Context: an optimization exercise on an open-source flow, tuned for small area, a short achievable clock period and few clock cycles per item. The choices shown serve that exercise and are no tape-out recipe. At most, simulation tests tie the RTL to the original design; equivalence was not proved. Some runs may be left out. An edit can pass the tests and still lose a function that they never use. Function not checked in runs 3, 4, 7 to 10, 13 and 14: the RTL went through the layout flow alone.

==> design/flow/config.mk <==
export PLATFORM = sky130hd
export DESIGN_NAME = sha1_block
export DESIGN_NICKNAME = sha1_block
export VERILOG_FILES = /design/flow/design.v
export SDC_FILE = /design/flow/constraint.sdc
export NUM_CORES = 4
export LEC_CHECK = 0
export CAP_MARGIN = 20
export CORE_MARGIN = 2
export CORE_UTILIZATION = 40
export PLACE_DENSITY = 0.6
export SLEW_MARGIN = 20
==> design/flow/constraint.sdc <==
create_clock -name core_clock -period 10.0 [get_ports {clk}]
set_input_delay 2.0000 -clock core_clock [delete_from_list [all_inputs] [get_ports {clk}]]
set_output_delay 2.0000 -clock core_clock [all_outputs]
set_load 0.01 [all_outputs]
==> design/flow/design.v <==
module w_machine (
    input wire clk,
    input wire load,
    input wire [511:0] block,
    output wire [31:0] w);
reg [511:0] state;
assign w = state[511:480];
wire [31:0] w_im3 = state[95:64];
wire [31:0] w_im8 = state[255:224];
wire [31:0] w_im14 = state[447:416];
wire [31:0] w_im16 = state[511:480];
wire [31:0] w_temp = w_im3 ^ w_im8 ^ w_im14 ^ w_im16;
wire [31:0] w_next = {w_temp[30:0], w_temp[31]};
always @(posedge clk)
begin
    if (load)
        state <= block;
    else begin
        state <= {state[479:0], w_next};
    end
end
endmodule
module sha1_round (
    input wire [159:0] context_in,
    input wire [31:0] w,
    input wire [31:0] k,
    input wire [31:0] f,
    output wire [159:0] context_out,
    output wire [31:0] f_next_20,
    output wire [31:0] f_next_40,
    output wire [31:0] f_next_60,
    output wire [31:0] f_next_80);
wire [31:0] a_in = context_in[159:128];
wire [31:0] b_in = context_in[127:96];
wire [31:0] c_in = context_in[95:64];
wire [31:0] d_in = context_in[63:32];
wire [31:0] e_in = context_in[31:0];
wire [31:0] a_out = {a_in[26:0], a_in[31:27]} + f + e_in + k + w;
wire [31:0] b_out = a_in;
wire [31:0] c_out = {b_in[1:0],b_in[31:2]};
wire [31:0] d_out = c_in;
wire [31:0] e_out = d_in;
assign f_next_20 = ((b_out & c_out) | (~b_out & d_out));
assign f_next_40 = (b_out ^ c_out ^ d_out);
assign f_next_60 = ((b_out & c_out) | (b_out & d_out) | (c_out & d_out));
assign f_next_80 = (b_out ^ c_out ^ d_out);
assign context_out = {a_out, b_out, c_out, d_out, e_out};
endmodule
module sha1_block (
    input wire clk,
    input wire start,
    input wire [159:0] context_in,
    input wire [511:0] block,
    output wire done,
    output wire [159:0] context_out);
reg [6:0] round;
reg [159:0] ctx;
wire [159:0] context_next;
assign done = round == 80;
wire [31:0] h0 = context_in[159:128];
wire [31:0] h1 = context_in[127:96];
wire [31:0] h2 = context_in[95:64];
wire [31:0] h3 = context_in[63:32];
wire [31:0] h4 = context_in[31:0];
wire [31:0] a = ctx[159:128];
wire [31:0] b = ctx[127:96];
wire [31:0] c = ctx[95:64];
wire [31:0] d = ctx[63:32];
wire [31:0] e = ctx[31:0];
wire [31:0] w;
wire [31:0] k = (round <= 19) ? 32'h5A827999 :
                (round <= 39) ? 32'h6ED9EBA1 :
                (round <= 59) ? 32'h8F1BBCDC :
                                32'hCA62C1D6;
reg [31:0] f;
wire [31:0] f_zero = ((h1 & h2) | (~h1 & h3));
wire [31:0] f_next_20;
wire [31:0] f_next_40;
wire [31:0] f_next_60;
wire [31:0] f_next_80;
assign context_out = {h0+a, h1+b, h2+c, h3+d, h4+e};
w_machine w_machine (.clk(clk), .load(start), .block(block), .w(w));
sha1_round sha1_round (
    .context_in(ctx),
    .w(w), .k(k), .f(f),
    .context_out(context_next),
    .f_next_20(f_next_20),
    .f_next_40(f_next_40),
    .f_next_60(f_next_60),
    .f_next_80(f_next_80));
always @(posedge clk)
begin
    if (start) begin
        round <= 0;
        ctx <= context_in;
        f <= f_zero;
    end else begin
        round <= (round + 1) % 128;
        ctx <= context_next;
        if (round+1 <= 19)  
            f <= f_next_20;
        else if (round+1 <= 39)
            f <= f_next_40;
        else if (round+1 <= 59)
            f <= f_next_60;
        else
            f <= f_next_80;
    end
end
endmodule
==> design/flow/run.sh <==
#!/bin/bash
# synth_recipe.tcl (not shown) runs the flow's synth.tcl, then flattens the netlist and writes it again
# the make line also repeats each setting of config.mk as NAME=value (left out here)
make -C /OpenROAD-flow-scripts/flow DESIGN_CONFIG=/design/flow/config.mk WORK_HOME=/design/flow/orfs CLKGATE_MAP_FILE= SYNTH_SCRIPT=/design/flow/synth_recipe.tcl finish
Fig. 1: run 1, signal wires on met1
(2 px per µm)
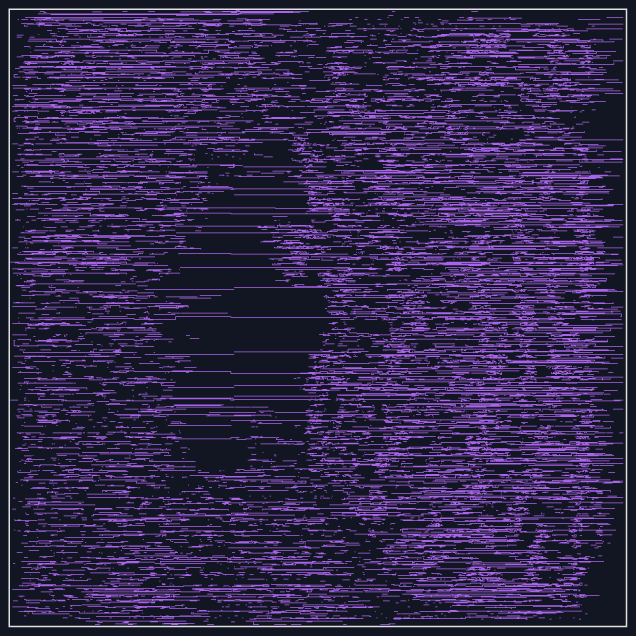
- share of all routed wire: 43%
- wire length on this layer: 55.3 mm
- longest straight run: 118 µm
- nets with wire on the layer: 4910
total number of vias: 28400
final WL: 129000 µm
GR Util met1: 33.7%

Fig. 2: run 1, met2 routing
(1.5 px per µm)
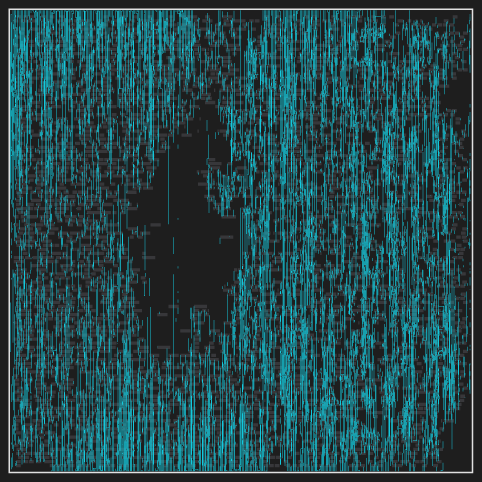
- share of all routed wire: 47%
- longest straight run: 177 µm
- wire length on this layer: 60.9 mm
- nets with wire on the layer: 4552
routing usage on met2: 44.5%

Fig. 3: run 1, signal wires on met3
(1.5 px per µm)
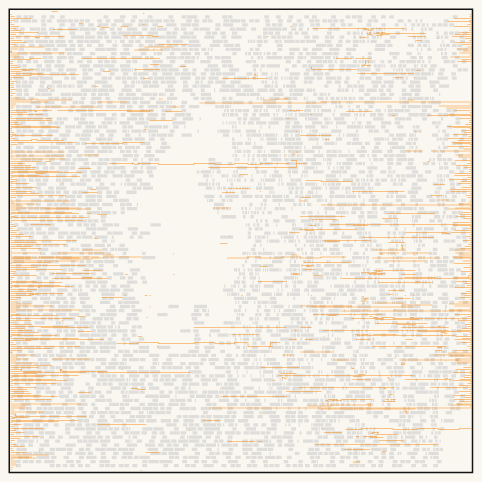
- longest straight run: 174 µm
- share of all routed wire: 7.6%
- nets with wire on the layer: 574
- wire length on this layer: 9810 µm
- main direction: horizontal
met3 usage: 7.61%

==> run summary, run 1 <==
largest area contributor in the netlist dfxtp_1; DRT met1 WL ~55000 µm; CP Depth 14; fraction of area in multi-input gates 43.1%; Area after DPL approximately 46000 µm²; register area 14200 µm²; post-route cell area between 40000 and 50000 µm²; Clock buf/inv share about 5.6%; clock skew 0.0392 ns; top flop regs w_machine.state (512), ctx (160), f (32); Ant. Diodes 15; largest family of logic cells by synthesized area multiplexers; CP endpoint kind output port; Clock Path Buffers 3; dominant kind of cell multi-input combinational cells; gr ovfl total 0; DRT antenna net count 0; Synth area leaders dfxtp_1 (39%), mux2_2 (18%), fa_1 (6.7%); Largest Register w_machine.state; final sequential cell count about 710; post-CTS sizing 0; # setup viols final 0; clk root buf clkbuf_16; Vias/cell roughly 5.1; Setup TNS 0 ns; Taps Inserted roughly 1200; final core utilization 53.8%; max reg flops between 500 and 600; WP data arrival between 6 and 7 ns; final hold vios 0; Worst-Skew Late Latency 0.65 ns; synthesized cell area 36900 µm²; status timing/DRC/antenna clean; DIE WIDTH ~310 µm; Min-Delay Path Depth 1; worst reg2reg setup slack approximately 4.5 ns; Worst setup SP type primary input; Min Hold Slack approximately 0.44 ns; compound-gate portion of the synthesized area between 10% and 20%; Synth async-reset ratio 0%; synthesized flop and latch total slightly above 700; period utilisation layout between 80% and 90%; xor/xnor share of the synthesized area around 6.4%; unrepaired setup endpoints after global routing no; Setup crit start context_in[32]; GRT Overall Usage 26.7%; crit path max-delay cell type clkdlybuf4s50_1; Worst R2R End ctx[158]$_DFF_P_; first-pass GRT wire length between 150000 and 200000 µm; gr busiest metal met2; CP cell instances clkdlybuf4s50_1, ha_1, inv_1, fa_1, nor2b_1, o2111ai_1, a21oi_2, o21ai_0, o21a_1, o21ai_0, a21o_1, a21oi_1, xnor2_1, clkdlybuf4s50_1; std cell rows roughly 110; overall die height 308 µm; Main synth FF type dfxtp_1; CTS Sinks 711; Area Overhead vs Synth 33.4%; Post-Synth Simple-Gate Area 5.68%; fin crit period a little over 8 ns
Testbench counts for the RTL of run 1, summed over its fixed seeds: cycles 31,104, items 384.
==> run 2: changes to the inputs <==
==> design/flow/design.v (replaced) <==
module w_machine (
    input wire clk,
    input wire start,
    input wire [5:0] cnt,
    input wire [511:0] block,
    output wire [63:0] w2);
reg [511:0] win;     
wire [31:0] w0  = win[511:480];
wire [31:0] w1  = win[479:448];
wire [31:0] w2_ = win[447:416];
wire [31:0] w3  = win[415:384];
wire [31:0] w8  = win[255:224];
wire [31:0] w9  = win[223:192];
wire [31:0] w13 = win[95:64];
wire [31:0] w14 = win[63:32];
wire [31:0] xa = w13 ^ w8 ^ w2_ ^ w0;
wire [31:0] xb = w14 ^ w9 ^ w3 ^ w1;
wire [63:0] expanded = {xa[30:0], xa[31], xb[30:0], xb[31]};
wire [2:0] sel = start ? 3'd0 : cnt[2:0];
wire from_block = start || (cnt[5:3] == 3'd0);
reg [63:0] blk2;
always @(*) begin
    case (sel)
        3'd0: blk2 = block[511:448];
        3'd1: blk2 = block[447:384];
        3'd2: blk2 = block[383:320];
        3'd3: blk2 = block[319:256];
        3'd4: blk2 = block[255:192];
        3'd5: blk2 = block[191:128];
        3'd6: blk2 = block[127:64];
        default: blk2 = block[63:0];
    endcase
end
assign w2 = from_block ? blk2 : expanded;
always @(posedge clk)
    win <= {win[447:0], w2};
endmodule
module sha1_round (
    input wire [31:0] a,
    input wire [31:0] b,
    input wire [31:0] c,
    input wire [31:0] d,
    input wire [31:0] x,
    input wire [31:0] y,
    input wire f_ch,
    input wire f_maj,
    input wire [31:0] h0,
    output wire [31:0] t1,
    output wire [31:0] t2);
function [31:0] f_sel(input ch, input maj, input [31:0] p, input [31:0] q, input [31:0] r);
    f_sel = ch  ? ((p & q) | (~p & r)) :
            maj ? ((p & q) | (p & r) | (q & r)) :
                  (p ^ q ^ r);
endfunction
wire [31:0] b30 = {b[1:0], b[31:2]};
assign t1 = {a[26:0], a[31:27]} + f_sel(f_ch, f_maj, b, c, d) + x;
wire [31:0] z = f_sel(f_ch, f_maj, a, b30, c) + y + h0;
assign t2 = {t1[26:0], t1[31:27]} + z;
endmodule
module sha1_block (
    input wire clk,
    input wire start,
    input wire [159:0] context_in,
    input wire [511:0] block,
    output wire done,
    output wire [159:0] context_out);
wire [31:0] h0 = context_in[159:128];
wire [31:0] h1 = context_in[127:96];
wire [31:0] h2 = context_in[95:64];
wire [31:0] h3 = context_in[63:32];
wire [31:0] h4 = context_in[31:0];
reg [5:0] cnt;
reg [31:0] a, b, c, d, e;
reg [31:0] x, y;        
reg f_ch, f_maj;        
wire last = (cnt == 6'd40);
assign done = (cnt == 6'd41);
assign context_out = {a, b, c, d, e};
wire [63:0] w2;
w_machine w_machine (
    .clk(clk), .start(start), .cnt(cnt), .block(block), .w2(w2));
wire [1:0] kidx = start ? 2'd0 :
                  (cnt <= 6'd9)  ? 2'd0 :
                  (cnt <= 6'd19) ? 2'd1 :
                  (cnt <= 6'd29) ? 2'd2 : 2'd3;
wire [31:0] k = (kidx == 2'd0) ? 32'h5A827999 :
                (kidx == 2'd1) ? 32'h6ED9EBA1 :
                (kidx == 2'd2) ? 32'h8F1BBCDC : 32'hCA62C1D6;
wire [31:0] t1, t2;
sha1_round sha1_round (
    .a(a), .b(b), .c(c), .d(d), .x(x), .y(y),
    .f_ch(f_ch), .f_maj(f_maj),
    .h0(last ? h0 : 32'd0),
    .t1(t1), .t2(t2));
wire [31:0] hg1 = last ? h1 : 32'd0;
wire [31:0] hg2 = last ? h2 : 32'd0;
wire [31:0] hg3 = last ? h3 : 32'd0;
wire [31:0] hg4 = last ? h4 : 32'd0;
wire [31:0] x_src = start ? h4 : c;
wire [31:0] y_src = start ? h3 : {b[1:0], b[31:2]};
always @(posedge clk) begin
    x <= x_src + k + w2[63:32];
    y <= y_src + k + w2[31:0];
    if (start) begin
        cnt <= 6'd1;
        a <= h0;
        b <= h1;
        c <= h2;
        d <= h3;
        e <= h4;
        f_ch <= 1'b1;
        f_maj <= 1'b0;
    end else begin
        cnt <= cnt + 6'd1;
        a <= t2;
        b <= t1 + hg1;
        c <= {a[1:0], a[31:2]} + hg2;
        d <= {b[1:0], b[31:2]} + hg3;
        e <= c + hg4;
        f_ch <= (cnt <= 6'd9);
        f_maj <= (cnt >= 6'd20) && (cnt <= 6'd29);
    end
end
endmodule
--- a/design/flow/config.mk
+++ b/design/flow/config.mk
@@ -6,7 +6,9 @@
 export NUM_CORES = 4
 export LEC_CHECK = 0
+export ABC_CLOCK_PERIOD_IN_PS = 3000
 export CAP_MARGIN = 20
 export CORE_MARGIN = 2
 export CORE_UTILIZATION = 40
 export PLACE_DENSITY = 0.6
+export SETUP_SLACK_MARGIN = 5
 export SLEW_MARGIN = 20
Fig. 4: run 2, met2 routing
(1.5 px per µm)
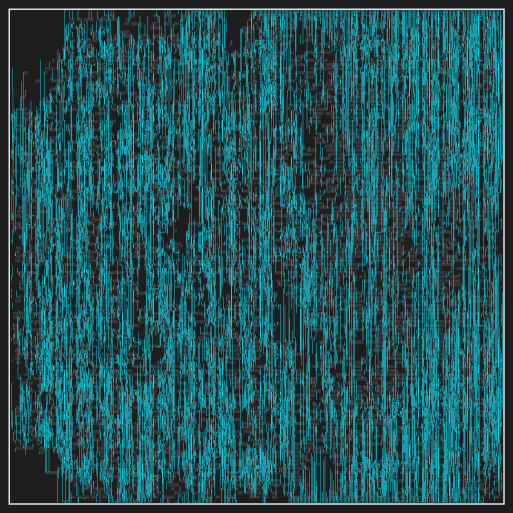
- share of all routed wire: 46%
- wire length on this layer: 92.6 mm
- longest straight run: 145 µm
routing usage on met2: 57.7%
total number of vias: 39600
final WL: 200000 µm

Fig. 5: run 2, met4 routing
(1 px per µm)
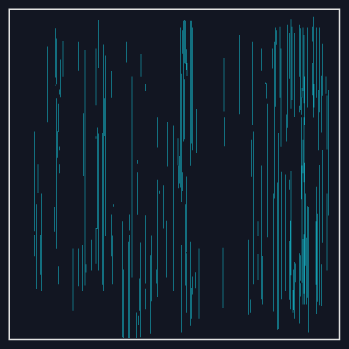
- wire length on this layer: 11400 µm
- main direction: vertical
- share of all routed wire: 5.7%
- longest straight run: 246 µm
- nets with wire on the layer: 151

==> run 2 against run 1 <==
- via count grew 39%
- routed wire length rose by 55%
- cell area increased by 25%
- critical endpoint is now a[31]$_DFF_P_
- highest routed layer unchanged
==> run summary, run 2 <==
status timing/DRC/antenna clean; first-pass GRT wire length 274000 µm (+47%); clock skew 0.0400 ns (+0.000834 ns); top sig layer met5; buffers added on ports around 830; DRT met1 WL 80200 µm (+45%); Min-Delay Path Depth 0 (-1); DIE WIDTH 329 µm (+6.8%); Vias/cell 5.63 (+10%); unrepaired setup endpoints after global routing yes; DRT Pass-1 Iters 7; Synth area leaders dfxtp_1 (35%), fa_1 (10%), ha_1 (7.7%); hold buffer count at CTS 0; synthesized cell area 42200 µm² (+14%); post-CTS sizing 410 (+410); Taps Inserted 1391 (+17%); Worst R2R End a[31]$_DFF_P_; post-route cell area 61500 µm² (+25%); DRT antenna net count 0 (unchanged); # setup viols final 0 (unchanged); worst reg2reg setup slack 2.59 ns (-1.93 ns); CP endpoint kind flop; Worst setup SP type flop; Clock buf/inv share 4.77% (-0.88 points); gr busiest metal met2; clk root buf clkbuf_16; overall die height 329 µm (+6.8%); layout cells sized above 1 between 10% and 20%; dominant kind of cell multi-input combinational cells; Seq area share 24.5%; Post-Synth Simple-Gate Area 10.7% (+5.0 points); Setup crit start d[1]$_DFF_P_; Synth async-reset ratio 0% (unchanged); max reg flops 512 (unchanged); Worst R2R Start d[1]$_DFF_P_; Clock Path Buffers 3 (unchanged); Worst-Skew Late Latency 0.66 ns (about the same); CTS Buf Count 82; # H-tree levels 3; Worst Tran Pin Value 1.20 ns; synthesized flop and latch total 744 (+4.6%); CTS tree done; Largest Register w_machine.win; Main synth FF type dfxtp_1; Area after DPL 52700 µm² (+13%); Setup TNS 0 ns (unchanged); WP data arrival 7.99 ns (+1.94 ns); met3 usage 6.95% (-0.66 points); crit path max-delay cell type fa_2; post-CTS setup buffer count about 190; fin crit period 7.41 ns (-0.644 ns); Ant. Diodes 16 (+1); gr ovfl total 0 (unchanged); register area 15100 µm² (+5.9%); xor/xnor share of the synthesized area 8.72% (+2.4 points); compound-gate portion of the synthesized area 20.2% (+9.3 points); Area Overhead vs Synth 45.7%; Worst Setup EP a[31]$_DFF_P_; final hold vios 0 (unchanged); std cell rows 119 (+7.2%); CP max FO 3; largest area contributor in the netlist dfxtp_1; GRT Overall Usage 35.4% (+8.7 points); post-detail-place hpwl 150000 µm; GR Util met1 44.5% (+11 points); largest family of logic cells by synthesized area compound AO/OA/AOI/OAI gates; clkbuf count between 100 and 150; register area share after synthesis roughly a third; number of multi-input combinational cells ~3200; fraction of area in multi-input gates 46.2% (+3.0 points); Min Hold Slack 0.304 ns (-0.137 ns); CTS Sinks 744 (+4.6%); CP Depth 34 (+20); period utilisation layout 74.1% (-6.4 points); final sequential cell count 744 (+4.6%); final core utilization 58.5% (+4.7 points)
Testbench counts for the RTL of run 2, summed over its fixed seeds: cycles 15,744, items 384.
==> run 3: changes to the inputs <==
--- a/design/flow/design.v
+++ b/design/flow/design.v
@@ -36,4 +36,35 @@
     win <= {win[447:0], w2};
 endmodule
+module sha1_add2 (
+    input wire [31:0] x,
+    input wire [31:0] y,
+    output wire [31:0] s);
+reg [31:0] g, p, gn, pn;
+integer i, k;
+always @(*) begin
+    g = x & y;
+    p = x ^ y;
+    for (k = 1; k < 32; k = k * 2) begin
+        gn = g;
+        pn = p;
+        for (i = k; i < 32; i = i + 1) begin
+            gn[i] = g[i] | (p[i] & g[i-k]);
+            pn[i] = p[i] & p[i-k];
+        end
+        g = gn;
+        p = pn;
+    end
+end
+assign s = x ^ y ^ {g[30:0], 1'b0};
+endmodule
+module sha1_add3 (
+    input wire [31:0] x,
+    input wire [31:0] y,
+    input wire [31:0] z,
+    output wire [31:0] s);
+wire [31:0] cs_s = x ^ y ^ z;
+wire [31:0] cs_c = (x & y) | (x & z) | (y & z);
+sha1_add2 add (.x(cs_s), .y({cs_c[30:0], 1'b0}), .s(s));
+endmodule
 module sha1_round (
     input wire [31:0] a,
@@ -54,7 +85,8 @@
 endfunction
 wire [31:0] b30 = {b[1:0], b[31:2]};
-assign t1 = {a[26:0], a[31:27]} + f_sel(f_ch, f_maj, b, c, d) + x;
-wire [31:0] z = f_sel(f_ch, f_maj, a, b30, c) + y + h0;
-assign t2 = {t1[26:0], t1[31:27]} + z;
+wire [31:0] z;
+sha1_add3 add_t1 (.x({a[26:0], a[31:27]}), .y(f_sel(f_ch, f_maj, b, c, d)), .z(x), .s(t1));
+sha1_add3 add_z (.x(f_sel(f_ch, f_maj, a, b30, c)), .y(y), .z(h0), .s(z));
+sha1_add2 add_t2 (.x({t1[26:0], t1[31:27]}), .y(z), .s(t2));
 endmodule
 module sha1_block (
@@ -76,5 +108,5 @@
 wire last = (cnt == 6'd40);
 assign done = (cnt == 6'd41);
-assign context_out = {a, b, c, d, e};
+assign context_out = {a, b, c, y, x};
 wire [63:0] w2;
 w_machine w_machine (
@@ -93,13 +125,18 @@
     .h0(last ? h0 : 32'd0),
     .t1(t1), .t2(t2));
-wire [31:0] hg1 = last ? h1 : 32'd0;
-wire [31:0] hg2 = last ? h2 : 32'd0;
-wire [31:0] hg3 = last ? h3 : 32'd0;
-wire [31:0] hg4 = last ? h4 : 32'd0;
-wire [31:0] x_src = start ? h4 : c;
-wire [31:0] y_src = start ? h3 : {b[1:0], b[31:2]};
+wire [31:0] x_a = start ? h4 : c;
+wire [31:0] y_a = start ? h3 : {b[1:0], b[31:2]};
+wire [31:0] x_b = last ? h4 : k;
+wire [31:0] y_b = last ? h3 : k;
+wire [31:0] x_c = last ? 32'd0 : w2[63:32];
+wire [31:0] y_c = last ? 32'd0 : w2[31:0];
+wire [31:0] x_next, y_next, b_next, c_next;
+sha1_add3 add_x (.x(x_a), .y(x_b), .z(x_c), .s(x_next));
+sha1_add3 add_y (.x(y_a), .y(y_b), .z(y_c), .s(y_next));
+sha1_add2 add_b (.x(t1), .y(last ? h1 : 32'd0), .s(b_next));
+sha1_add2 add_c (.x({a[1:0], a[31:2]}), .y(last ? h2 : 32'd0), .s(c_next));
 always @(posedge clk) begin
-    x <= x_src + k + w2[63:32];
-    y <= y_src + k + w2[31:0];
+    x <= x_next;
+    y <= y_next;
     if (start) begin
         cnt <= 6'd1;
@@ -114,8 +151,8 @@
         cnt <= cnt + 6'd1;
         a <= t2;
-        b <= t1 + hg1;
-        c <= {a[1:0], a[31:2]} + hg2;
-        d <= {b[1:0], b[31:2]} + hg3;
-        e <= c + hg4;
+        b <= b_next;
+        c <= c_next;
+        d <= {b[1:0], b[31:2]};
+        e <= c;
         f_ch <= (cnt <= 6'd9);
         f_maj <= (cnt >= 6'd20) && (cnt <= 6'd29);
--- a/design/flow/config.mk
+++ b/design/flow/config.mk
@@ -6,5 +6,4 @@
 export NUM_CORES = 4
 export LEC_CHECK = 0
-export ABC_CLOCK_PERIOD_IN_PS = 3000
 export CAP_MARGIN = 20
 export CORE_MARGIN = 2
Fig. 6: run 3, placement view
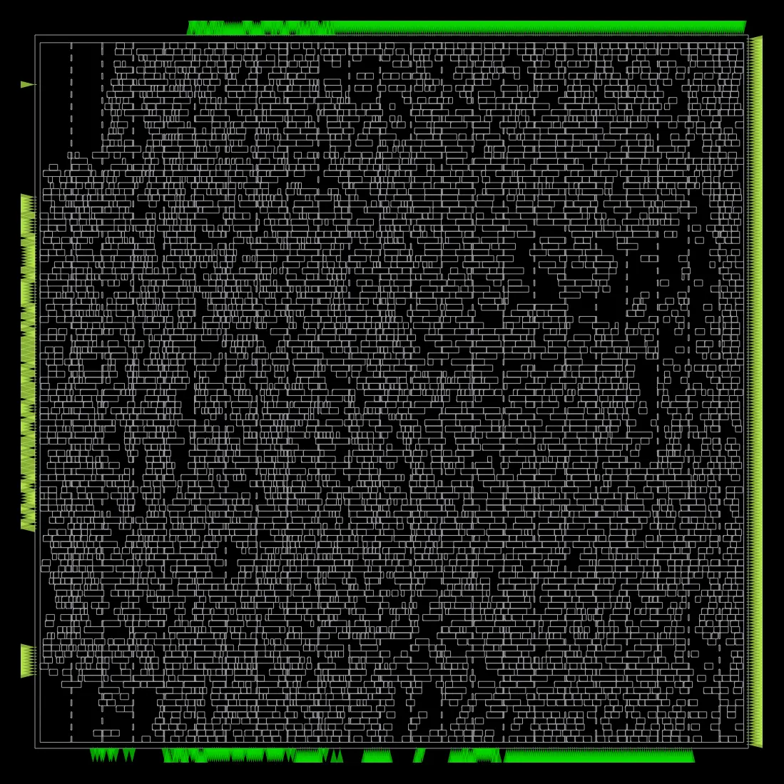
Seq area share: 25.1%
final sequential cell count: 712
Core Box Area: 98400 µm²
Fillers: 8563

Fig. 7: run 3, met2 routing
(1.5 px per µm)
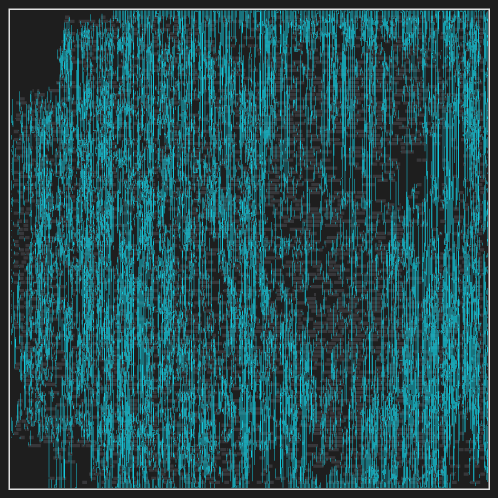
- share of all routed wire: 46%
- main direction: vertical
- nets with wire on the layer: 5385
- longest straight run: 179 µm
- wire length on this layer: 83.7 mm
total number of vias: 36600
routing usage on met2: 56.0%
final WL: 183000 µm

==> run 3 against run 2 <==
- still clean
- critical path type is now primary input to flop
- critical path depth fell by 7
- via count fell by 7.4%
- first-iteration DRC count fell by 7.6%
- worst setup slack improved by 0.44 ns
- maximum frequency rose by 6.4%
- hold slack improved by 0.011 ns
==> run summary, run 3 <==
Worst R2R Start b[1]$_DFF_P_; Setup TNS 0 ns (unchanged); Main synth FF type dfxtp_1; final hold vios 0 (unchanged); status timing/DRC/antenna clean; synthesized cell area 39700 µm² (-5.9%); max reg flops 512 (unchanged); clkbuf count 102 (-1.9%); buffers added on ports 834 (unchanged); worst reg2reg setup slack 3.06 ns (+0.47 ns); fraction of area in multi-input gates 46.0% (-0.21 points); Min-Delay Path Depth 0 (unchanged); top sig layer met5; post-CTS setup buffer count 162 (-13%); hold buffer count at CTS 0 (unchanged); gr ovfl total 0 (unchanged); std cell rows 115 (-3.4%); Area after DPL 49900 µm² (-5.3%); post-CTS sizing 368 (-10%); layout cells sized above 1 18.7% (+0.27 points); WP data arrival 7.49 ns (-0.50 ns); Synth async-reset ratio 0% (unchanged); Vias/cell 5.59 (-0.69%); overall die height 319 µm (-3.0%); CTS Buf Count 79 (-3.7%); Worst setup SP type primary input; period utilisation layout 69.6% (-4.4 points); GR Util met1 43.5% (-1.0 points); post-detail-place hpwl 141000 µm (-6.1%); Setup crit start context_in[129]; largest area contributor in the netlist dfxtp_1; xor/xnor share of the synthesized area 8.86% (+0.14 points); crit path max-delay cell type fa_1; Ant. Diodes 15 (-1); Clock Path Buffers 3 (unchanged); dominant kind of cell multi-input combinational cells; CTS tree done; Worst-Skew Late Latency 0.65 ns (about the same); register area 14400 µm² (-4.7%); clock skew 0.0529 ns (+0.0129 ns); clk root buf clkbuf_16; CTS Sinks 712 (-4.3%); Synth area leaders dfxtp_1 (36%), fa_1 (9.8%), ha_1 (7.8%); final core utilization 58.2% (-0.30 points); fin crit period 6.96 ns (-0.443 ns); Clock buf/inv share 4.94% (+0.17 points); Worst Setup EP a[30]$_DFF_P_; DRT antenna net count 0 (unchanged); DRT Pass-1 Iters 8 (+1); number of multi-input combinational cells 3014 (-6.0%); synthesized flop and latch total 712 (-4.3%); first-pass GRT wire length 254000 µm (-7.3%); Min Hold Slack 0.315 ns (+0.0108 ns); Worst Tran Pin Value 1.22 ns (+0.0167 ns); # setup viols final 0 (unchanged); Largest Register w_machine.win; met3 usage 6.24% (-0.70 points); Worst R2R End a[28]$_DFF_P_; CP max FO 2 (-1)
==> run 4: changes to the inputs <==
--- a/design/flow/config.mk
+++ b/design/flow/config.mk
@@ -10,4 +10,3 @@
 export CORE_UTILIZATION = 40
 export PLACE_DENSITY = 0.6
-export SETUP_SLACK_MARGIN = 5
 export SLEW_MARGIN = 20
Fig. 8: run 4, met4 routing
(1 px per µm)
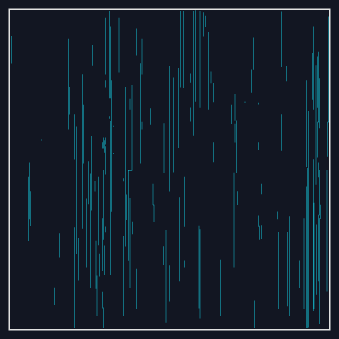
- share of all routed wire: 4.3%
- main direction: vertical
final WL: 170000 µm
total number of vias: 34800

Fig. 9: run 4, met2 routing
(1.5 px per µm)
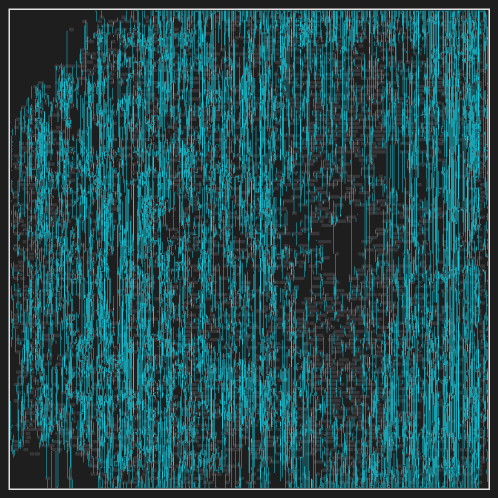
- share of all routed wire: 47%
- main direction: vertical
- nets with wire on the layer: 5087
- wire length on this layer: 80.2 mm
routing usage on met2: 53.9%

==> run 4 against run 3 <==
- hold slack got worse by 0.00061 ns
- cell area shrank 8.8%
- critical path type unchanged
- final cell count decreased by 3.5%
- first-iteration DRC count shrank 3.2%
- worst setup slack worse by 1.1 ns
- still clean
- synthesized area did not move
- global-route usage is 2.1 points lower
==> run summary, run 4 <==
number of multi-input combinational cells 3010 (-0.13%); final hold vios 0 (unchanged); overall die height 319 µm (unchanged); # setup viols final 0 (unchanged); register area share after synthesis between 30% and 40%; gr busiest metal met2; post-CTS sizing 0 (-100%); xor/xnor share of the synthesized area 8.86% (unchanged); Vias/cell 5.50 (-1.7%); final core utilization 53.1% (-5.1 points); GR Util met1 41.4% (-2.1 points); Area after DPL 49400 µm² (-0.85%); Setup TNS 0 ns (unchanged); max reg flops 512 (unchanged); Synth area leaders dfxtp_1 (36%), fa_1 (9.8%), ha_1 (7.8%); worst hold start w_machine.win[278]$_DFF_P_; Data required, critical path between 10 and 15 ns; post-synthesis mux area share under 10%; crit-path leading delay family compound AO/OA/AOI/OAI gates; first-pass GRT wire length 240000 µm (-5.6%); clock skew 0.0420 ns (-0.0109 ns); DRT Pass-1 Iters 8 (unchanged); worst reg2reg setup slack 1.96 ns (-1.10 ns); unrepaired setup endpoints after global routing no; post-CTS setup buffer count 0 (-100%); register area 14300 µm² (-0.70%); synthesized cell area 39700 µm² (unchanged); CTS tree done; gr ovfl total 0 (unchanged); crit path max-delay cell type clkdlybuf4s50_1; Starting Density roughly two fifths; Min Hold Slack 0.314 ns (-0.000608 ns); DRT met1 WL roughly 70000 µm; Largest Register w_machine.win; Taps Inserted about 1300; Layout Cells excl Fill ~6300; post-detail-place hpwl 139000 µm (-1.4%); Worst R2R End a[30]$_DFF_P_; adder-cell share of the synthesized area approximately 18%; Main synth FF type dfxtp_1; Avg Inst Size Synth 9.54 µm²; Clock buf/inv share 5.32% (+0.37 points); period utilisation layout 80.9% (+11 points); synthesized flop and latch total 712 (unchanged); CP Depth 26; Setup crit start context_in[129]; pre-CTS setup slack about 1.4 ns; status timing/DRC/antenna clean; worst reg2reg path depth 30; fin crit period 8.09 ns (+1.13 ns); drt wl/cell 26.8 µm; DIE WIDTH approximately 320 µm; dominant kind of cell multi-input combinational cells; Worst Tran Pin Value 1.16 ns (-0.0592 ns); Post-synth EDFFs 0; CP max FO 6 (+4); num ports between 800 and 900; clk root buf clkbuf_16; top sig layer met5; Clock Path Buffers 3 (unchanged); Ant. Diodes 24 (+9); CP Buf/Inv Count 1; buffers added on ports 834 (unchanged); final sequential cell count 712 (unchanged); post-route cell area 52300 µm²; Seq area share 27.3% (+2.2 points); Synth async-reset ratio 0% (unchanged); CTS Sinks 712 (unchanged); critical path class primary input to flop; hold buffer count at CTS 0 (unchanged); Core Box Area 98400 µm² (unchanged); Worst R2R Start b[1]$_DFF_P_; Min-Delay Path Depth 0 (unchanged); Worst setup SP type primary input; Worst Setup EP a[30]$_DFF_P_; fmax between 0.1 and 0.15 GHz; worst hold path class flop to flop; clkbuf count 107 (+4.9%); largest area contributor in the netlist dfxtp_1; CTS Buf Count 78 (-1.3%); met3 usage 5.30% (-0.95 points); max-slew violations 0; Fillers 9021 (+5.3%); WP data arrival 8.64 ns (+1.15 ns); DRT antenna net count 0 (unchanged); critical path's largest stage delay between 0.6 and 0.7 ns; layout cells sized above 1 6.41% (-12 points); Worst-Skew Late Latency 0.66 ns (about the same); top-area cell type share of the netlist area about 36%; std cell rows 115 (unchanged); fraction of area in multi-input gates 45.5% (-0.47 points); met2 WL between 80000 and 90000 µm
--- run 5 (changed files replaced; the others as in run 4) ---
==> design/flow/design.v <==
module w_machine (
    input wire clk,
    input wire start,
    input wire [5:0] cnt,
    input wire [511:0] block,
    input wire [31:0] h3,
    input wire [31:0] h4,
    output wire [63:0] w2);
reg [511:0] win;     
wire [31:0] w0  = win[511:480];
wire [31:0] w1  = win[479:448];
wire [31:0] w2_ = win[447:416];
wire [31:0] w3  = win[415:384];
wire [31:0] w8  = win[255:224];
wire [31:0] w9  = win[223:192];
wire [31:0] w13 = win[95:64];
wire [31:0] w14 = win[63:32];
wire [31:0] xa = w13 ^ w8 ^ w2_ ^ w0;
wire [31:0] xb = w14 ^ w9 ^ w3 ^ w1;
wire [63:0] expanded = {xa[30:0], xa[31], xb[30:0], xb[31]};
wire [2:0] sel = start ? 3'd0 : cnt[2:0] + 3'd1;
reg [63:0] blk2;
always @(*) begin
    case (sel)
        3'd0: blk2 = block[511:448];
        3'd1: blk2 = block[447:384];
        3'd2: blk2 = block[383:320];
        3'd3: blk2 = block[319:256];
        3'd4: blk2 = block[255:192];
        3'd5: blk2 = block[191:128];
        3'd6: blk2 = block[127:64];
        default: blk2 = block[63:0];
    endcase
end
wire [63:0] w_in = (start || cnt <= 6'd6) ? blk2 :
                   (cnt == 6'd39) ? {h4, h3} : expanded;
assign w2 = win[63:0];
always @(posedge clk)
    win <= {win[447:0], w_in};
endmodule
module sha1_gp (
    input wire g1, p1, g0, p0,
    output wire g, p);
assign g = g1 | (p1 & g0);
assign p = p1 & p0;
endmodule
module sha1_g (
    input wire g1, p1, g0,
    output wire g);
assign g = g1 | (p1 & g0);
endmodule
module sha1_add2 (
    input wire [31:0] x,
    input wire [31:0] y,
    output wire [31:0] s);
wire [31:0] g [0:5];
wire [31:0] p [0:5];
assign g[0] = x & y;
assign p[0] = x ^ y;
genvar l, i;
generate
    for (l = 0; l < 5; l = l + 1) begin : lvl
        for (i = 0; i < 32; i = i + 1) begin : bt
            if (((i >> l) & 1) == 1) begin : node
                localparam integer J = ((i >> l) << l) - 1;
                if ((i >> (l + 1)) == 0) begin : gonly
                    sha1_g n (.g1(g[l][i]), .p1(p[l][i]), .g0(g[l][J]), .g(g[l+1][i]));
                    assign p[l+1][i] = 1'b0;
                end else begin : gp
                    sha1_gp n (.g1(g[l][i]), .p1(p[l][i]), .g0(g[l][J]), .p0(p[l][J]),
                               .g(g[l+1][i]), .p(p[l+1][i]));
                end
            end else begin : pass
                assign g[l+1][i] = g[l][i];
                assign p[l+1][i] = p[l][i];
            end
        end
    end
endgenerate
assign s = p[0] ^ {g[5][30:0], 1'b0};
endmodule
module sha1_add3 (
    input wire [31:0] x,
    input wire [31:0] y,
    input wire [31:0] z,
    output wire [31:0] s);
wire [31:0] cs_s = x ^ y ^ z;
wire [31:0] cs_c = (x & y) | (x & z) | (y & z);
sha1_add2 add (.x(cs_s), .y({cs_c[30:0], 1'b0}), .s(s));
endmodule
module sha1_add4 (
    input wire [31:0] x,
    input wire [31:0] y,
    input wire [31:0] z,
    input wire [31:0] w,
    output wire [31:0] s);
wire [31:0] cs_s = x ^ y ^ z;
wire [31:0] cs_c = (x & y) | (x & z) | (y & z);
sha1_add3 add (.x(cs_s), .y({cs_c[30:0], 1'b0}), .z(w), .s(s));
endmodule
module sha1_f (
    input wire ch,
    input wire maj,
    input wire [31:0] p,
    input wire [31:0] q,
    input wire [31:0] r,
    output wire [31:0] f);
assign f = ch  ? ((p & q) | (~p & r)) :
           maj ? ((p & q) | (p & r) | (q & r)) :
                 (p ^ q ^ r);
endmodule
module sha1_round (
    input wire [31:0] a,
    input wire [31:0] b,
    input wire [31:0] c,
    input wire [31:0] fr,
    input wire [31:0] x,
    input wire [31:0] y,
    input wire f_ch,
    input wire f_maj,
    output wire [31:0] t1,
    output wire [31:0] t2);
wire [31:0] f2, z;
sha1_add3 add_t1 (.x({a[26:0], a[31:27]}), .y(fr), .z(x), .s(t1));
sha1_f f_2 (.ch(f_ch), .maj(f_maj), .p(a), .q({b[1:0], b[31:2]}), .r(c), .f(f2));
sha1_add2 add_z (.x(f2), .y(y), .s(z));
sha1_add2 add_t2 (.x({t1[26:0], t1[31:27]}), .y(z), .s(t2));
endmodule
module sha1_block (
    input wire clk,
    input wire start,
    input wire [159:0] context_in,
    input wire [511:0] block,
    output wire done,
    output wire [159:0] context_out);
wire [31:0] h0 = context_in[159:128];
wire [31:0] h1 = context_in[127:96];
wire [31:0] h2 = context_in[95:64];
wire [31:0] h3 = context_in[63:32];
wire [31:0] h4 = context_in[31:0];
reg [5:0] cnt;
reg [31:0] a, b, c;
reg [31:0] fr;          
reg [31:0] x, y;        
reg f_ch, f_maj;        
reg [1:0] kidx;         
reg prep;               
reg pre_last;           
reg last;               
assign done = (cnt == 6'd41);
assign context_out = {a, b, c, y, x};
wire [63:0] w2;
w_machine w_machine (
    .clk(clk), .start(start), .cnt(cnt), .block(block), .h3(h3), .h4(h4),
    .w2(w2));
wire [31:0] k = (kidx == 2'd0) ? 32'h5A827999 :
                (kidx == 2'd1) ? 32'h6ED9EBA1 :
                (kidx == 2'd2) ? 32'h8F1BBCDC : 32'hCA62C1D6;
wire [31:0] kg = last ? 32'd0 : k;
wire f_ch_next = (cnt <= 6'd9);
wire f_maj_next = (cnt >= 6'd20) && (cnt <= 6'd29);
wire [31:0] t1, t2;
sha1_round sha1_round (
    .a(a), .b(b), .c(c), .fr(fr), .x(x), .y(y),
    .f_ch(f_ch), .f_maj(f_maj),
    .t1(t1), .t2(t2));
wire [31:0] b30 = {b[1:0], b[31:2]};
wire [31:0] a30 = {a[1:0], a[31:2]};
wire [31:0] fr_next;
sha1_f f_1 (.ch(f_ch_next), .maj(f_maj_next), .p(prep ? h1 : t1), .q(a30), .r(b30),
            .f(fr_next));
wire [31:0] x_next, y_next, b_next, c_next;
sha1_add3 add_x (.x(c), .y(kg), .z(w2[63:32]), .s(x_next));
sha1_add4 add_y (.x(b30), .y(kg), .z(w2[31:0]), .w(pre_last ? h0 : 32'd0),
                 .s(y_next));
sha1_add2 add_b (.x(t1), .y(last ? h1 : 32'd0), .s(b_next));
sha1_add2 add_c (.x(a30), .y(last ? h2 : 32'd0), .s(c_next));
always @(posedge clk) begin
    x <= x_next;
    y <= y_next;
    fr <= fr_next;
    f_ch <= f_ch_next;
    f_maj <= f_maj_next;
    prep <= start;
    pre_last <= !start && (cnt == 6'd38);
    last <= !start && (cnt == 6'd39);
    kidx <= start ? 2'd0 :
            (cnt <= 6'd8)  ? 2'd0 :
            (cnt <= 6'd18) ? 2'd1 :
            (cnt <= 6'd28) ? 2'd2 : 2'd3;
    if (start) begin
        cnt <= 6'd0;
        a <= {h2[29:0], h2[31:30]};
        b <= {h3[29:0], h3[31:30]};
        c <= h4;
    end else begin
        cnt <= cnt + 6'd1;
        a <= prep ? h0 : t2;
        b <= prep ? h1 : b_next;
        c <= c_next;
    end
end
endmodule
==> design/flow/config.mk <==
export PLATFORM = sky130hd
export DESIGN_NAME = sha1_block
export DESIGN_NICKNAME = sha1_block
export VERILOG_FILES = /design/flow/design.v
export SDC_FILE = /design/flow/constraint.sdc
export NUM_CORES = 4
export LEC_CHECK = 0
export CAP_MARGIN = 20
export CORE_MARGIN = 2
export CORE_UTILIZATION = 40
export PLACE_DENSITY = 0.6
export SLEW_MARGIN = 20
export SYNTH_HIERARCHICAL = 1
Fig. 10: run 5, met4 routing
(1 px per µm)
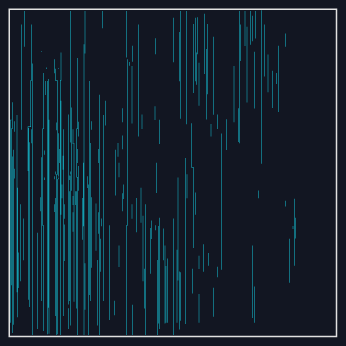
- longest straight run: 290 µm
- nets with wire on the layer: 154
total number of vias: 33400
final WL: 193000 µm

Fig. 11: run 5, signal wires on met3
(1.5 px per µm)
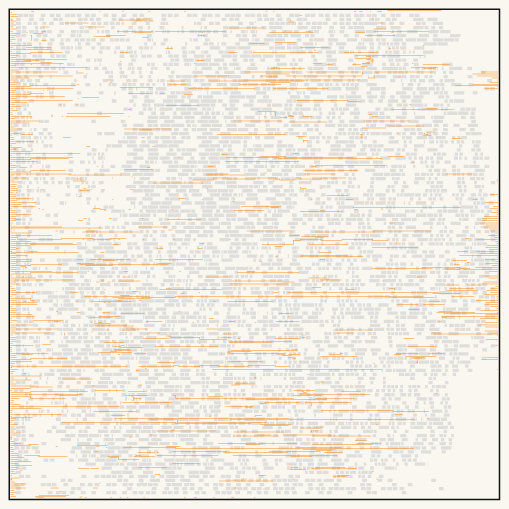
- wire length on this layer: 11100 µm
- share of all routed wire: 5.8%
- longest straight run: 165 µm
- main direction: horizontal
- nets with wire on the layer: 688
met3 usage: 6.25%

==> run 5 against run 4 <==
- via count decreased by 3.8%
- largest cell class unchanged
- cell area increased by 2.0%
- synthesized cell count decreased by 6.1%
- critical endpoint is now a[31]$_DFF_P_
- still clean on timing, DRC and antenna
==> run summary, run 5 <==
status timing/DRC/antenna clean; crit-path leading delay family compound AO/OA/AOI/OAI gates; Vias/cell 5.46 (-0.69%); GR Util met1 41.0% (-0.43 points); met2 WL 94600 µm (+18%); period utilisation layout 57.8% (-23 points); critical path class flop to flop; worst reg2reg setup slack 4.22 ns (+2.26 ns); post-CTS sizing 0 (unchanged); CP Buf/Inv Count 0 (-1); CP Depth 17 (-35%); post-synthesis mux area share 9.47% (+6.2 points); gr ovfl total 0 (unchanged); Worst R2R Start a[29]$_DFF_P_; synthesized flop and latch total 717 (+0.70%); first-pass GRT wire length 263000 µm (+9.8%); std cell rows 118 (+2.6%); Min Hold Slack 0.302 ns (-0.0116 ns); worst hold start w_machine.win[336]$_DFF_P_; Area after DPL 50500 µm² (+2.0%); dominant kind of cell multi-input combinational cells; Worst R2R End a[31]$_DFF_P_; post-route cell area 53300 µm² (+2.0%); Synth area leaders dfxtp_1 (35%), a21o_1 (9.5%), fa_1 (9.1%); Worst setup SP type flop; critical path's largest stage delay 0.71 ns (+0.09 ns); max reg flops 512 (unchanged); Layout Cells excl Fill 6121 (-3.1%); Post-synth EDFFs 0 (unchanged); Starting Density 40.2% (-0.17 points); hold buffer count at CTS 0 (unchanged); adder-cell share of the synthesized area 16.1% (-1.6 points); routing usage on met2 60.4% (+6.6 points); Clock buf/inv share 5.12% (-0.20 points); CTS Buf Count 78 (unchanged); Setup crit start a[29]$_DFF_P_; num ports 835 (unchanged); Data required, critical path 10.51 ns (-0.04 ns); Synth async-reset ratio 0% (unchanged); Fillers 9546 (+5.8%); top sig layer met5; Largest Register w_machine.win; pre-CTS setup slack 4.25 ns (+2.85 ns); final hold vios 0 (unchanged); Seq area share 26.9% (-0.33 points); CTS Sinks 717 (+0.70%); top-area cell type share of the netlist area 34.6% (-1.3 points); CP max FO 16 (+10); Taps Inserted 1380 (+7.2%); largest area contributor in the netlist dfxtp_1; Clock Path Buffers 3 (unchanged); buffers added on ports 834 (unchanged); fraction of area in multi-input gates 48.1% (+2.6 points); Worst Tran Pin Value 1.08 ns (-0.0776 ns); Ant. Diodes 51 (+110%); Worst-Skew Late Latency 0.69 ns (+0.03 ns); DIE WIDTH 326 µm (+2.2%); worst hold path class flop to flop; Core Box Area 103000 µm² (+4.9%); clock skew 0.0653 ns (+0.0233 ns); fin crit period 5.78 ns (-2.31 ns)
Testbench counts for the RTL of run 5, summed over its fixed seeds: cycles 16,128, items 384.
==> run 6: changes to the inputs <==
--- a/design/flow/config.mk
+++ b/design/flow/config.mk
@@ -10,4 +10,5 @@
 export CORE_UTILIZATION = 40
 export PLACE_DENSITY = 0.6
+export SETUP_SLACK_MARGIN = 5
 export SLEW_MARGIN = 20
 export SYNTH_HIERARCHICAL = 1
Fig. 12: run 6, signal wires on met3
(1.5 px per µm)
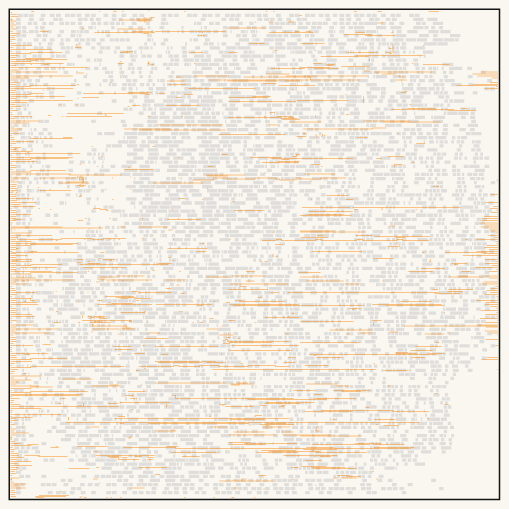
- longest straight run: 157 µm
- nets with wire on the layer: 700
- main direction: horizontal
- wire length on this layer: 11200 µm
met3 usage: 6.23%
total number of vias: 33600
final WL: 194000 µm

Fig. 13: run 6, placement view
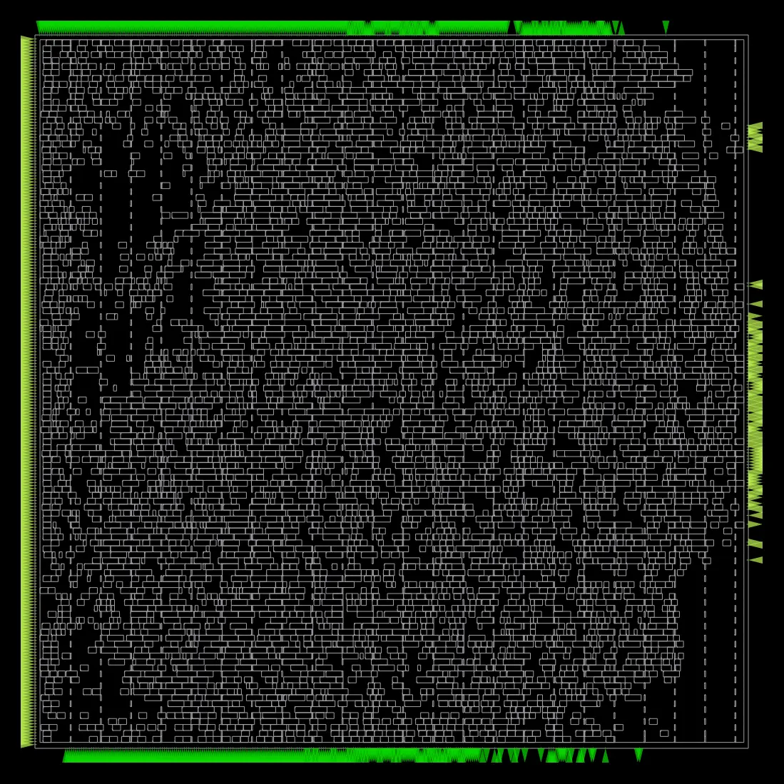
Taps Inserted: 1380
Core Box Area: 103000 µm²
final core utilization: 52.0%

==> run 6 against run 5 <==
- maximum frequency grew 19%
- non-clock buffer count increased by 16
- routed wire length increased by 0.40%
- global-route usage about the same
- hold slack got worse by 0.00079 ns
- die area is the same
- critical endpoint is now b[31]$_DFF_P_
- sequential share of layout area about the same
- worst setup slack better by 0.93 ns
- final cell count up 0.29%
- clock skew rose by 0.0025 ns
==> run summary, run 6 <==
status timing/DRC/antenna clean; Worst setup SP type flop; post-synthesis mux area share 9.47% (unchanged); Synth async-reset ratio 0% (unchanged); Largest Register w_machine.win; std cell rows 118 (unchanged); dominant kind of cell multi-input combinational cells; Worst R2R Start a[27]$_DFF_P_; CTS Buf Count 78 (unchanged); Min Hold Slack 0.302 ns (-0.000789 ns); routing usage on met2 60.4% (about the same); hold buffer count at CTS 0 (unchanged); post-route cell area 53700 µm² (+0.69%); clock skew 0.0678 ns (+0.00254 ns); Worst-Skew Late Latency 0.70 ns (about the same); first-pass GRT wire length 263000 µm (about the same); Post-synth EDFFs 0 (unchanged); adder-cell share of the synthesized area 16.1% (unchanged); period utilisation layout 48.5% (-9.3 points); post-CTS sizing 40 (+40); gr ovfl total 0 (unchanged); critical path's largest stage delay 0.52 ns (-0.19 ns); worst hold start w_machine.win[336]$_DFF_P_; Starting Density 40.2% (unchanged); Vias/cell 5.47 (about the same); met2 WL 94900 µm (+0.37%); pre-CTS setup slack 4.25 ns (unchanged); Clock buf/inv share 5.08% (-0.035 points); Setup crit start a[27]$_DFF_P_; Clock Path Buffers 3 (unchanged); worst reg2reg setup slack 5.15 ns (+0.93 ns); largest area contributor in the netlist dfxtp_1; crit-path leading delay family compound AO/OA/AOI/OAI gates; Seq area share 26.9% (-0.028 points); Fillers 9516 (-0.31%); Area after DPL 50500 µm² (unchanged); GR Util met1 41.0% (about the same); Layout Cells excl Fill 6139 (+0.29%); fraction of area in multi-input gates 47.9% (-0.13 points); Synth area leaders dfxtp_1 (35%), a21o_1 (9.5%), fa_1 (9.1%); worst hold path class flop to flop
==> run 7: changes to the inputs <==
--- a/design/flow/design.v
+++ b/design/flow/design.v
@@ -8,4 +8,6 @@
     output wire [63:0] w2);
 reg [511:0] win;     
+reg [7:1] sel_blk;
+reg sel_h, sel_exp;
 wire [31:0] w0  = win[511:480];
 wire [31:0] w1  = win[479:448];
@@ -19,23 +21,21 @@
 wire [31:0] xb = w14 ^ w9 ^ w3 ^ w1;
 wire [63:0] expanded = {xa[30:0], xa[31], xb[30:0], xb[31]};
-wire [2:0] sel = start ? 3'd0 : cnt[2:0] + 3'd1;
-reg [63:0] blk2;
+reg [63:0] picked;
+integer p;
 always @(*) begin
-    case (sel)
-        3'd0: blk2 = block[511:448];
-        3'd1: blk2 = block[447:384];
-        3'd2: blk2 = block[383:320];
-        3'd3: blk2 = block[319:256];
-        3'd4: blk2 = block[255:192];
-        3'd5: blk2 = block[191:128];
-        3'd6: blk2 = block[127:64];
-        default: blk2 = block[63:0];
-    endcase
+    picked = ({64{sel_h}} & {h4, h3}) | ({64{sel_exp}} & expanded);
+    for (p = 1; p < 8; p = p + 1)
+        picked = picked | ({64{sel_blk[p]}} & block[511 - 64*p -: 64]);
 end
-wire [63:0] w_in = (start || cnt <= 6'd6) ? blk2 :
-                   (cnt == 6'd39) ? {h4, h3} : expanded;
+wire [63:0] w_in = start ? block[511:448] : picked;
 assign w2 = win[63:0];
-always @(posedge clk)
+wire [5:0] n = start ? 6'd0 : cnt + 6'd1;
+always @(posedge clk) begin
     win <= {win[447:0], w_in};
+    for (p = 1; p < 8; p = p + 1)
+        sel_blk[p] <= (n + 6'd1 == p);
+    sel_h <= (n == 6'd39);
+    sel_exp <= (n >= 6'd7) && (n != 6'd39);
+end
 endmodule
 module sha1_gp (
==> design/flow/flow/run.sh (new file) <==
#!/bin/bash
# Layout flow: the standard layout (standard.sh), unchanged except that
# the port buffers that global placement inserts are the smallest buffer
# cell, sky130_fd_sc_hd__buf_1, instead of the default pick.  Every input and
# output port still gets its own buffer; resizing may upsize them later.
set -euo pipefail
export BUFFER_PORTS_ARGS="-buffer_cell sky130_fd_sc_hd__buf_1"
bash standard.sh finish > standard_flow.log 2>&1
==> design/flow/standard.sh (new file) <==
#!/bin/bash
# synth_recipe.tcl (not shown) runs the flow's synth.tcl, then flattens the netlist and writes it again
# the make line also repeats each setting of config.mk as NAME=value (left out here)
make -C /OpenROAD-flow-scripts/flow DESIGN_CONFIG=/design/flow/config.mk WORK_HOME=/design/flow/orfs CLKGATE_MAP_FILE= SYNTH_SCRIPT=/design/flow/synth_recipe.tcl "${@:-finish}"
removed: design/flow/run.sh
Fig. 14: run 7, placement view
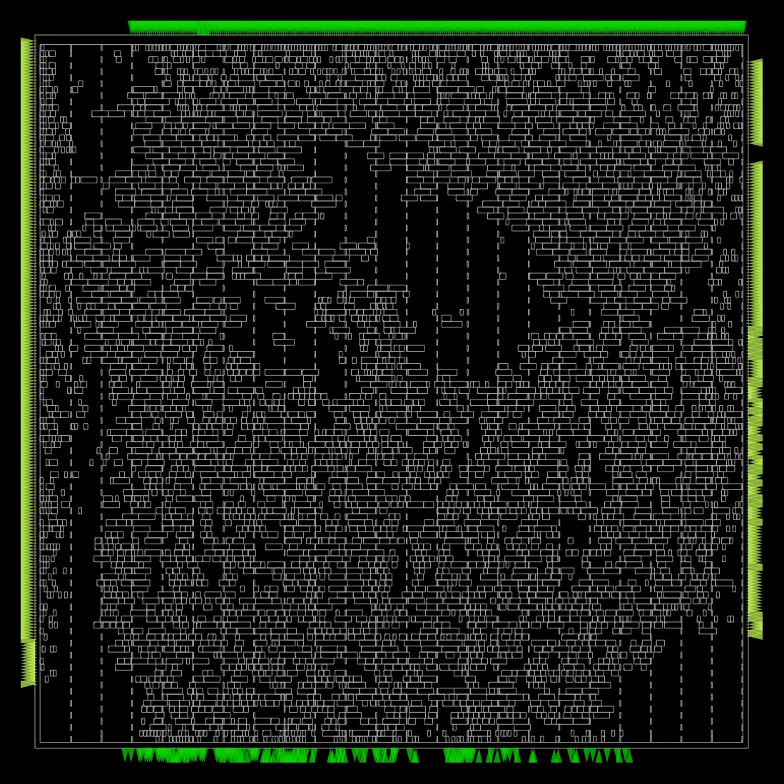
Layout Cells excl Fill: 5912
std cell rows: 116
final sequential cell count: 726

Fig. 15: run 7, signal wires on met3
(1.5 px per µm)
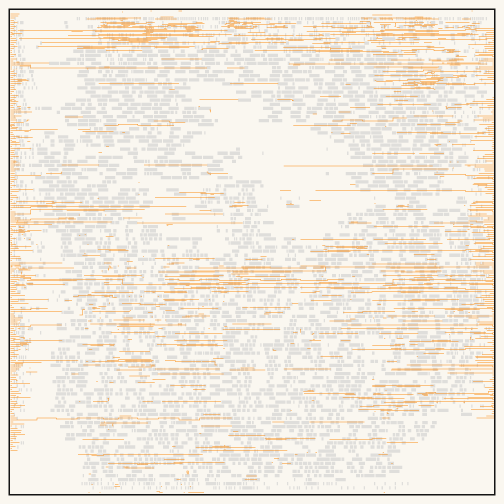
- share of all routed wire: 8.2%
- wire length on this layer: 14300 µm
met3 usage: 6.96%
total number of vias: 32800
final WL: 174000 µm

==> run 7 against run 6 <==
- synthesized area shrank 2.0%
- final cell count shrank 3.7%
- worst setup slack gained 0.00054 ns
- via count shrank 2.4%
- utilization shrank 4.7 points
- sequential cell count grew 9
- critical endpoint is now a[31]$_DFF_P_
- still clean
- critical path type unchanged
- first-iteration DRC count grew 19%
- critical path depth grew 1
- hold slack gained 0.015 ns
- non-clock buffer count shrank 20
==> run summary, run 7 <==
Setup crit start a[30]$_DFF_P_; Core Box Area 100000 µm² (-2.8%); clk root buf clkbuf_16; CTS tree done; critical path class flop to flop; fraction of area in multi-input gates 51.7% (+3.7 points); drt wl/cell roughly 30 µm; worst hold path class flop to flop; Worst setup SP type flop; number of global-route vias before repair around 32000; count leader, synth dfxtp_1; Ant. Diodes 15; placed cells ~5700; synth warn 9; Post-synth EDFFs 0 (unchanged); worst reg2reg path depth 17; Largest Register w_machine.win; first-pass GRT wire length 235000 µm (-11%); top sig layer met5; max-slew violations 0; pin count of the biggest net entering global routing around 170; clock skew 0.0226 ns (-0.0453 ns); worst reg2reg setup slack 5.15 ns (about the same); gr ovfl total 0 (unchanged); pre-CTS setup slack 4.18 ns (-0.0748 ns); # setup viols final 0; initial antenna violation count 44; synthesized cell area just over 40000 µm²; top-area cell type share of the netlist area a little over a third; WP data arrival roughly 5.4 ns; crit-path leading delay family compound AO/OA/AOI/OAI gates; setup ws final ~5 ns; die area 104000 µm²; final net count roughly 5600; Area after DPL 44300 µm² (-12%); relative slew slack between 20% and 30%; adder-cell share of the synthesized area 16.4% (+0.30 points); DRT met1 WL between 60000 and 70000 µm; routing usage on met2 51.5% (-8.9 points); most frequent cells after synthesis dfxtp_1 (726), a21o_1 (527), and2_1 (413); Clock Path Buffers 3 (unchanged); largest area contributor in the netlist dfxtp_1; Starting Density 40.5% (+0.33 points); Setup TNS 0 ns; Main synth FF type dfxtp_1; largest family of logic cells by synthesized area compound AO/OA/AOI/OAI gates; CP cell instances fa_1, ha_1, and2_1, a21o_1, a21o_2, a21o_4, a21o_1, xor3_1, ha_1, and2_1, and2_1, a21o_2, a21o_4, a21o_1, xor3_1, mux2i_1, o21ai_0; Seq area share 30.8% (+3.9 points); final hold vios 0; status timing/DRC/antenna clean; critical path's largest stage delay 0.44 ns (-0.08 ns); CP Buf/Inv Count 0; post-CTS sizing 22 (-45%); period utilisation layout 48.5% (about the same); Post-Synth Simple-Gate Area under 10%; routed wl met3 14300 µm; synthesized flop and latch total ~730; CP max FO 16; post-route cell area 47500 µm² (-12%); Worst-Skew Late Latency 0.66 ns (-0.04 ns); Taps Inserted 1357 (-1.7%); final core utilization 47.3% (-4.7 points); multi-input logic area around 25000 µm²; xor/xnor share of the synthesized area 9.51%; fmax slightly above 0.2 GHz; Non-clock buffer share under 10%; Worst R2R End a[31]$_DFF_P_; Synth area leaders dfxtp_1 (36%), a21o_1 (9.7%), fa_1 (9.3%); gr busiest metal met2; CTS Buf Count 81 (+3.8%); dominant kind of cell multi-input combinational cells; GR Util met1 40.5% (-0.53 points); Worst R2R Start a[30]$_DFF_P_; maxcap violations 0; Clock buf/inv share 6.18% (+1.1 points); # H-tree levels 3; Fillers 9571 (+0.58%); commonest non-fill, non-tap cell in the layout buf_1; Vias/cell 5.54 (+1.3%); overall die height between 300 and 400 µm; worst hold start w_machine.win[306]$_DFF_P_; Synth async-reset ratio 0% (unchanged); clkbuf count 104; Worst-path clk slew around 0.06 ns; number of multi-input combinational cells approximately 2700; hold buffer count at CTS 0 (unchanged); Min Hold Slack 0.317 ns (+0.0154 ns); DR iter-0 viols about 3000; post-synthesis mux area share 8.09% (-1.4 points); DRT antenna net count 0; Avg Inst Size Synth about 11 µm²; Hold EP w_machine.win[370]$_DFF_P_; met2 WL 78900 µm (-17%); Worst Tran Pin Value about 1.2 ns
==> run 8: changes to the inputs <==
--- a/design/flow/config.mk
+++ b/design/flow/config.mk
@@ -9,4 +9,5 @@
 export CORE_MARGIN = 2
 export CORE_UTILIZATION = 40
+export CTS_BUF_LIST = sky130_fd_sc_hd__clkbuf_4 sky130_fd_sc_hd__clkbuf_8
 export PLACE_DENSITY = 0.6
 export SETUP_SLACK_MARGIN = 5
Fig. 16: run 8, met4 routing
(1 px per µm)
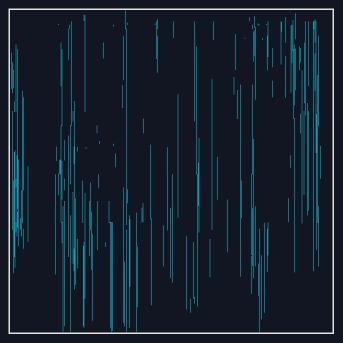
- wire length on this layer: 10400 µm
- main direction: vertical
- share of all routed wire: 6.0%
final WL: 174000 µm
total number of vias: 32800

Fig. 17: run 8, signal wires on met1
(2 px per µm)
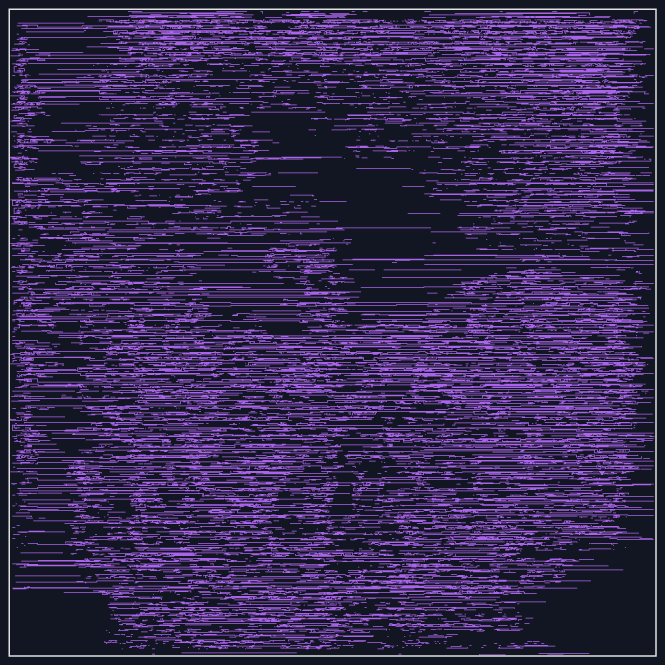
- nets with wire on the layer: 5084
- share of all routed wire: 40%
- wire length on this layer: 69.6 mm
- longest straight run: 116 µm
- main direction: horizontal
GR Util met1: 40.2%

==> run 8 against run 7 <==
- utilization shrank 0.18 points
- global-route usage is essentially flat
- hold slack lost 0.011 ns
- highest routed layer unchanged
- routed wire length hardly changed
- sequential share of layout area is 0.13 points higher
- non-clock buffer count is the same
- die area stayed put
==> run summary, run 8 <==
synthesized flop and latch total 726 (unchanged); CP max FO 16 (unchanged); Area after DPL 44300 µm² (unchanged); Hold EP w_machine.win[352]$_DFF_P_; Clock buf/inv share 5.81% (-0.37 points); multi-input logic area 24500 µm² (unchanged); gr busiest metal met2; initial antenna violation count 45 (+2.3%); Non-clock buffer share 7.28% (+0.020 points); CTS tree done; number of multi-input combinational cells 2748 (unchanged); WP data arrival 5.46 ns (+0.11 ns); Worst R2R Start a[28]$_DFF_P_; Synth async-reset ratio 0% (unchanged); Clock Path Buffers 3 (unchanged); buffers added on ports 834; Worst setup SP type flop; first-pass GRT wire length 236000 µm (+0.14%); routed wl met3 14800 µm (+3.2%); Layout Cells excl Fill 5979 (+1.1%); final core utilization 47.1% (-0.18 points); std cell rows 116 (unchanged); Synth area leaders dfxtp_1 (36%), a21o_1 (9.7%), fa_1 (9.3%); fraction of area in multi-input gates 51.9% (+0.20 points); Avg Inst Size Synth 10.9 µm² (unchanged); clock skew 0.0517 ns (+0.0292 ns); clk root buf clkbuf_8; drt wl/cell 29.1 µm (-1.0%); top sig layer met5; synth warn 9 (unchanged); worst reg2reg setup slack 5.15 ns (about the same); Area Overhead vs Synth 16.4%; CTS Buf Count 120 (+48%); Fillers 9632 (+0.64%); Setup crit start a[28]$_DFF_P_; most frequent cells after synthesis dfxtp_1 (726), a21o_1 (527), and2_1 (413); commonest non-fill, non-tap cell in the layout buf_1; top-area cell type share of the netlist area 35.8% (unchanged); die area 104000 µm² (unchanged); Main synth FF type dfxtp_1; DRT antenna net count 0 (unchanged); Worst-Skew Late Latency 0.80 ns (+0.14 ns); # H-tree levels 3 (unchanged); Worst R2R End a[31]$_DFF_P_; final net count 5603 (+0.70%); synthesized cell area 40600 µm² (unchanged); routing usage on met2 51.7% (+0.16 points); worst reg2reg path depth 18 (+1); setup ws final 5.15 ns (-0.00516 ns); Starting Density 40.5% (unchanged); overall die height 323 µm (unchanged); dominant kind of cell multi-input combinational cells; fmax 0.206 GHz (-0.11%); Setup TNS 0 ns (unchanged); post-route cell area 47300 µm² (-0.38%); Taps Inserted 1357 (unchanged); CP Buf/Inv Count 1 (+1); critical path's largest stage delay 0.38 ns (-0.06 ns); met2 WL 79000 µm (about the same); status timing/DRC/antenna clean; crit-path leading delay family compound AO/OA/AOI/OAI gates; largest family of logic cells by synthesized area compound AO/OA/AOI/OAI gates; Ant. Diodes 16 (+1); Worst Tran Pin Value 1.20 ns (+0.0196 ns); period utilisation layout 48.5% (+0.052 points); Post-synth EDFFs 0 (unchanged); pin count of the biggest net entering global routing 171 (unchanged); Largest Register w_machine.win; count leader, synth dfxtp_1; num ports 835; clkbuf count 191 (+84%); Post-Synth Simple-Gate Area 8.92% (unchanged); maxcap violations 0 (unchanged); Vias/cell 5.49 (-0.98%); worst hold start w_machine.win[288]$_DFF_P_; critical path class flop to flop; gr ovfl total 0 (unchanged); DRT met1 WL 69600 µm (-0.31%); max-slew violations 0 (unchanged); relative slew slack 20.1% (-1.3 points); pre-CTS setup slack 4.18 ns (unchanged); xor/xnor share of the synthesized area 9.51% (unchanged); worst hold path class flop to flop; largest area contributor in the netlist dfxtp_1; post-synthesis mux area share 8.09% (unchanged); final sequential cell count 726 (unchanged); final hold vios 0 (unchanged); adder-cell share of the synthesized area 16.4% (unchanged)
==> run 9: changes to the inputs <==
--- a/design/flow/config.mk
+++ b/design/flow/config.mk
@@ -8,7 +8,6 @@
 export CAP_MARGIN = 20
 export CORE_MARGIN = 2
-export CORE_UTILIZATION = 40
-export CTS_BUF_LIST = sky130_fd_sc_hd__clkbuf_4 sky130_fd_sc_hd__clkbuf_8
-export PLACE_DENSITY = 0.6
+export CORE_UTILIZATION = 60
+export PLACE_DENSITY = 0.75
 export SETUP_SLACK_MARGIN = 5
 export SLEW_MARGIN = 20
Fig. 18: run 9, signal wires on met3
(2 px per µm)
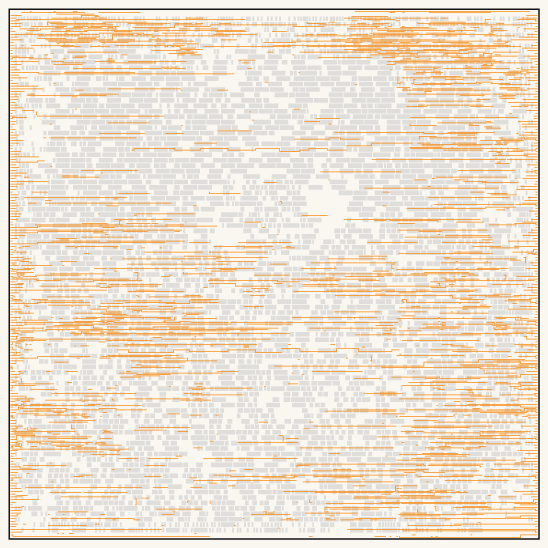
- longest straight run: 118 µm
- share of all routed wire: 11%
- nets with wire on the layer: 1014
- main direction: horizontal
total number of vias: 33700
met3 usage: 14.0%
final WL: 165000 µm

Fig. 19: run 9, signal wires on met1
(2 px per µm)
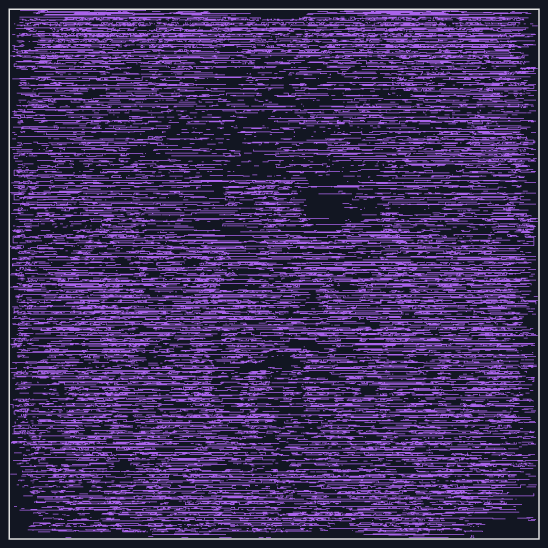
- main direction: horizontal
- wire length on this layer: 58.6 mm
- share of all routed wire: 35%
- longest straight run: 77.7 µm
- nets with wire on the layer: 5070
GR Util met1: 53.8%

==> run 9 against run 8 <==
- sequential share of layout area rose by 0.43 points
- global-route usage grew 14 points
- utilization is 22 points higher
- hold slack improved by 0.0088 ns
- register-to-register slack about the same
- via count is 2.7% higher
- synthesized area unchanged
- critical path type unchanged
- critical endpoint unchanged
==> run summary, run 9 <==
Non-clock buffer share 7.56% (+0.28 points); Main synth FF type dfxtp_1; fraction of area in multi-input gates 52.7% (+0.78 points); synth warn 9 (unchanged); Worst Tran Pin Value 1.03 ns (-0.163 ns); routing usage on met2 68.7% (+17 points); xor/xnor share of the synthesized area 9.51% (unchanged); clk root buf clkbuf_16; # H-tree levels 3 (unchanged); Vias/cell 6.21 (+13%); count leader, synth dfxtp_1; CP max FO 15 (-1); Worst setup SP type flop; Setup TNS 0 ns (unchanged); CP Buf/Inv Count 1 (unchanged); fmax 0.207 GHz (+0.25%); synthesized flop and latch total 726 (unchanged); Ant. Diodes 19 (+3); Post-synth EDFFs 0 (unchanged); std cell rows 95 (-18%); final sequential cell count 726 (unchanged); drt wl/cell 30.4 µm (+4.7%); Worst-Skew Late Latency 0.64 ns (-0.16 ns); Hold EP w_machine.win[367]$_DFF_P_; final core utilization 69.5% (+22 points); Area Overhead vs Synth 14.8%; most frequent cells after synthesis dfxtp_1 (726), a21o_1 (527), and2_1 (413); first-pass GRT wire length 228000 µm (-3.3%); worst reg2reg setup slack 5.16 ns (about the same); final hold vios 0 (unchanged); Clock Path Buffers 3 (unchanged); period utilisation layout 48.4% (-0.12 points); WP data arrival 5.33 ns (-0.13 ns); critical path class flop to flop; Worst R2R End a[31]$_DFF_P_; clkbuf count 97 (-49%); Fillers 5304 (-45%); Setup crit start c[7]$_DFF_P_; Synth area leaders dfxtp_1 (36%), a21o_1 (9.7%), fa_1 (9.3%); top-area cell type share of the netlist area 35.8% (unchanged); final net count 5570 (-0.59%); DRT antenna net count 0 (unchanged); worst hold path class flop to flop; relative slew slack 31.0% (+11 points); dominant kind of cell multi-input combinational cells; Taps Inserted 873 (-36%); Synth async-reset ratio 0% (unchanged); Post-Synth Simple-Gate Area 8.92% (unchanged); met2 WL 71100 µm (-9.9%); DRT met1 WL 58600 µm (-16%); status timing/DRC/antenna clean; clock skew 0.0307 ns (-0.0211 ns); CTS tree done; routed wl met3 18700 µm (+27%); synthesized cell area 40600 µm² (unchanged); setup ws final 5.16 ns (+0.0123 ns); top sig layer met5; multi-input logic area 24600 µm² (+0.11%); pre-CTS setup slack 4.33 ns (+0.152 ns); Clock buf/inv share 5.54% (-0.27 points); CTS Buf Count 74 (-38%); commonest non-fill, non-tap cell in the layout buf_1
==> run 10: changes to the inputs <==
--- a/design/flow/design.v
+++ b/design/flow/design.v
@@ -80,4 +80,48 @@
 assign s = p[0] ^ {g[5][30:0], 1'b0};
 endmodule
+module sha1_add2s (
+    input wire [31:0] x,
+    input wire [31:0] y,
+    output wire [31:0] s);
+wire [31:0] ug [0:5];
+wire [31:0] up [0:5];
+assign ug[0] = x & y;
+assign up[0] = x ^ y;
+genvar l, i;
+generate
+    for (l = 0; l < 5; l = l + 1) begin : upl
+        for (i = 0; i < 32; i = i + 1) begin : bt
+            if ((i % (2 << l)) == (2 << l) - 1) begin : node
+                if (i == (2 << l) - 1) begin : gonly
+                    sha1_g n (.g1(ug[l][i]), .p1(up[l][i]), .g0(ug[l][i - (1 << l)]),
+                              .g(ug[l+1][i]));
+                    assign up[l+1][i] = 1'b0;
+                end else begin : gp
+                    sha1_gp n (.g1(ug[l][i]), .p1(up[l][i]), .g0(ug[l][i - (1 << l)]),
+                               .p0(up[l][i - (1 << l)]), .g(ug[l+1][i]), .p(up[l+1][i]));
+                end
+            end else begin : pass
+                assign ug[l+1][i] = ug[l][i];
+                assign up[l+1][i] = up[l][i];
+            end
+        end
+    end
+endgenerate
+wire [31:0] cg [0:4];
+assign cg[4] = ug[5];
+generate
+    for (l = 3; l >= 0; l = l - 1) begin : dnl
+        for (i = 0; i < 32; i = i + 1) begin : bt
+            if (i >= (2 << l) && (i % (2 << l)) == (1 << l) - 1) begin : node
+                sha1_g n (.g1(cg[l+1][i]), .p1(up[l+1][i]), .g0(cg[l+1][i - (1 << l)]),
+                          .g(cg[l][i]));
+            end else begin : pass
+                assign cg[l][i] = cg[l+1][i];
+            end
+        end
+    end
+endgenerate
+assign s = up[0] ^ {cg[0][30:0], 1'b0};
+endmodule
 module sha1_add3 (
     input wire [31:0] x,
@@ -98,4 +142,13 @@
 wire [31:0] cs_c = (x & y) | (x & z) | (y & z);
 sha1_add3 add (.x(cs_s), .y({cs_c[30:0], 1'b0}), .z(w), .s(s));
+endmodule
+module sha1_add3s (
+    input wire [31:0] x,
+    input wire [31:0] y,
+    input wire [31:0] z,
+    output wire [31:0] s);
+wire [31:0] cs_s = x ^ y ^ z;
+wire [31:0] cs_c = (x & y) | (x & z) | (y & z);
+sha1_add2s add (.x(cs_s), .y({cs_c[30:0], 1'b0}), .s(s));
 endmodule
 module sha1_f (
@@ -171,9 +224,9 @@
             .f(fr_next));
 wire [31:0] x_next, y_next, b_next, c_next;
-sha1_add3 add_x (.x(c), .y(kg), .z(w2[63:32]), .s(x_next));
+sha1_add3s add_x (.x(c), .y(kg), .z(w2[63:32]), .s(x_next));
 sha1_add4 add_y (.x(b30), .y(kg), .z(w2[31:0]), .w(pre_last ? h0 : 32'd0),
                  .s(y_next));
 sha1_add2 add_b (.x(t1), .y(last ? h1 : 32'd0), .s(b_next));
-sha1_add2 add_c (.x(a30), .y(last ? h2 : 32'd0), .s(c_next));
+sha1_add2s add_c (.x(a30), .y(last ? h2 : 32'd0), .s(c_next));
 always @(posedge clk) begin
     x <= x_next;
--- a/design/flow/config.mk
+++ b/design/flow/config.mk
@@ -8,6 +8,8 @@
 export CAP_MARGIN = 20
 export CORE_MARGIN = 2
-export CORE_UTILIZATION = 60
-export PLACE_DENSITY = 0.75
+export CORE_UTILIZATION = 40
+export CTS_CLUSTER_DIAMETER = 100
+export CTS_CLUSTER_SIZE = 20
+export PLACE_DENSITY = 0.6
 export SETUP_SLACK_MARGIN = 5
 export SLEW_MARGIN = 20
Fig. 20: run 10, signal wires on met3
(1.5 px per µm)
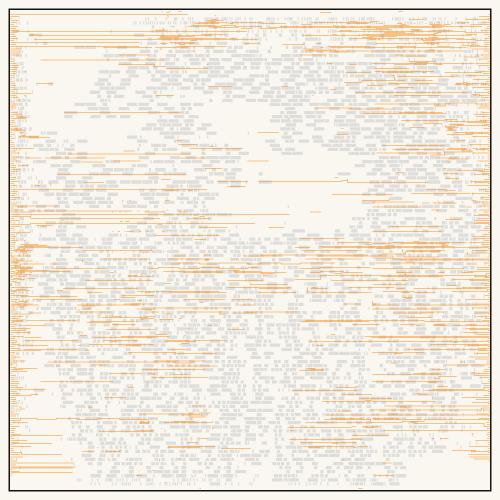
- longest straight run: 186 µm
- wire length on this layer: 15100 µm
- main direction: horizontal
- share of all routed wire: 8.4%
- nets with wire on the layer: 860
met3 usage: 7.62%
final WL: 179000 µm
total number of vias: 31700

Fig. 21: run 10, met4 routing
(1 px per µm)
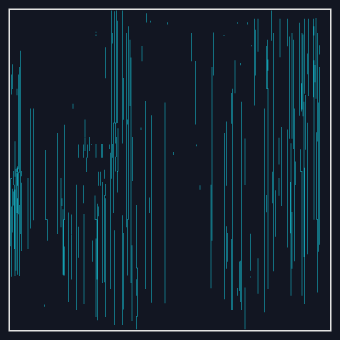
- longest straight run: 238 µm
- wire length on this layer: 11900 µm
- share of all routed wire: 6.6%

==> run 10 against run 9 <==
- cell area down 2.8%
- utilization is 24 points lower
- sequential share of layout area grew 0.90 points
- register-to-register slack got worse by 0.099 ns
- routed wire length increased by 8.5%
- critical path depth is 1 lower
- first-iteration DRC count is 24% lower
- worst setup slack worse by 0.099 ns
- largest cell class unchanged
- highest routed layer unchanged
==> run summary, run 10 <==
status timing/DRC/antenna clean; CP max FO 11 (-4); clock skew 0.0308 ns (+0.000147 ns); Hold EP w_machine.win[242]$_DFF_P_; Vias/cell 5.60 (-9.9%); Taps Inserted 1287 (+47%); synth warn 10 (+1); final net count 5439 (-2.4%); WP data arrival 5.42 ns (+0.09 ns); routed wl met3 15100 µm (-19%); final sequential cell count 726 (unchanged); # H-tree levels 2 (-1); pre-CTS setup slack 4.27 ns (-0.0627 ns); fmax 0.202 GHz (-2.0%); clk root buf clkbuf_16; top-area cell type share of the netlist area 36.4% (+0.59 points); DRT met1 WL 71700 µm (+22%); routing usage on met2 54.0% (-15 points); Worst-Skew Late Latency 0.64 ns (about the same); max reg flops approximately 510; final core utilization 45.9% (-24 points); synthesized cell area 39900 µm² (-1.6%); Main synth FF type dfxtp_1; crit-path leading delay family compound AO/OA/AOI/OAI gates; Synth async-reset ratio 0% (unchanged); Post-Synth Simple-Gate Area 8.37% (-0.55 points); Worst Tran Pin Value 1.16 ns (+0.124 ns); CP Depth 19; commonest non-fill, non-tap cell in the layout buf_1; setup ws final 5.06 ns (-0.0986 ns); CP Buf/Inv Count 0 (-1); Setup crit start c[0]$_DFF_P_; Post-synth EDFFs 0 (unchanged); synthesized flop and latch total 726 (unchanged); GR Util met1 42.2% (-12 points); xor/xnor share of the synthesized area 9.66% (+0.16 points); number of global-route vias before repair 31000; gr busiest metal met2; worst reg2reg setup slack 5.06 ns (-0.10 ns); Worst setup SP type flop; critical path class flop to flop; Non-clock buffer share 7.64% (+0.079 points); drt wl/cell 31.6 µm (+3.8%); Setup TNS 0 ns (unchanged); clkbuf count 51 (-47%); Clock buf/inv share 3.21% (-2.3 points); CTS tree done; CTS Buf Count 47 (-36%); Ant. Diodes 17 (-2); most frequent cells after synthesis dfxtp_1 (726), a21o_1 (481), and2_1 (367); count leader, synth dfxtp_1; first-pass GRT wire length 242000 µm (+6.1%); worst hold path class flop to flop; top sig layer met5; Synth area leaders dfxtp_1 (36%), fa_1 (9.4%), a21o_1 (9.0%); relative slew slack 22.7% (-8.3 points); DRT antenna net count 0 (unchanged); dominant kind of cell multi-input combinational cells; Worst R2R End a[31]$_DFF_P_; std cell rows 115 (+21%); Clock Path Buffers 3 (unchanged); period utilisation layout 49.4% (+0.99 points); Fillers 9536 (+80%); post-CTS sizing 43; Area Overhead vs Synth 13.5%; most used cell, CP a21o_1; met2 WL 80200 µm (+13%)
==> run 11: changes to the inputs <==
--- a/design/flow/design.v
+++ b/design/flow/design.v
@@ -228,5 +228,5 @@
                  .s(y_next));
 sha1_add2 add_b (.x(t1), .y(last ? h1 : 32'd0), .s(b_next));
-sha1_add2s add_c (.x(a30), .y(last ? h2 : 32'd0), .s(c_next));
+sha1_add2 add_c (.x(a30), .y(last ? h2 : 32'd0), .s(c_next));
 always @(posedge clk) begin
     x <= x_next;
Fig. 22: run 11, signal wires on met1
(2 px per µm)
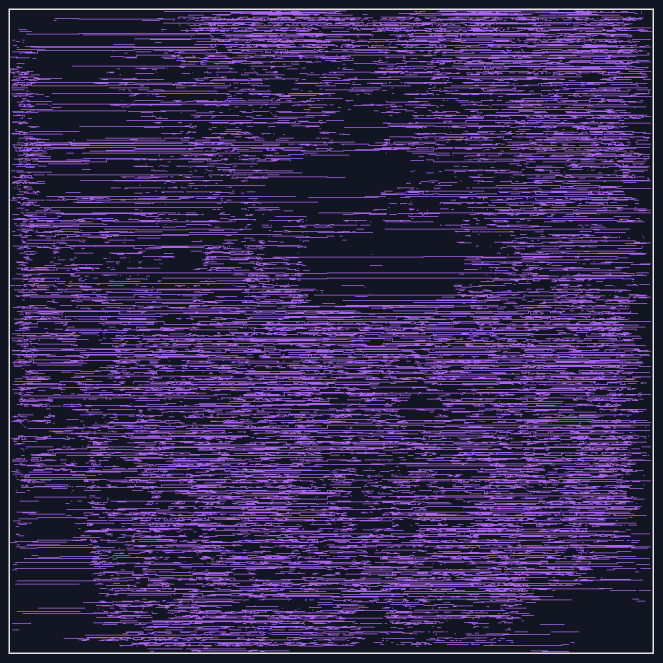
- main direction: horizontal
- nets with wire on the layer: 4977
GR Util met1: 43.4%
total number of vias: 32400

Fig. 23: run 11, met4 routing
(1 px per µm)
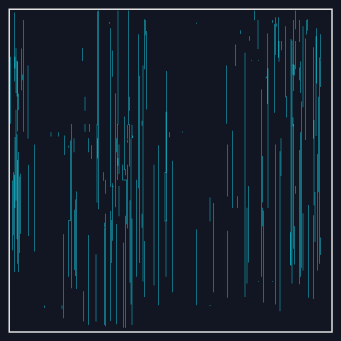
- nets with wire on the layer: 143
- share of all routed wire: 6.2%
- wire length on this layer: 11300 µm
final WL: 182000 µm

==> run 11 against run 10 <==
- non-clock buffer count up 4
- maximum frequency up 0.91%
- routed wire length is 1.5% higher
- worst setup slack better by 0.045 ns
- synthesized cell count up 1.3%
- still clean on timing, DRC and antenna
==> run summary, run 11 <==
routing usage on met2 54.2% (+0.20 points); Setup crit start a[30]$_DFF_P_; dominant kind of cell multi-input combinational cells; most used cell, CP a21o_1; synthesized flop and latch total 726 (unchanged); Setup TNS 0 ns (unchanged); final hold vios 0; Vias/cell 5.66 (+1.2%); std cell rows 116 (+0.87%); fraction of area in multi-input gates between 50 and 60%; Non-clk bufs between 800 and 900; clkbuf count 50 (-2.0%); top sig layer met5; worst hold path class flop to flop; met2 WL 81700 µm (+1.8%); Area after DPL ~44000 µm²; Taps Inserted 1298 (+0.85%); Clock buf/inv share 2.94% (-0.26 points); Post-synth EDFFs 0 (unchanged); # H-tree levels 2 (unchanged); Post-Synth Simple-Gate Area 8.66% (+0.29 points); final core utilization 45.5% (-0.44 points); CTS Sinks just over 700; max reg flops 512 (unchanged); CP max FO 16 (+5); synth warn 10 (unchanged); DRT Pass-1 Iters 8; GRT Overall Usage 34.1%; xor/xnor share of the synthesized area 9.59% (-0.076 points); gr ovfl total 0; Synth area leaders dfxtp_1 (36%), a21o_1 (9.4%), fa_1 (9.3%); routed wl met3 15500 µm (+2.6%); worst reg2reg setup slack 5.11 ns (+0.04 ns); Area Overhead vs Synth 12.9%; CP endpoint kind flop; Clock Path Buffers 3 (unchanged); Hold EP w_machine.win[164]$_DFF_P_; max-slew violations 0; pin count of the biggest net entering global routing between 80 and 90; critical path class flop to flop; drt wl/cell 31.7 µm (+0.50%); largest family of logic cells by synthesized area compound AO/OA/AOI/OAI gates; fmax 0.204 GHz (+0.91%); Layout Cells excl Fill approximately 5700; count leader, synth dfxtp_1; final sequential cell count 726 (unchanged); Fillers 9774 (+2.5%); Worst Tran Pin Value 1.07 ns (-0.0912 ns); CP Depth 17 (-2); die area a little over 100000 µm²; most frequent cells after synthesis dfxtp_1 (726), a21o_1 (504), and2_1 (390); Ant. Diodes 19 (+2); Synth async-reset ratio 0% (unchanged); Main synth FF type dfxtp_1; gr busiest metal met2; Worst setup SP type flop; clk root buf clkbuf_16; compound-gate portion of the synthesized area 16.9%; WP data arrival 5.37 ns (-0.05 ns); final net count 5487 (+0.88%); DRT met1 WL 73200 µm (+2.1%); register area share after synthesis a little over a third; relative slew slack 28.8% (+6.1 points); synthesized cell area 40300 µm² (+0.79%); DR iter-0 viols around 3400; setup ws final 5.11 ns (+0.0447 ns); clock skew 0.0473 ns (+0.0165 ns); top-area cell type share of the netlist area 36.1% (-0.29 points); met3 usage 7.13% (-0.50 points); Non-clock buffer share 7.63% (-0.017 points); CTS Buf Count 46 (-2.1%); number of global-route vias before repair 31100 (+0.26%); CP Buf/Inv Count 0 (unchanged); crit-path leading delay family compound AO/OA/AOI/OAI gates; non-clock inverter total of the final layout 41; post-CTS sizing 31 (-28%); first-pass GRT wire length 245000 µm (+1.5%); CTS tree done; Worst-Skew Late Latency 0.64 ns (about the same); commonest non-fill, non-tap cell in the layout buf_1; Worst R2R End b[31]$_DFF_P_; status timing/DRC/antenna clean; DRT antenna net count 0 (unchanged); Starting Density ~40%; pre-CTS setup slack 4.19 ns (-0.0827 ns); period utilisation layout 48.9% (-0.45 points)
Testbench counts for the RTL of run 11, summed over its fixed seeds: cycles 16,128, items 384.
==> run 12: changes to the inputs <==
--- a/design/flow/config.mk
+++ b/design/flow/config.mk
@@ -10,5 +10,5 @@
 export CORE_UTILIZATION = 40
 export CTS_CLUSTER_DIAMETER = 100
-export CTS_CLUSTER_SIZE = 20
+export CTS_CLUSTER_SIZE = 24
 export PLACE_DENSITY = 0.6
 export SETUP_SLACK_MARGIN = 5
Fig. 24: run 12, met4 routing
(1 px per µm)
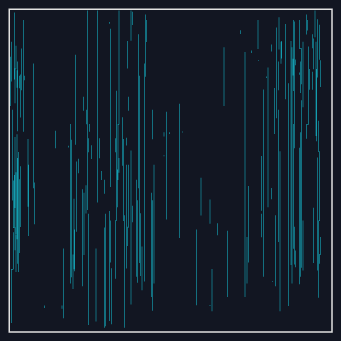
- wire length on this layer: 11000 µm
- longest straight run: 245 µm
total number of vias: 32500
final WL: 182000 µm

Fig. 25: run 12, met2 routing
(1.5 px per µm)
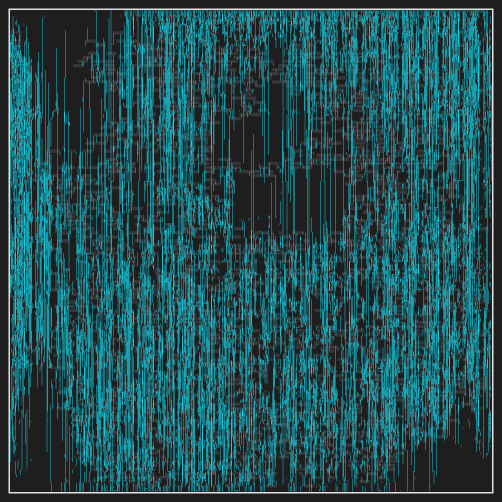
- longest straight run: 137 µm
- wire length on this layer: 82.1 mm
- main direction: vertical
- nets with wire on the layer: 4787
- share of all routed wire: 45%
routing usage on met2: 54.1%

==> run 12 against run 11 <==
- synthesized area did not move
- first-iteration DRC count rose by 1.8%
- sequential share of layout area rose by 0.080 points
- utilization fell by 0.12 points
- cell area fell by 0.26%
- clock-buffer cell count fell by 6
- maximum frequency rose by 0.95%
==> run summary, run 12 <==
status timing/DRC/antenna clean; Synth area leaders dfxtp_1 (36%), a21o_1 (9.4%), fa_1 (9.3%); top-area cell type share of the netlist area 36.1% (unchanged); Worst R2R End a[31]$_DFF_P_; most frequent cells after synthesis dfxtp_1 (726), a21o_1 (504), and2_1 (390); Worst Tran Pin Value 1.07 ns (+0.00583 ns); compound-gate portion of the synthesized area 16.9% (unchanged); Starting Density 40.3% (unchanged); synth warn 10 (unchanged); post-CTS sizing 30 (-3.2%); gr ovfl total 0 (unchanged); xor/xnor share of the synthesized area 9.59% (unchanged); commonest non-fill, non-tap cell in the layout buf_1; largest family of logic cells by synthesized area compound AO/OA/AOI/OAI gates; pre-CTS setup slack 4.19 ns (unchanged); Non-clk bufs 877 (unchanged); gr busiest metal met2; Main synth FF type dfxtp_1; met3 usage 7.21% (+0.082 points); fmax 0.206 GHz (+0.95%); DRT Pass-1 Iters 9 (+1); Post-Synth Simple-Gate Area 8.66% (unchanged); CTS Buf Count 40 (-13%); Clock buf/inv share 2.65% (-0.30 points); DRT antenna net count 0 (unchanged); std cell rows 116 (unchanged); CP Buf/Inv Count 0 (unchanged); final core utilization 45.4% (-0.12 points); synthesized flop and latch total 726 (unchanged); clk root buf clkbuf_16; CP endpoint kind flop; max-slew violations 0 (unchanged); Non-clock buffer share 7.64% (+0.011 points); met2 WL 82100 µm (+0.56%); Worst-Skew Late Latency 0.65 ns (about the same); Area Overhead vs Synth 12.7%; routed wl met3 14600 µm (-5.5%); DRT met1 WL 73900 µm (+0.93%); period utilisation layout 48.5% (-0.46 points); Worst setup SP type flop; clock skew 0.0622 ns (+0.0149 ns); WP data arrival 5.35 ns (-0.02 ns); Setup TNS 0 ns (unchanged); synthesized cell area 40300 µm² (unchanged); Ant. Diodes 24 (+5); worst hold path class flop to flop
==> run 13: changes to the inputs <==
--- a/design/flow/design.v
+++ b/design/flow/design.v
@@ -21,12 +21,15 @@
 wire [31:0] xb = w14 ^ w9 ^ w3 ^ w1;
 wire [63:0] expanded = {xa[30:0], xa[31], xb[30:0], xb[31]};
-reg [63:0] picked;
+wire [7:1] use_blk = sel_blk & {7{!start}};
+wire use_h = sel_h && !start;
+wire use_exp = sel_exp && !start;
+reg [63:0] w_in;
 integer p;
 always @(*) begin
-    picked = ({64{sel_h}} & {h4, h3}) | ({64{sel_exp}} & expanded);
+    w_in = ({64{start}} & block[511:448]) | ({64{use_h}} & {h4, h3}) |
+           ({64{use_exp}} & expanded);
     for (p = 1; p < 8; p = p + 1)
-        picked = picked | ({64{sel_blk[p]}} & block[511 - 64*p -: 64]);
+        w_in = w_in | ({64{use_blk[p]}} & block[511 - 64*p -: 64]);
 end
-wire [63:0] w_in = start ? block[511:448] : picked;
 assign w2 = win[63:0];
 wire [5:0] n = start ? 6'd0 : cnt + 6'd1;
Fig. 26: run 13, met4 routing
(1 px per µm)
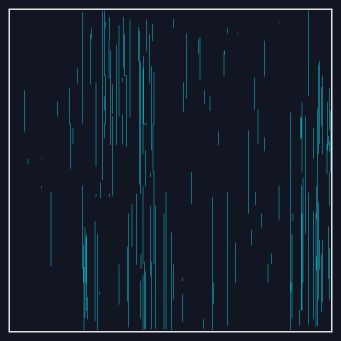
- share of all routed wire: 4.6%
- main direction: vertical
- longest straight run: 217 µm
total number of vias: 31800
final WL: 169000 µm

Fig. 27: run 13, placement view
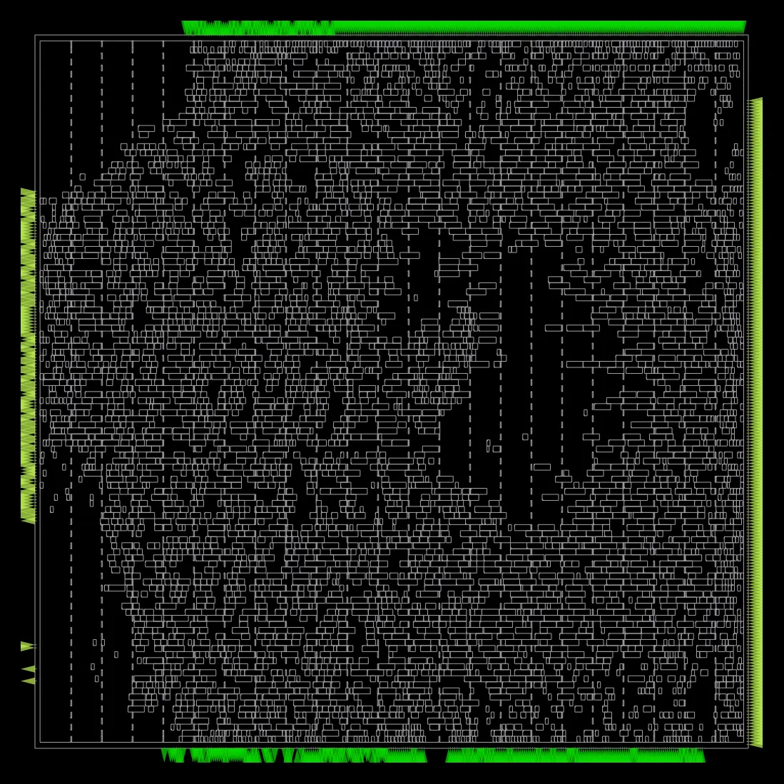
Taps Inserted: 1298
Fillers: 9792
Layout Cells excl Fill: 5690
Core Box Area: 99900 µm²

==> run 13 against run 12 <==
- still clean
- register-to-register slack worse by 0.096 ns
- clock-buffer cell count grew 2
- critical path depth down 5
- final cell count is 0.61% lower
- first-iteration DRC count shrank 20%
- synthesized area shrank 0.24%
- routed wire length fell by 6.9%
- largest cell class unchanged
- highest routed layer unchanged
==> run summary, run 13 <==
clk root buf clkbuf_16; register area around 15000 µm²; number of global-route vias before repair approximately 31000; status timing/DRC/antenna clean; initial antenna violation count 46; period utilisation layout 49.4% (+0.96 points); Setup TNS 0 ns (unchanged); register area share after synthesis a little over a third; Clock buf/inv share 3.00% (+0.36 points); DRC Markers 0; post-detail-place hpwl 140000 µm; final hold vios 0; DRT Pass-1 Iters 7 (-2); Worst Setup EP y[31]$_DFF_P_; largest family of logic cells by synthesized area compound AO/OA/AOI/OAI gates; first-pass GRT wire length 231000 µm; post-route cell area about 46000 µm²; most frequent cells after synthesis dfxtp_1 (726), a21o_1 (504), and2_1 (390); std cell rows 116 (unchanged); DRT antenna net count 0 (unchanged); CTS Buf Count 43 (+7.5%); count leader, synth dfxtp_1; CP Buf/Inv Count 2 (+2); GR Util met1 between 40% and 50%; CP endpoint kind flop; Worst setup SP type flop; multi-input logic area around 24000 µm²; Ant. Diodes 27 (+13%); WP data arrival 5.46 ns (+0.11 ns); post-synthesis mux area share between 8 and 9%; Hold EP w_machine.win[341]$_DFF_P_; Avg Inst Size Synth roughly 11 µm²; num ports 835; largest area contributor in the netlist dfxtp_1; worst reg2reg path depth 14; # setup viols final 0; pin count of the biggest net entering global routing between 100 and 150; Main synth FF type dfxtp_1; Non-clock buffer share 7.47% (-0.17 points); post-CTS setup buffer count 1; Worst Tran Pin Value 1.10 ns (+0.0301 ns); Post-synth EDFFs 0; die area 103000 µm²; Post-Synth Simple-Gate Area 8.99% (+0.33 points); pre-CTS setup slack 4.27 ns (+0.0845 ns); commonest non-fill, non-tap cell in the layout buf_1; gr busiest metal met2; relative slew slack roughly a quarter; fmax 0.202 GHz (-1.9%); max-slew violations 0 (unchanged); routed wl met3 12700 µm (-13%); Worst R2R Start kidx[0]$_SDFF_PP0_; top-area cell type share of the netlist area 36.2% (+0.088 points); gr ovfl total 0 (unchanged); synthesized cell area 40200 µm² (-0.24%); compound-gate portion of the synthesized area 17.0% (+0.11 points); synth warn 10 (unchanged); # H-tree levels 2; Non-clk bufs 866 (-1.3%); Worst-Skew Late Latency 0.63 ns (-0.02 ns); CP Depth 14; met3 usage 6.81% (-0.40 points); Worst-path clk slew around 0.1 ns; Synth area leaders dfxtp_1 (36%), a21o_1 (9.4%), fa_1 (9.4%); worst hold path class flop to flop; final sequential cell count 726; final core utilization 45.6% (+0.22 points); Starting Density 40.2% (about the same); post-CTS sizing 24 (-20%); Post-Synthesis Cells around 3600; CP cell instances inv_1, ha_1, nor2b_1, or2_2, fa_1, fa_1, ha_1, a21o_1, a21o_1, a21o_2, a21o_1, buf_4, a21o_1, xor3_1; Worst R2R End y[31]$_DFF_P_; drt wl/cell just under 30 µm; DRT met1 WL 74500 µm (+0.81%); Area Overhead vs Synth 13.3%; buffers added on ports about 830; met2 WL 74100 µm (-9.8%); routing usage on met2 49.4% (-4.7 points); unrepaired setup endpoints after global routing no; clock skew 0.0340 ns (-0.0282 ns); clkbuf count 46; xor/xnor share of the synthesized area 9.61% (+0.023 points); synthesized flop and latch total 726 (unchanged)
==> run 14: changes to the inputs <==
--- a/design/flow/design.v
+++ b/design/flow/design.v
@@ -21,23 +21,19 @@
 wire [31:0] xb = w14 ^ w9 ^ w3 ^ w1;
 wire [63:0] expanded = {xa[30:0], xa[31], xb[30:0], xb[31]};
-wire [7:1] use_blk = sel_blk & {7{!start}};
-wire use_h = sel_h && !start;
-wire use_exp = sel_exp && !start;
-reg [63:0] w_in;
+reg [63:0] picked;
 integer p;
 always @(*) begin
-    w_in = ({64{start}} & block[511:448]) | ({64{use_h}} & {h4, h3}) |
-           ({64{use_exp}} & expanded);
+    picked = ({64{sel_h}} & {h4, h3}) | ({64{sel_exp}} & expanded);
     for (p = 1; p < 8; p = p + 1)
-        w_in = w_in | ({64{use_blk[p]}} & block[511 - 64*p -: 64]);
+        picked = picked | ({64{sel_blk[p]}} & block[511 - 64*p -: 64]);
 end
-assign w2 = win[63:0];
-wire [5:0] n = start ? 6'd0 : cnt + 6'd1;
+assign w2 = start ? block[511:448] : picked;
+wire [5:0] n = start ? 6'd1 : cnt + 6'd1;
 always @(posedge clk) begin
-    win <= {win[447:0], w_in};
+    win <= {win[447:0], w2};
     for (p = 1; p < 8; p = p + 1)
-        sel_blk[p] <= (n + 6'd1 == p);
-    sel_h <= (n == 6'd39);
-    sel_exp <= (n >= 6'd7) && (n != 6'd39);
+        sel_blk[p] <= (n == p);
+    sel_h <= (n == 6'd40);
+    sel_exp <= (n >= 6'd8) && (n != 6'd40);
 end
 endmodule
@@ -201,5 +197,4 @@
 reg f_ch, f_maj;        
 reg [1:0] kidx;         
-reg prep;               
 reg pre_last;           
 reg last;               
@@ -213,7 +208,7 @@
                 (kidx == 2'd1) ? 32'h6ED9EBA1 :
                 (kidx == 2'd2) ? 32'h8F1BBCDC : 32'hCA62C1D6;
-wire [31:0] kg = last ? 32'd0 : k;
-wire f_ch_next = (cnt <= 6'd9);
-wire f_maj_next = (cnt >= 6'd20) && (cnt <= 6'd29);
+wire [31:0] kg = start ? 32'h5A827999 : last ? 32'd0 : k;
+wire f_ch_next = start || (cnt <= 6'd9);
+wire f_maj_next = !start && (cnt >= 6'd20) && (cnt <= 6'd29);
 wire [31:0] t1, t2;
 sha1_round sha1_round (
@@ -223,10 +218,12 @@
 wire [31:0] b30 = {b[1:0], b[31:2]};
 wire [31:0] a30 = {a[1:0], a[31:2]};
+wire [31:0] nb = start ? h1 : t1;
+wire [31:0] nc = start ? h2 : a30;
+wire [31:0] nd = start ? h3 : b30;
 wire [31:0] fr_next;
-sha1_f f_1 (.ch(f_ch_next), .maj(f_maj_next), .p(prep ? h1 : t1), .q(a30), .r(b30),
-            .f(fr_next));
+sha1_f f_1 (.ch(f_ch_next), .maj(f_maj_next), .p(nb), .q(nc), .r(nd), .f(fr_next));
 wire [31:0] x_next, y_next, b_next, c_next;
-sha1_add3s add_x (.x(c), .y(kg), .z(w2[63:32]), .s(x_next));
-sha1_add4 add_y (.x(b30), .y(kg), .z(w2[31:0]), .w(pre_last ? h0 : 32'd0),
+sha1_add3s add_x (.x(start ? h4 : c), .y(kg), .z(w2[63:32]), .s(x_next));
+sha1_add4 add_y (.x(nd), .y(kg), .z(w2[31:0]), .w(pre_last ? h0 : 32'd0),
                  .s(y_next));
 sha1_add2 add_b (.x(t1), .y(last ? h1 : 32'd0), .s(b_next));
@@ -238,5 +235,4 @@
     f_ch <= f_ch_next;
     f_maj <= f_maj_next;
-    prep <= start;
     pre_last <= !start && (cnt == 6'd38);
     last <= !start && (cnt == 6'd39);
@@ -246,12 +242,12 @@
             (cnt <= 6'd28) ? 2'd2 : 2'd3;
     if (start) begin
-        cnt <= 6'd0;
-        a <= {h2[29:0], h2[31:30]};
-        b <= {h3[29:0], h3[31:30]};
-        c <= h4;
+        cnt <= 6'd1;
+        a <= h0;
+        b <= h1;
+        c <= h2;
     end else begin
         cnt <= cnt + 6'd1;
-        a <= prep ? h0 : t2;
-        b <= prep ? h1 : b_next;
+        a <= t2;
+        b <= b_next;
         c <= c_next;
     end
--- a/design/flow/config.mk
+++ b/design/flow/config.mk
@@ -10,5 +10,5 @@
 export CORE_UTILIZATION = 40
 export CTS_CLUSTER_DIAMETER = 100
-export CTS_CLUSTER_SIZE = 24
+export CTS_CLUSTER_SIZE = 20
 export PLACE_DENSITY = 0.6
 export SETUP_SLACK_MARGIN = 5
Fig. 28: run 14, signal wires on met1
(2 px per µm)
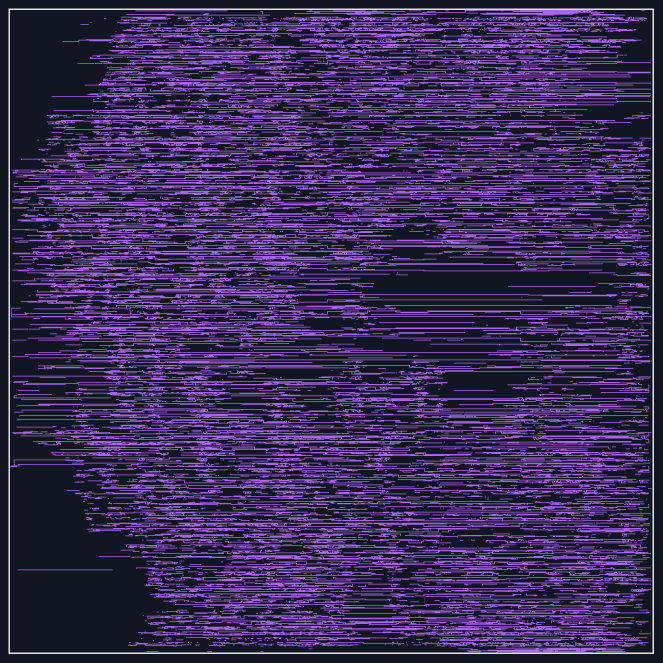
- longest straight run: 244 µm
- main direction: horizontal
- share of all routed wire: 44%
- nets with wire on the layer: 5235
- wire length on this layer: 77.7 mm
final WL: 176000 µm
total number of vias: 33200
GR Util met1: 45.5%

Fig. 29: run 14, signal wires on met3
(1.5 px per µm)
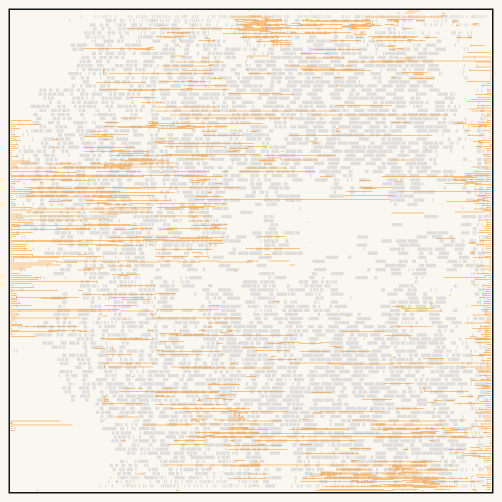
- longest straight run: 186 µm
- nets with wire on the layer: 748
- share of all routed wire: 8.2%
met3 usage: 6.26%

==> run 14 against run 13 <==
- critical path type is now primary input to flop
- synthesized cell count is 3.4% higher
- final cell count is 4.7% higher
- largest cell class unchanged
- critical path depth increased by 2
- critical endpoint is now x[31]$_DFF_P_
- register-to-register slack about the same
==> run summary, run 14 <==
routing usage on met2 50.2% (+0.80 points); Area Overhead vs Synth 20.8%; DRT Pass-1 Iters 7 (unchanged); most frequent cells after synthesis dfxtp_1 (725), a21o_1 (505), and2_1 (395); Avg Inst Size Synth 10.7 µm² (-3.0%); synthesized cell area 40300 µm² (+0.25%); clk root buf clkbuf_16; Worst Setup EP x[31]$_DFF_P_; Core Box Area 100000 µm² (+0.15%); num ports 835 (unchanged); routed wl met3 14400 µm (+13%); Post-Synthesis Cells 3769 (+3.4%); clkbuf count 47 (+2.2%); CTS Buf Count 45 (+4.7%); largest family of logic cells by synthesized area compound AO/OA/AOI/OAI gates; worst hold path class flop to flop; Synth area leaders dfxtp_1 (36%), a21o_1 (9.4%), fa_1 (9.3%); max-slew violations 0 (unchanged); relative slew slack 29.7% (+3.3 points); DRT antenna net count 0 (unchanged); # H-tree levels 2 (unchanged); CP cell instances buf_2, a222oi_1, nand4_1, a21oi_2, a21oi_2, fa_1, ha_4, and2_4, a21o_1, a21o_4, a21o_4, a21o_4, a21o_1, a21o_1, a21o_1, xor3_1; synth warn 10 (unchanged); pin count of the biggest net entering global routing 75 (-49%); compound-gate portion of the synthesized area 17.9% (+0.87 points); xor/xnor share of the synthesized area 9.52% (-0.089 points); count leader, synth dfxtp_1; Taps Inserted 1298 (unchanged); initial antenna violation count 56 (+22%); CP Buf/Inv Count 1 (-1); status timing/DRC/antenna clean; CP Depth 16 (+2); met2 WL 77200 µm (+4.1%); gr ovfl total 0 (unchanged); Worst R2R Start a[1]$_DFF_P_; Ant. Diodes 17 (-37%); CP endpoint kind flop; worst reg2reg path depth 20 (+6); Main synth FF type dfxtp_1; Worst setup SP type primary input; register area 14600 µm² (-0.18%); post-CTS sizing 135 (+460%); number of global-route vias before repair 31800 (+3.1%); # setup viols final 0 (unchanged)

==> gallery <==
Met4 routing.
(a)
(1 px per µm)
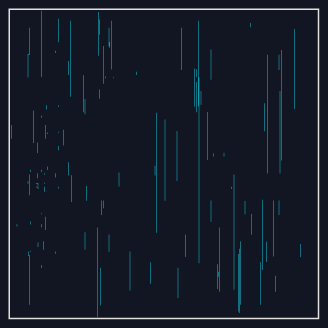
(b)
(1 px per µm)
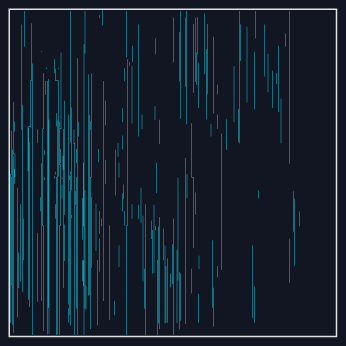
(c)
(1 px per µm)
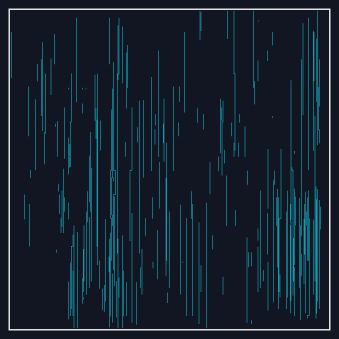
(d)
(1.5 px per µm)
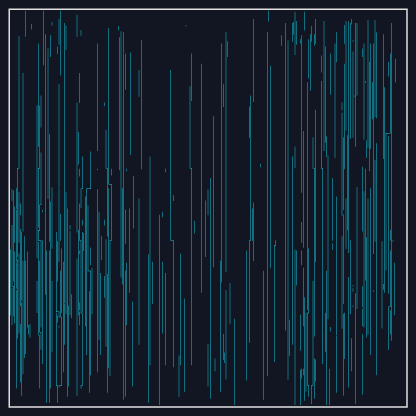
(e)
(1 px per µm)
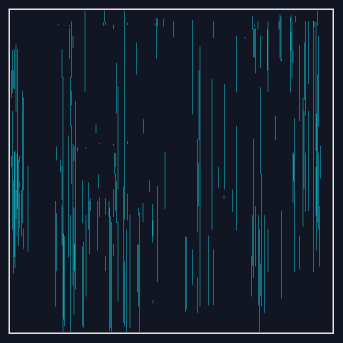
(f)
(1 px per µm)
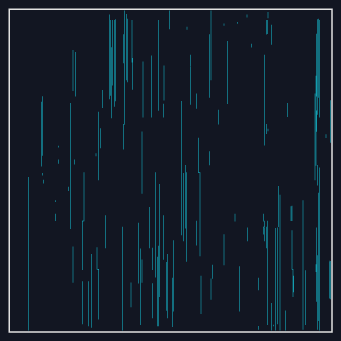
run 9: (d)
run 1: (a)
run 3: (c)
run 14: (f)
run 7: (e)
run 6: (b)
Of these, smallest die: (d)

Key to (a):
- longest straight run: 186 µm
- nets with wire on the layer: 68
- main direction: vertical
- wire length on this layer: 2930 µm
- share of all routed wire: 2.3%


==> gallery <==
Placement view.
image #1
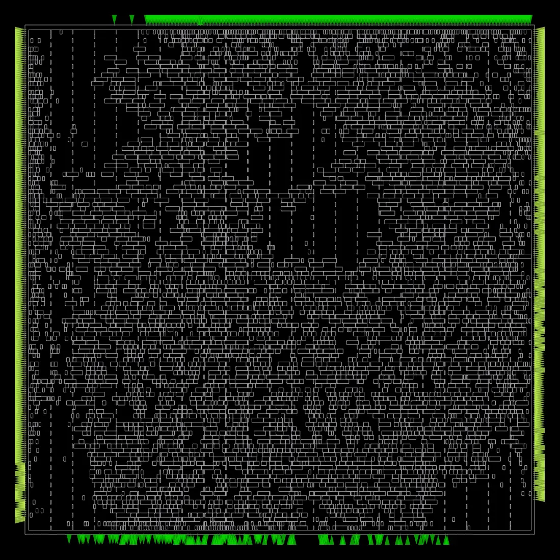
image #2
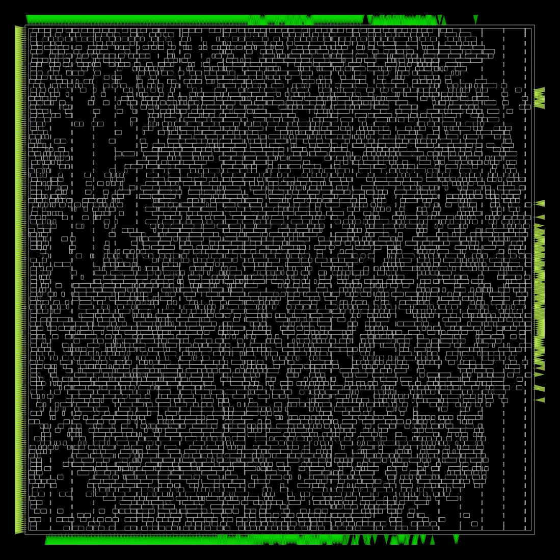
image #3
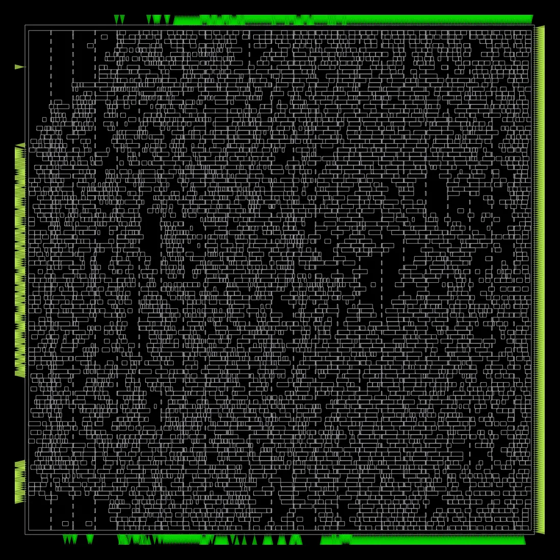
image #4
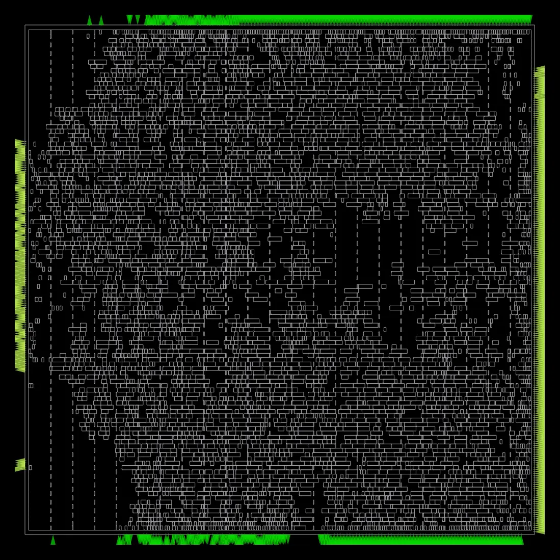
image #5
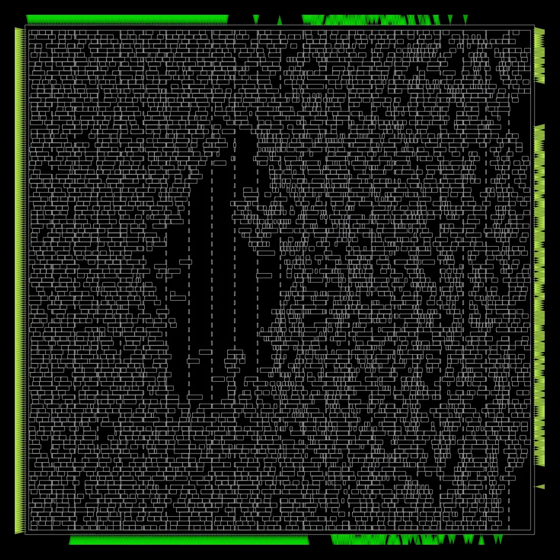
- image #2 = run 5
- image #4 = run 14
- image #5 = run 1
- image #1 = run 11
- image #3 = run 4

## afterwards: timing with drivers on the ports
No port has a modelled driver above. Below, the same layouts with a new extraction and two added sets of constraints.
Step 1 (the two cells are an assumption about what drives the block):
set clk [get_ports {clk}]
set_driving_cell -lib_cell sky130_fd_sc_hd__clkbuf_16 $clk
set_driving_cell -lib_cell sky130_fd_sc_hd__buf_2 [delete_from_list [all_inputs] $clk]
Step 2 adds t to the input delays and takes it off the output delays; t is the mean of the earliest and latest rising clock arrival at the registers after step 1. Input paths then give back, and output paths get back, about the clock's delay inside the block.
Slacks: no drivers / after step 1 / after step 2; pairs: no drivers / after step 1.
run	t, ns	setup WS [ns]	worst data-port slew with drivers (ns)
run 1	0.706	1.951 / 1.922 / 1.922	0.21
run 2	0.712	2.594 / 2.594 / 2.594	0.24
run 3	0.698	3.038 / 3.062 / 2.375	0.22
run 4	0.709	1.911 / 1.954 / 1.246	0.24
run 5	0.738	4.220 / 4.220 / 4.220	0.32
run 6	0.736	5.152 / 5.136 / 4.705	0.31
run 7	0.718	5.152 / 5.152 / 4.911	0.19
run 8	0.846	5.147 / 5.147 / 4.901	0.20
run 9	0.689	5.159 / 5.159 / 4.741	0.35
run 10	0.693	5.061 / 5.061 / 4.710	0.22
run 11	0.690	5.106 / 5.106 / 5.022	0.31
run 12	0.701	5.152 / 5.152 / 5.020	0.30
run 13	0.681	5.056 / 5.056 / 4.955	0.20
run 14	0.686	4.738 / 4.539 / 3.853	0.43
After both steps setup and hold are still met in every run listed. The setup slack of run 14, which loses most, moves by -0.199 ns with the drivers and by -0.885 ns with both steps.
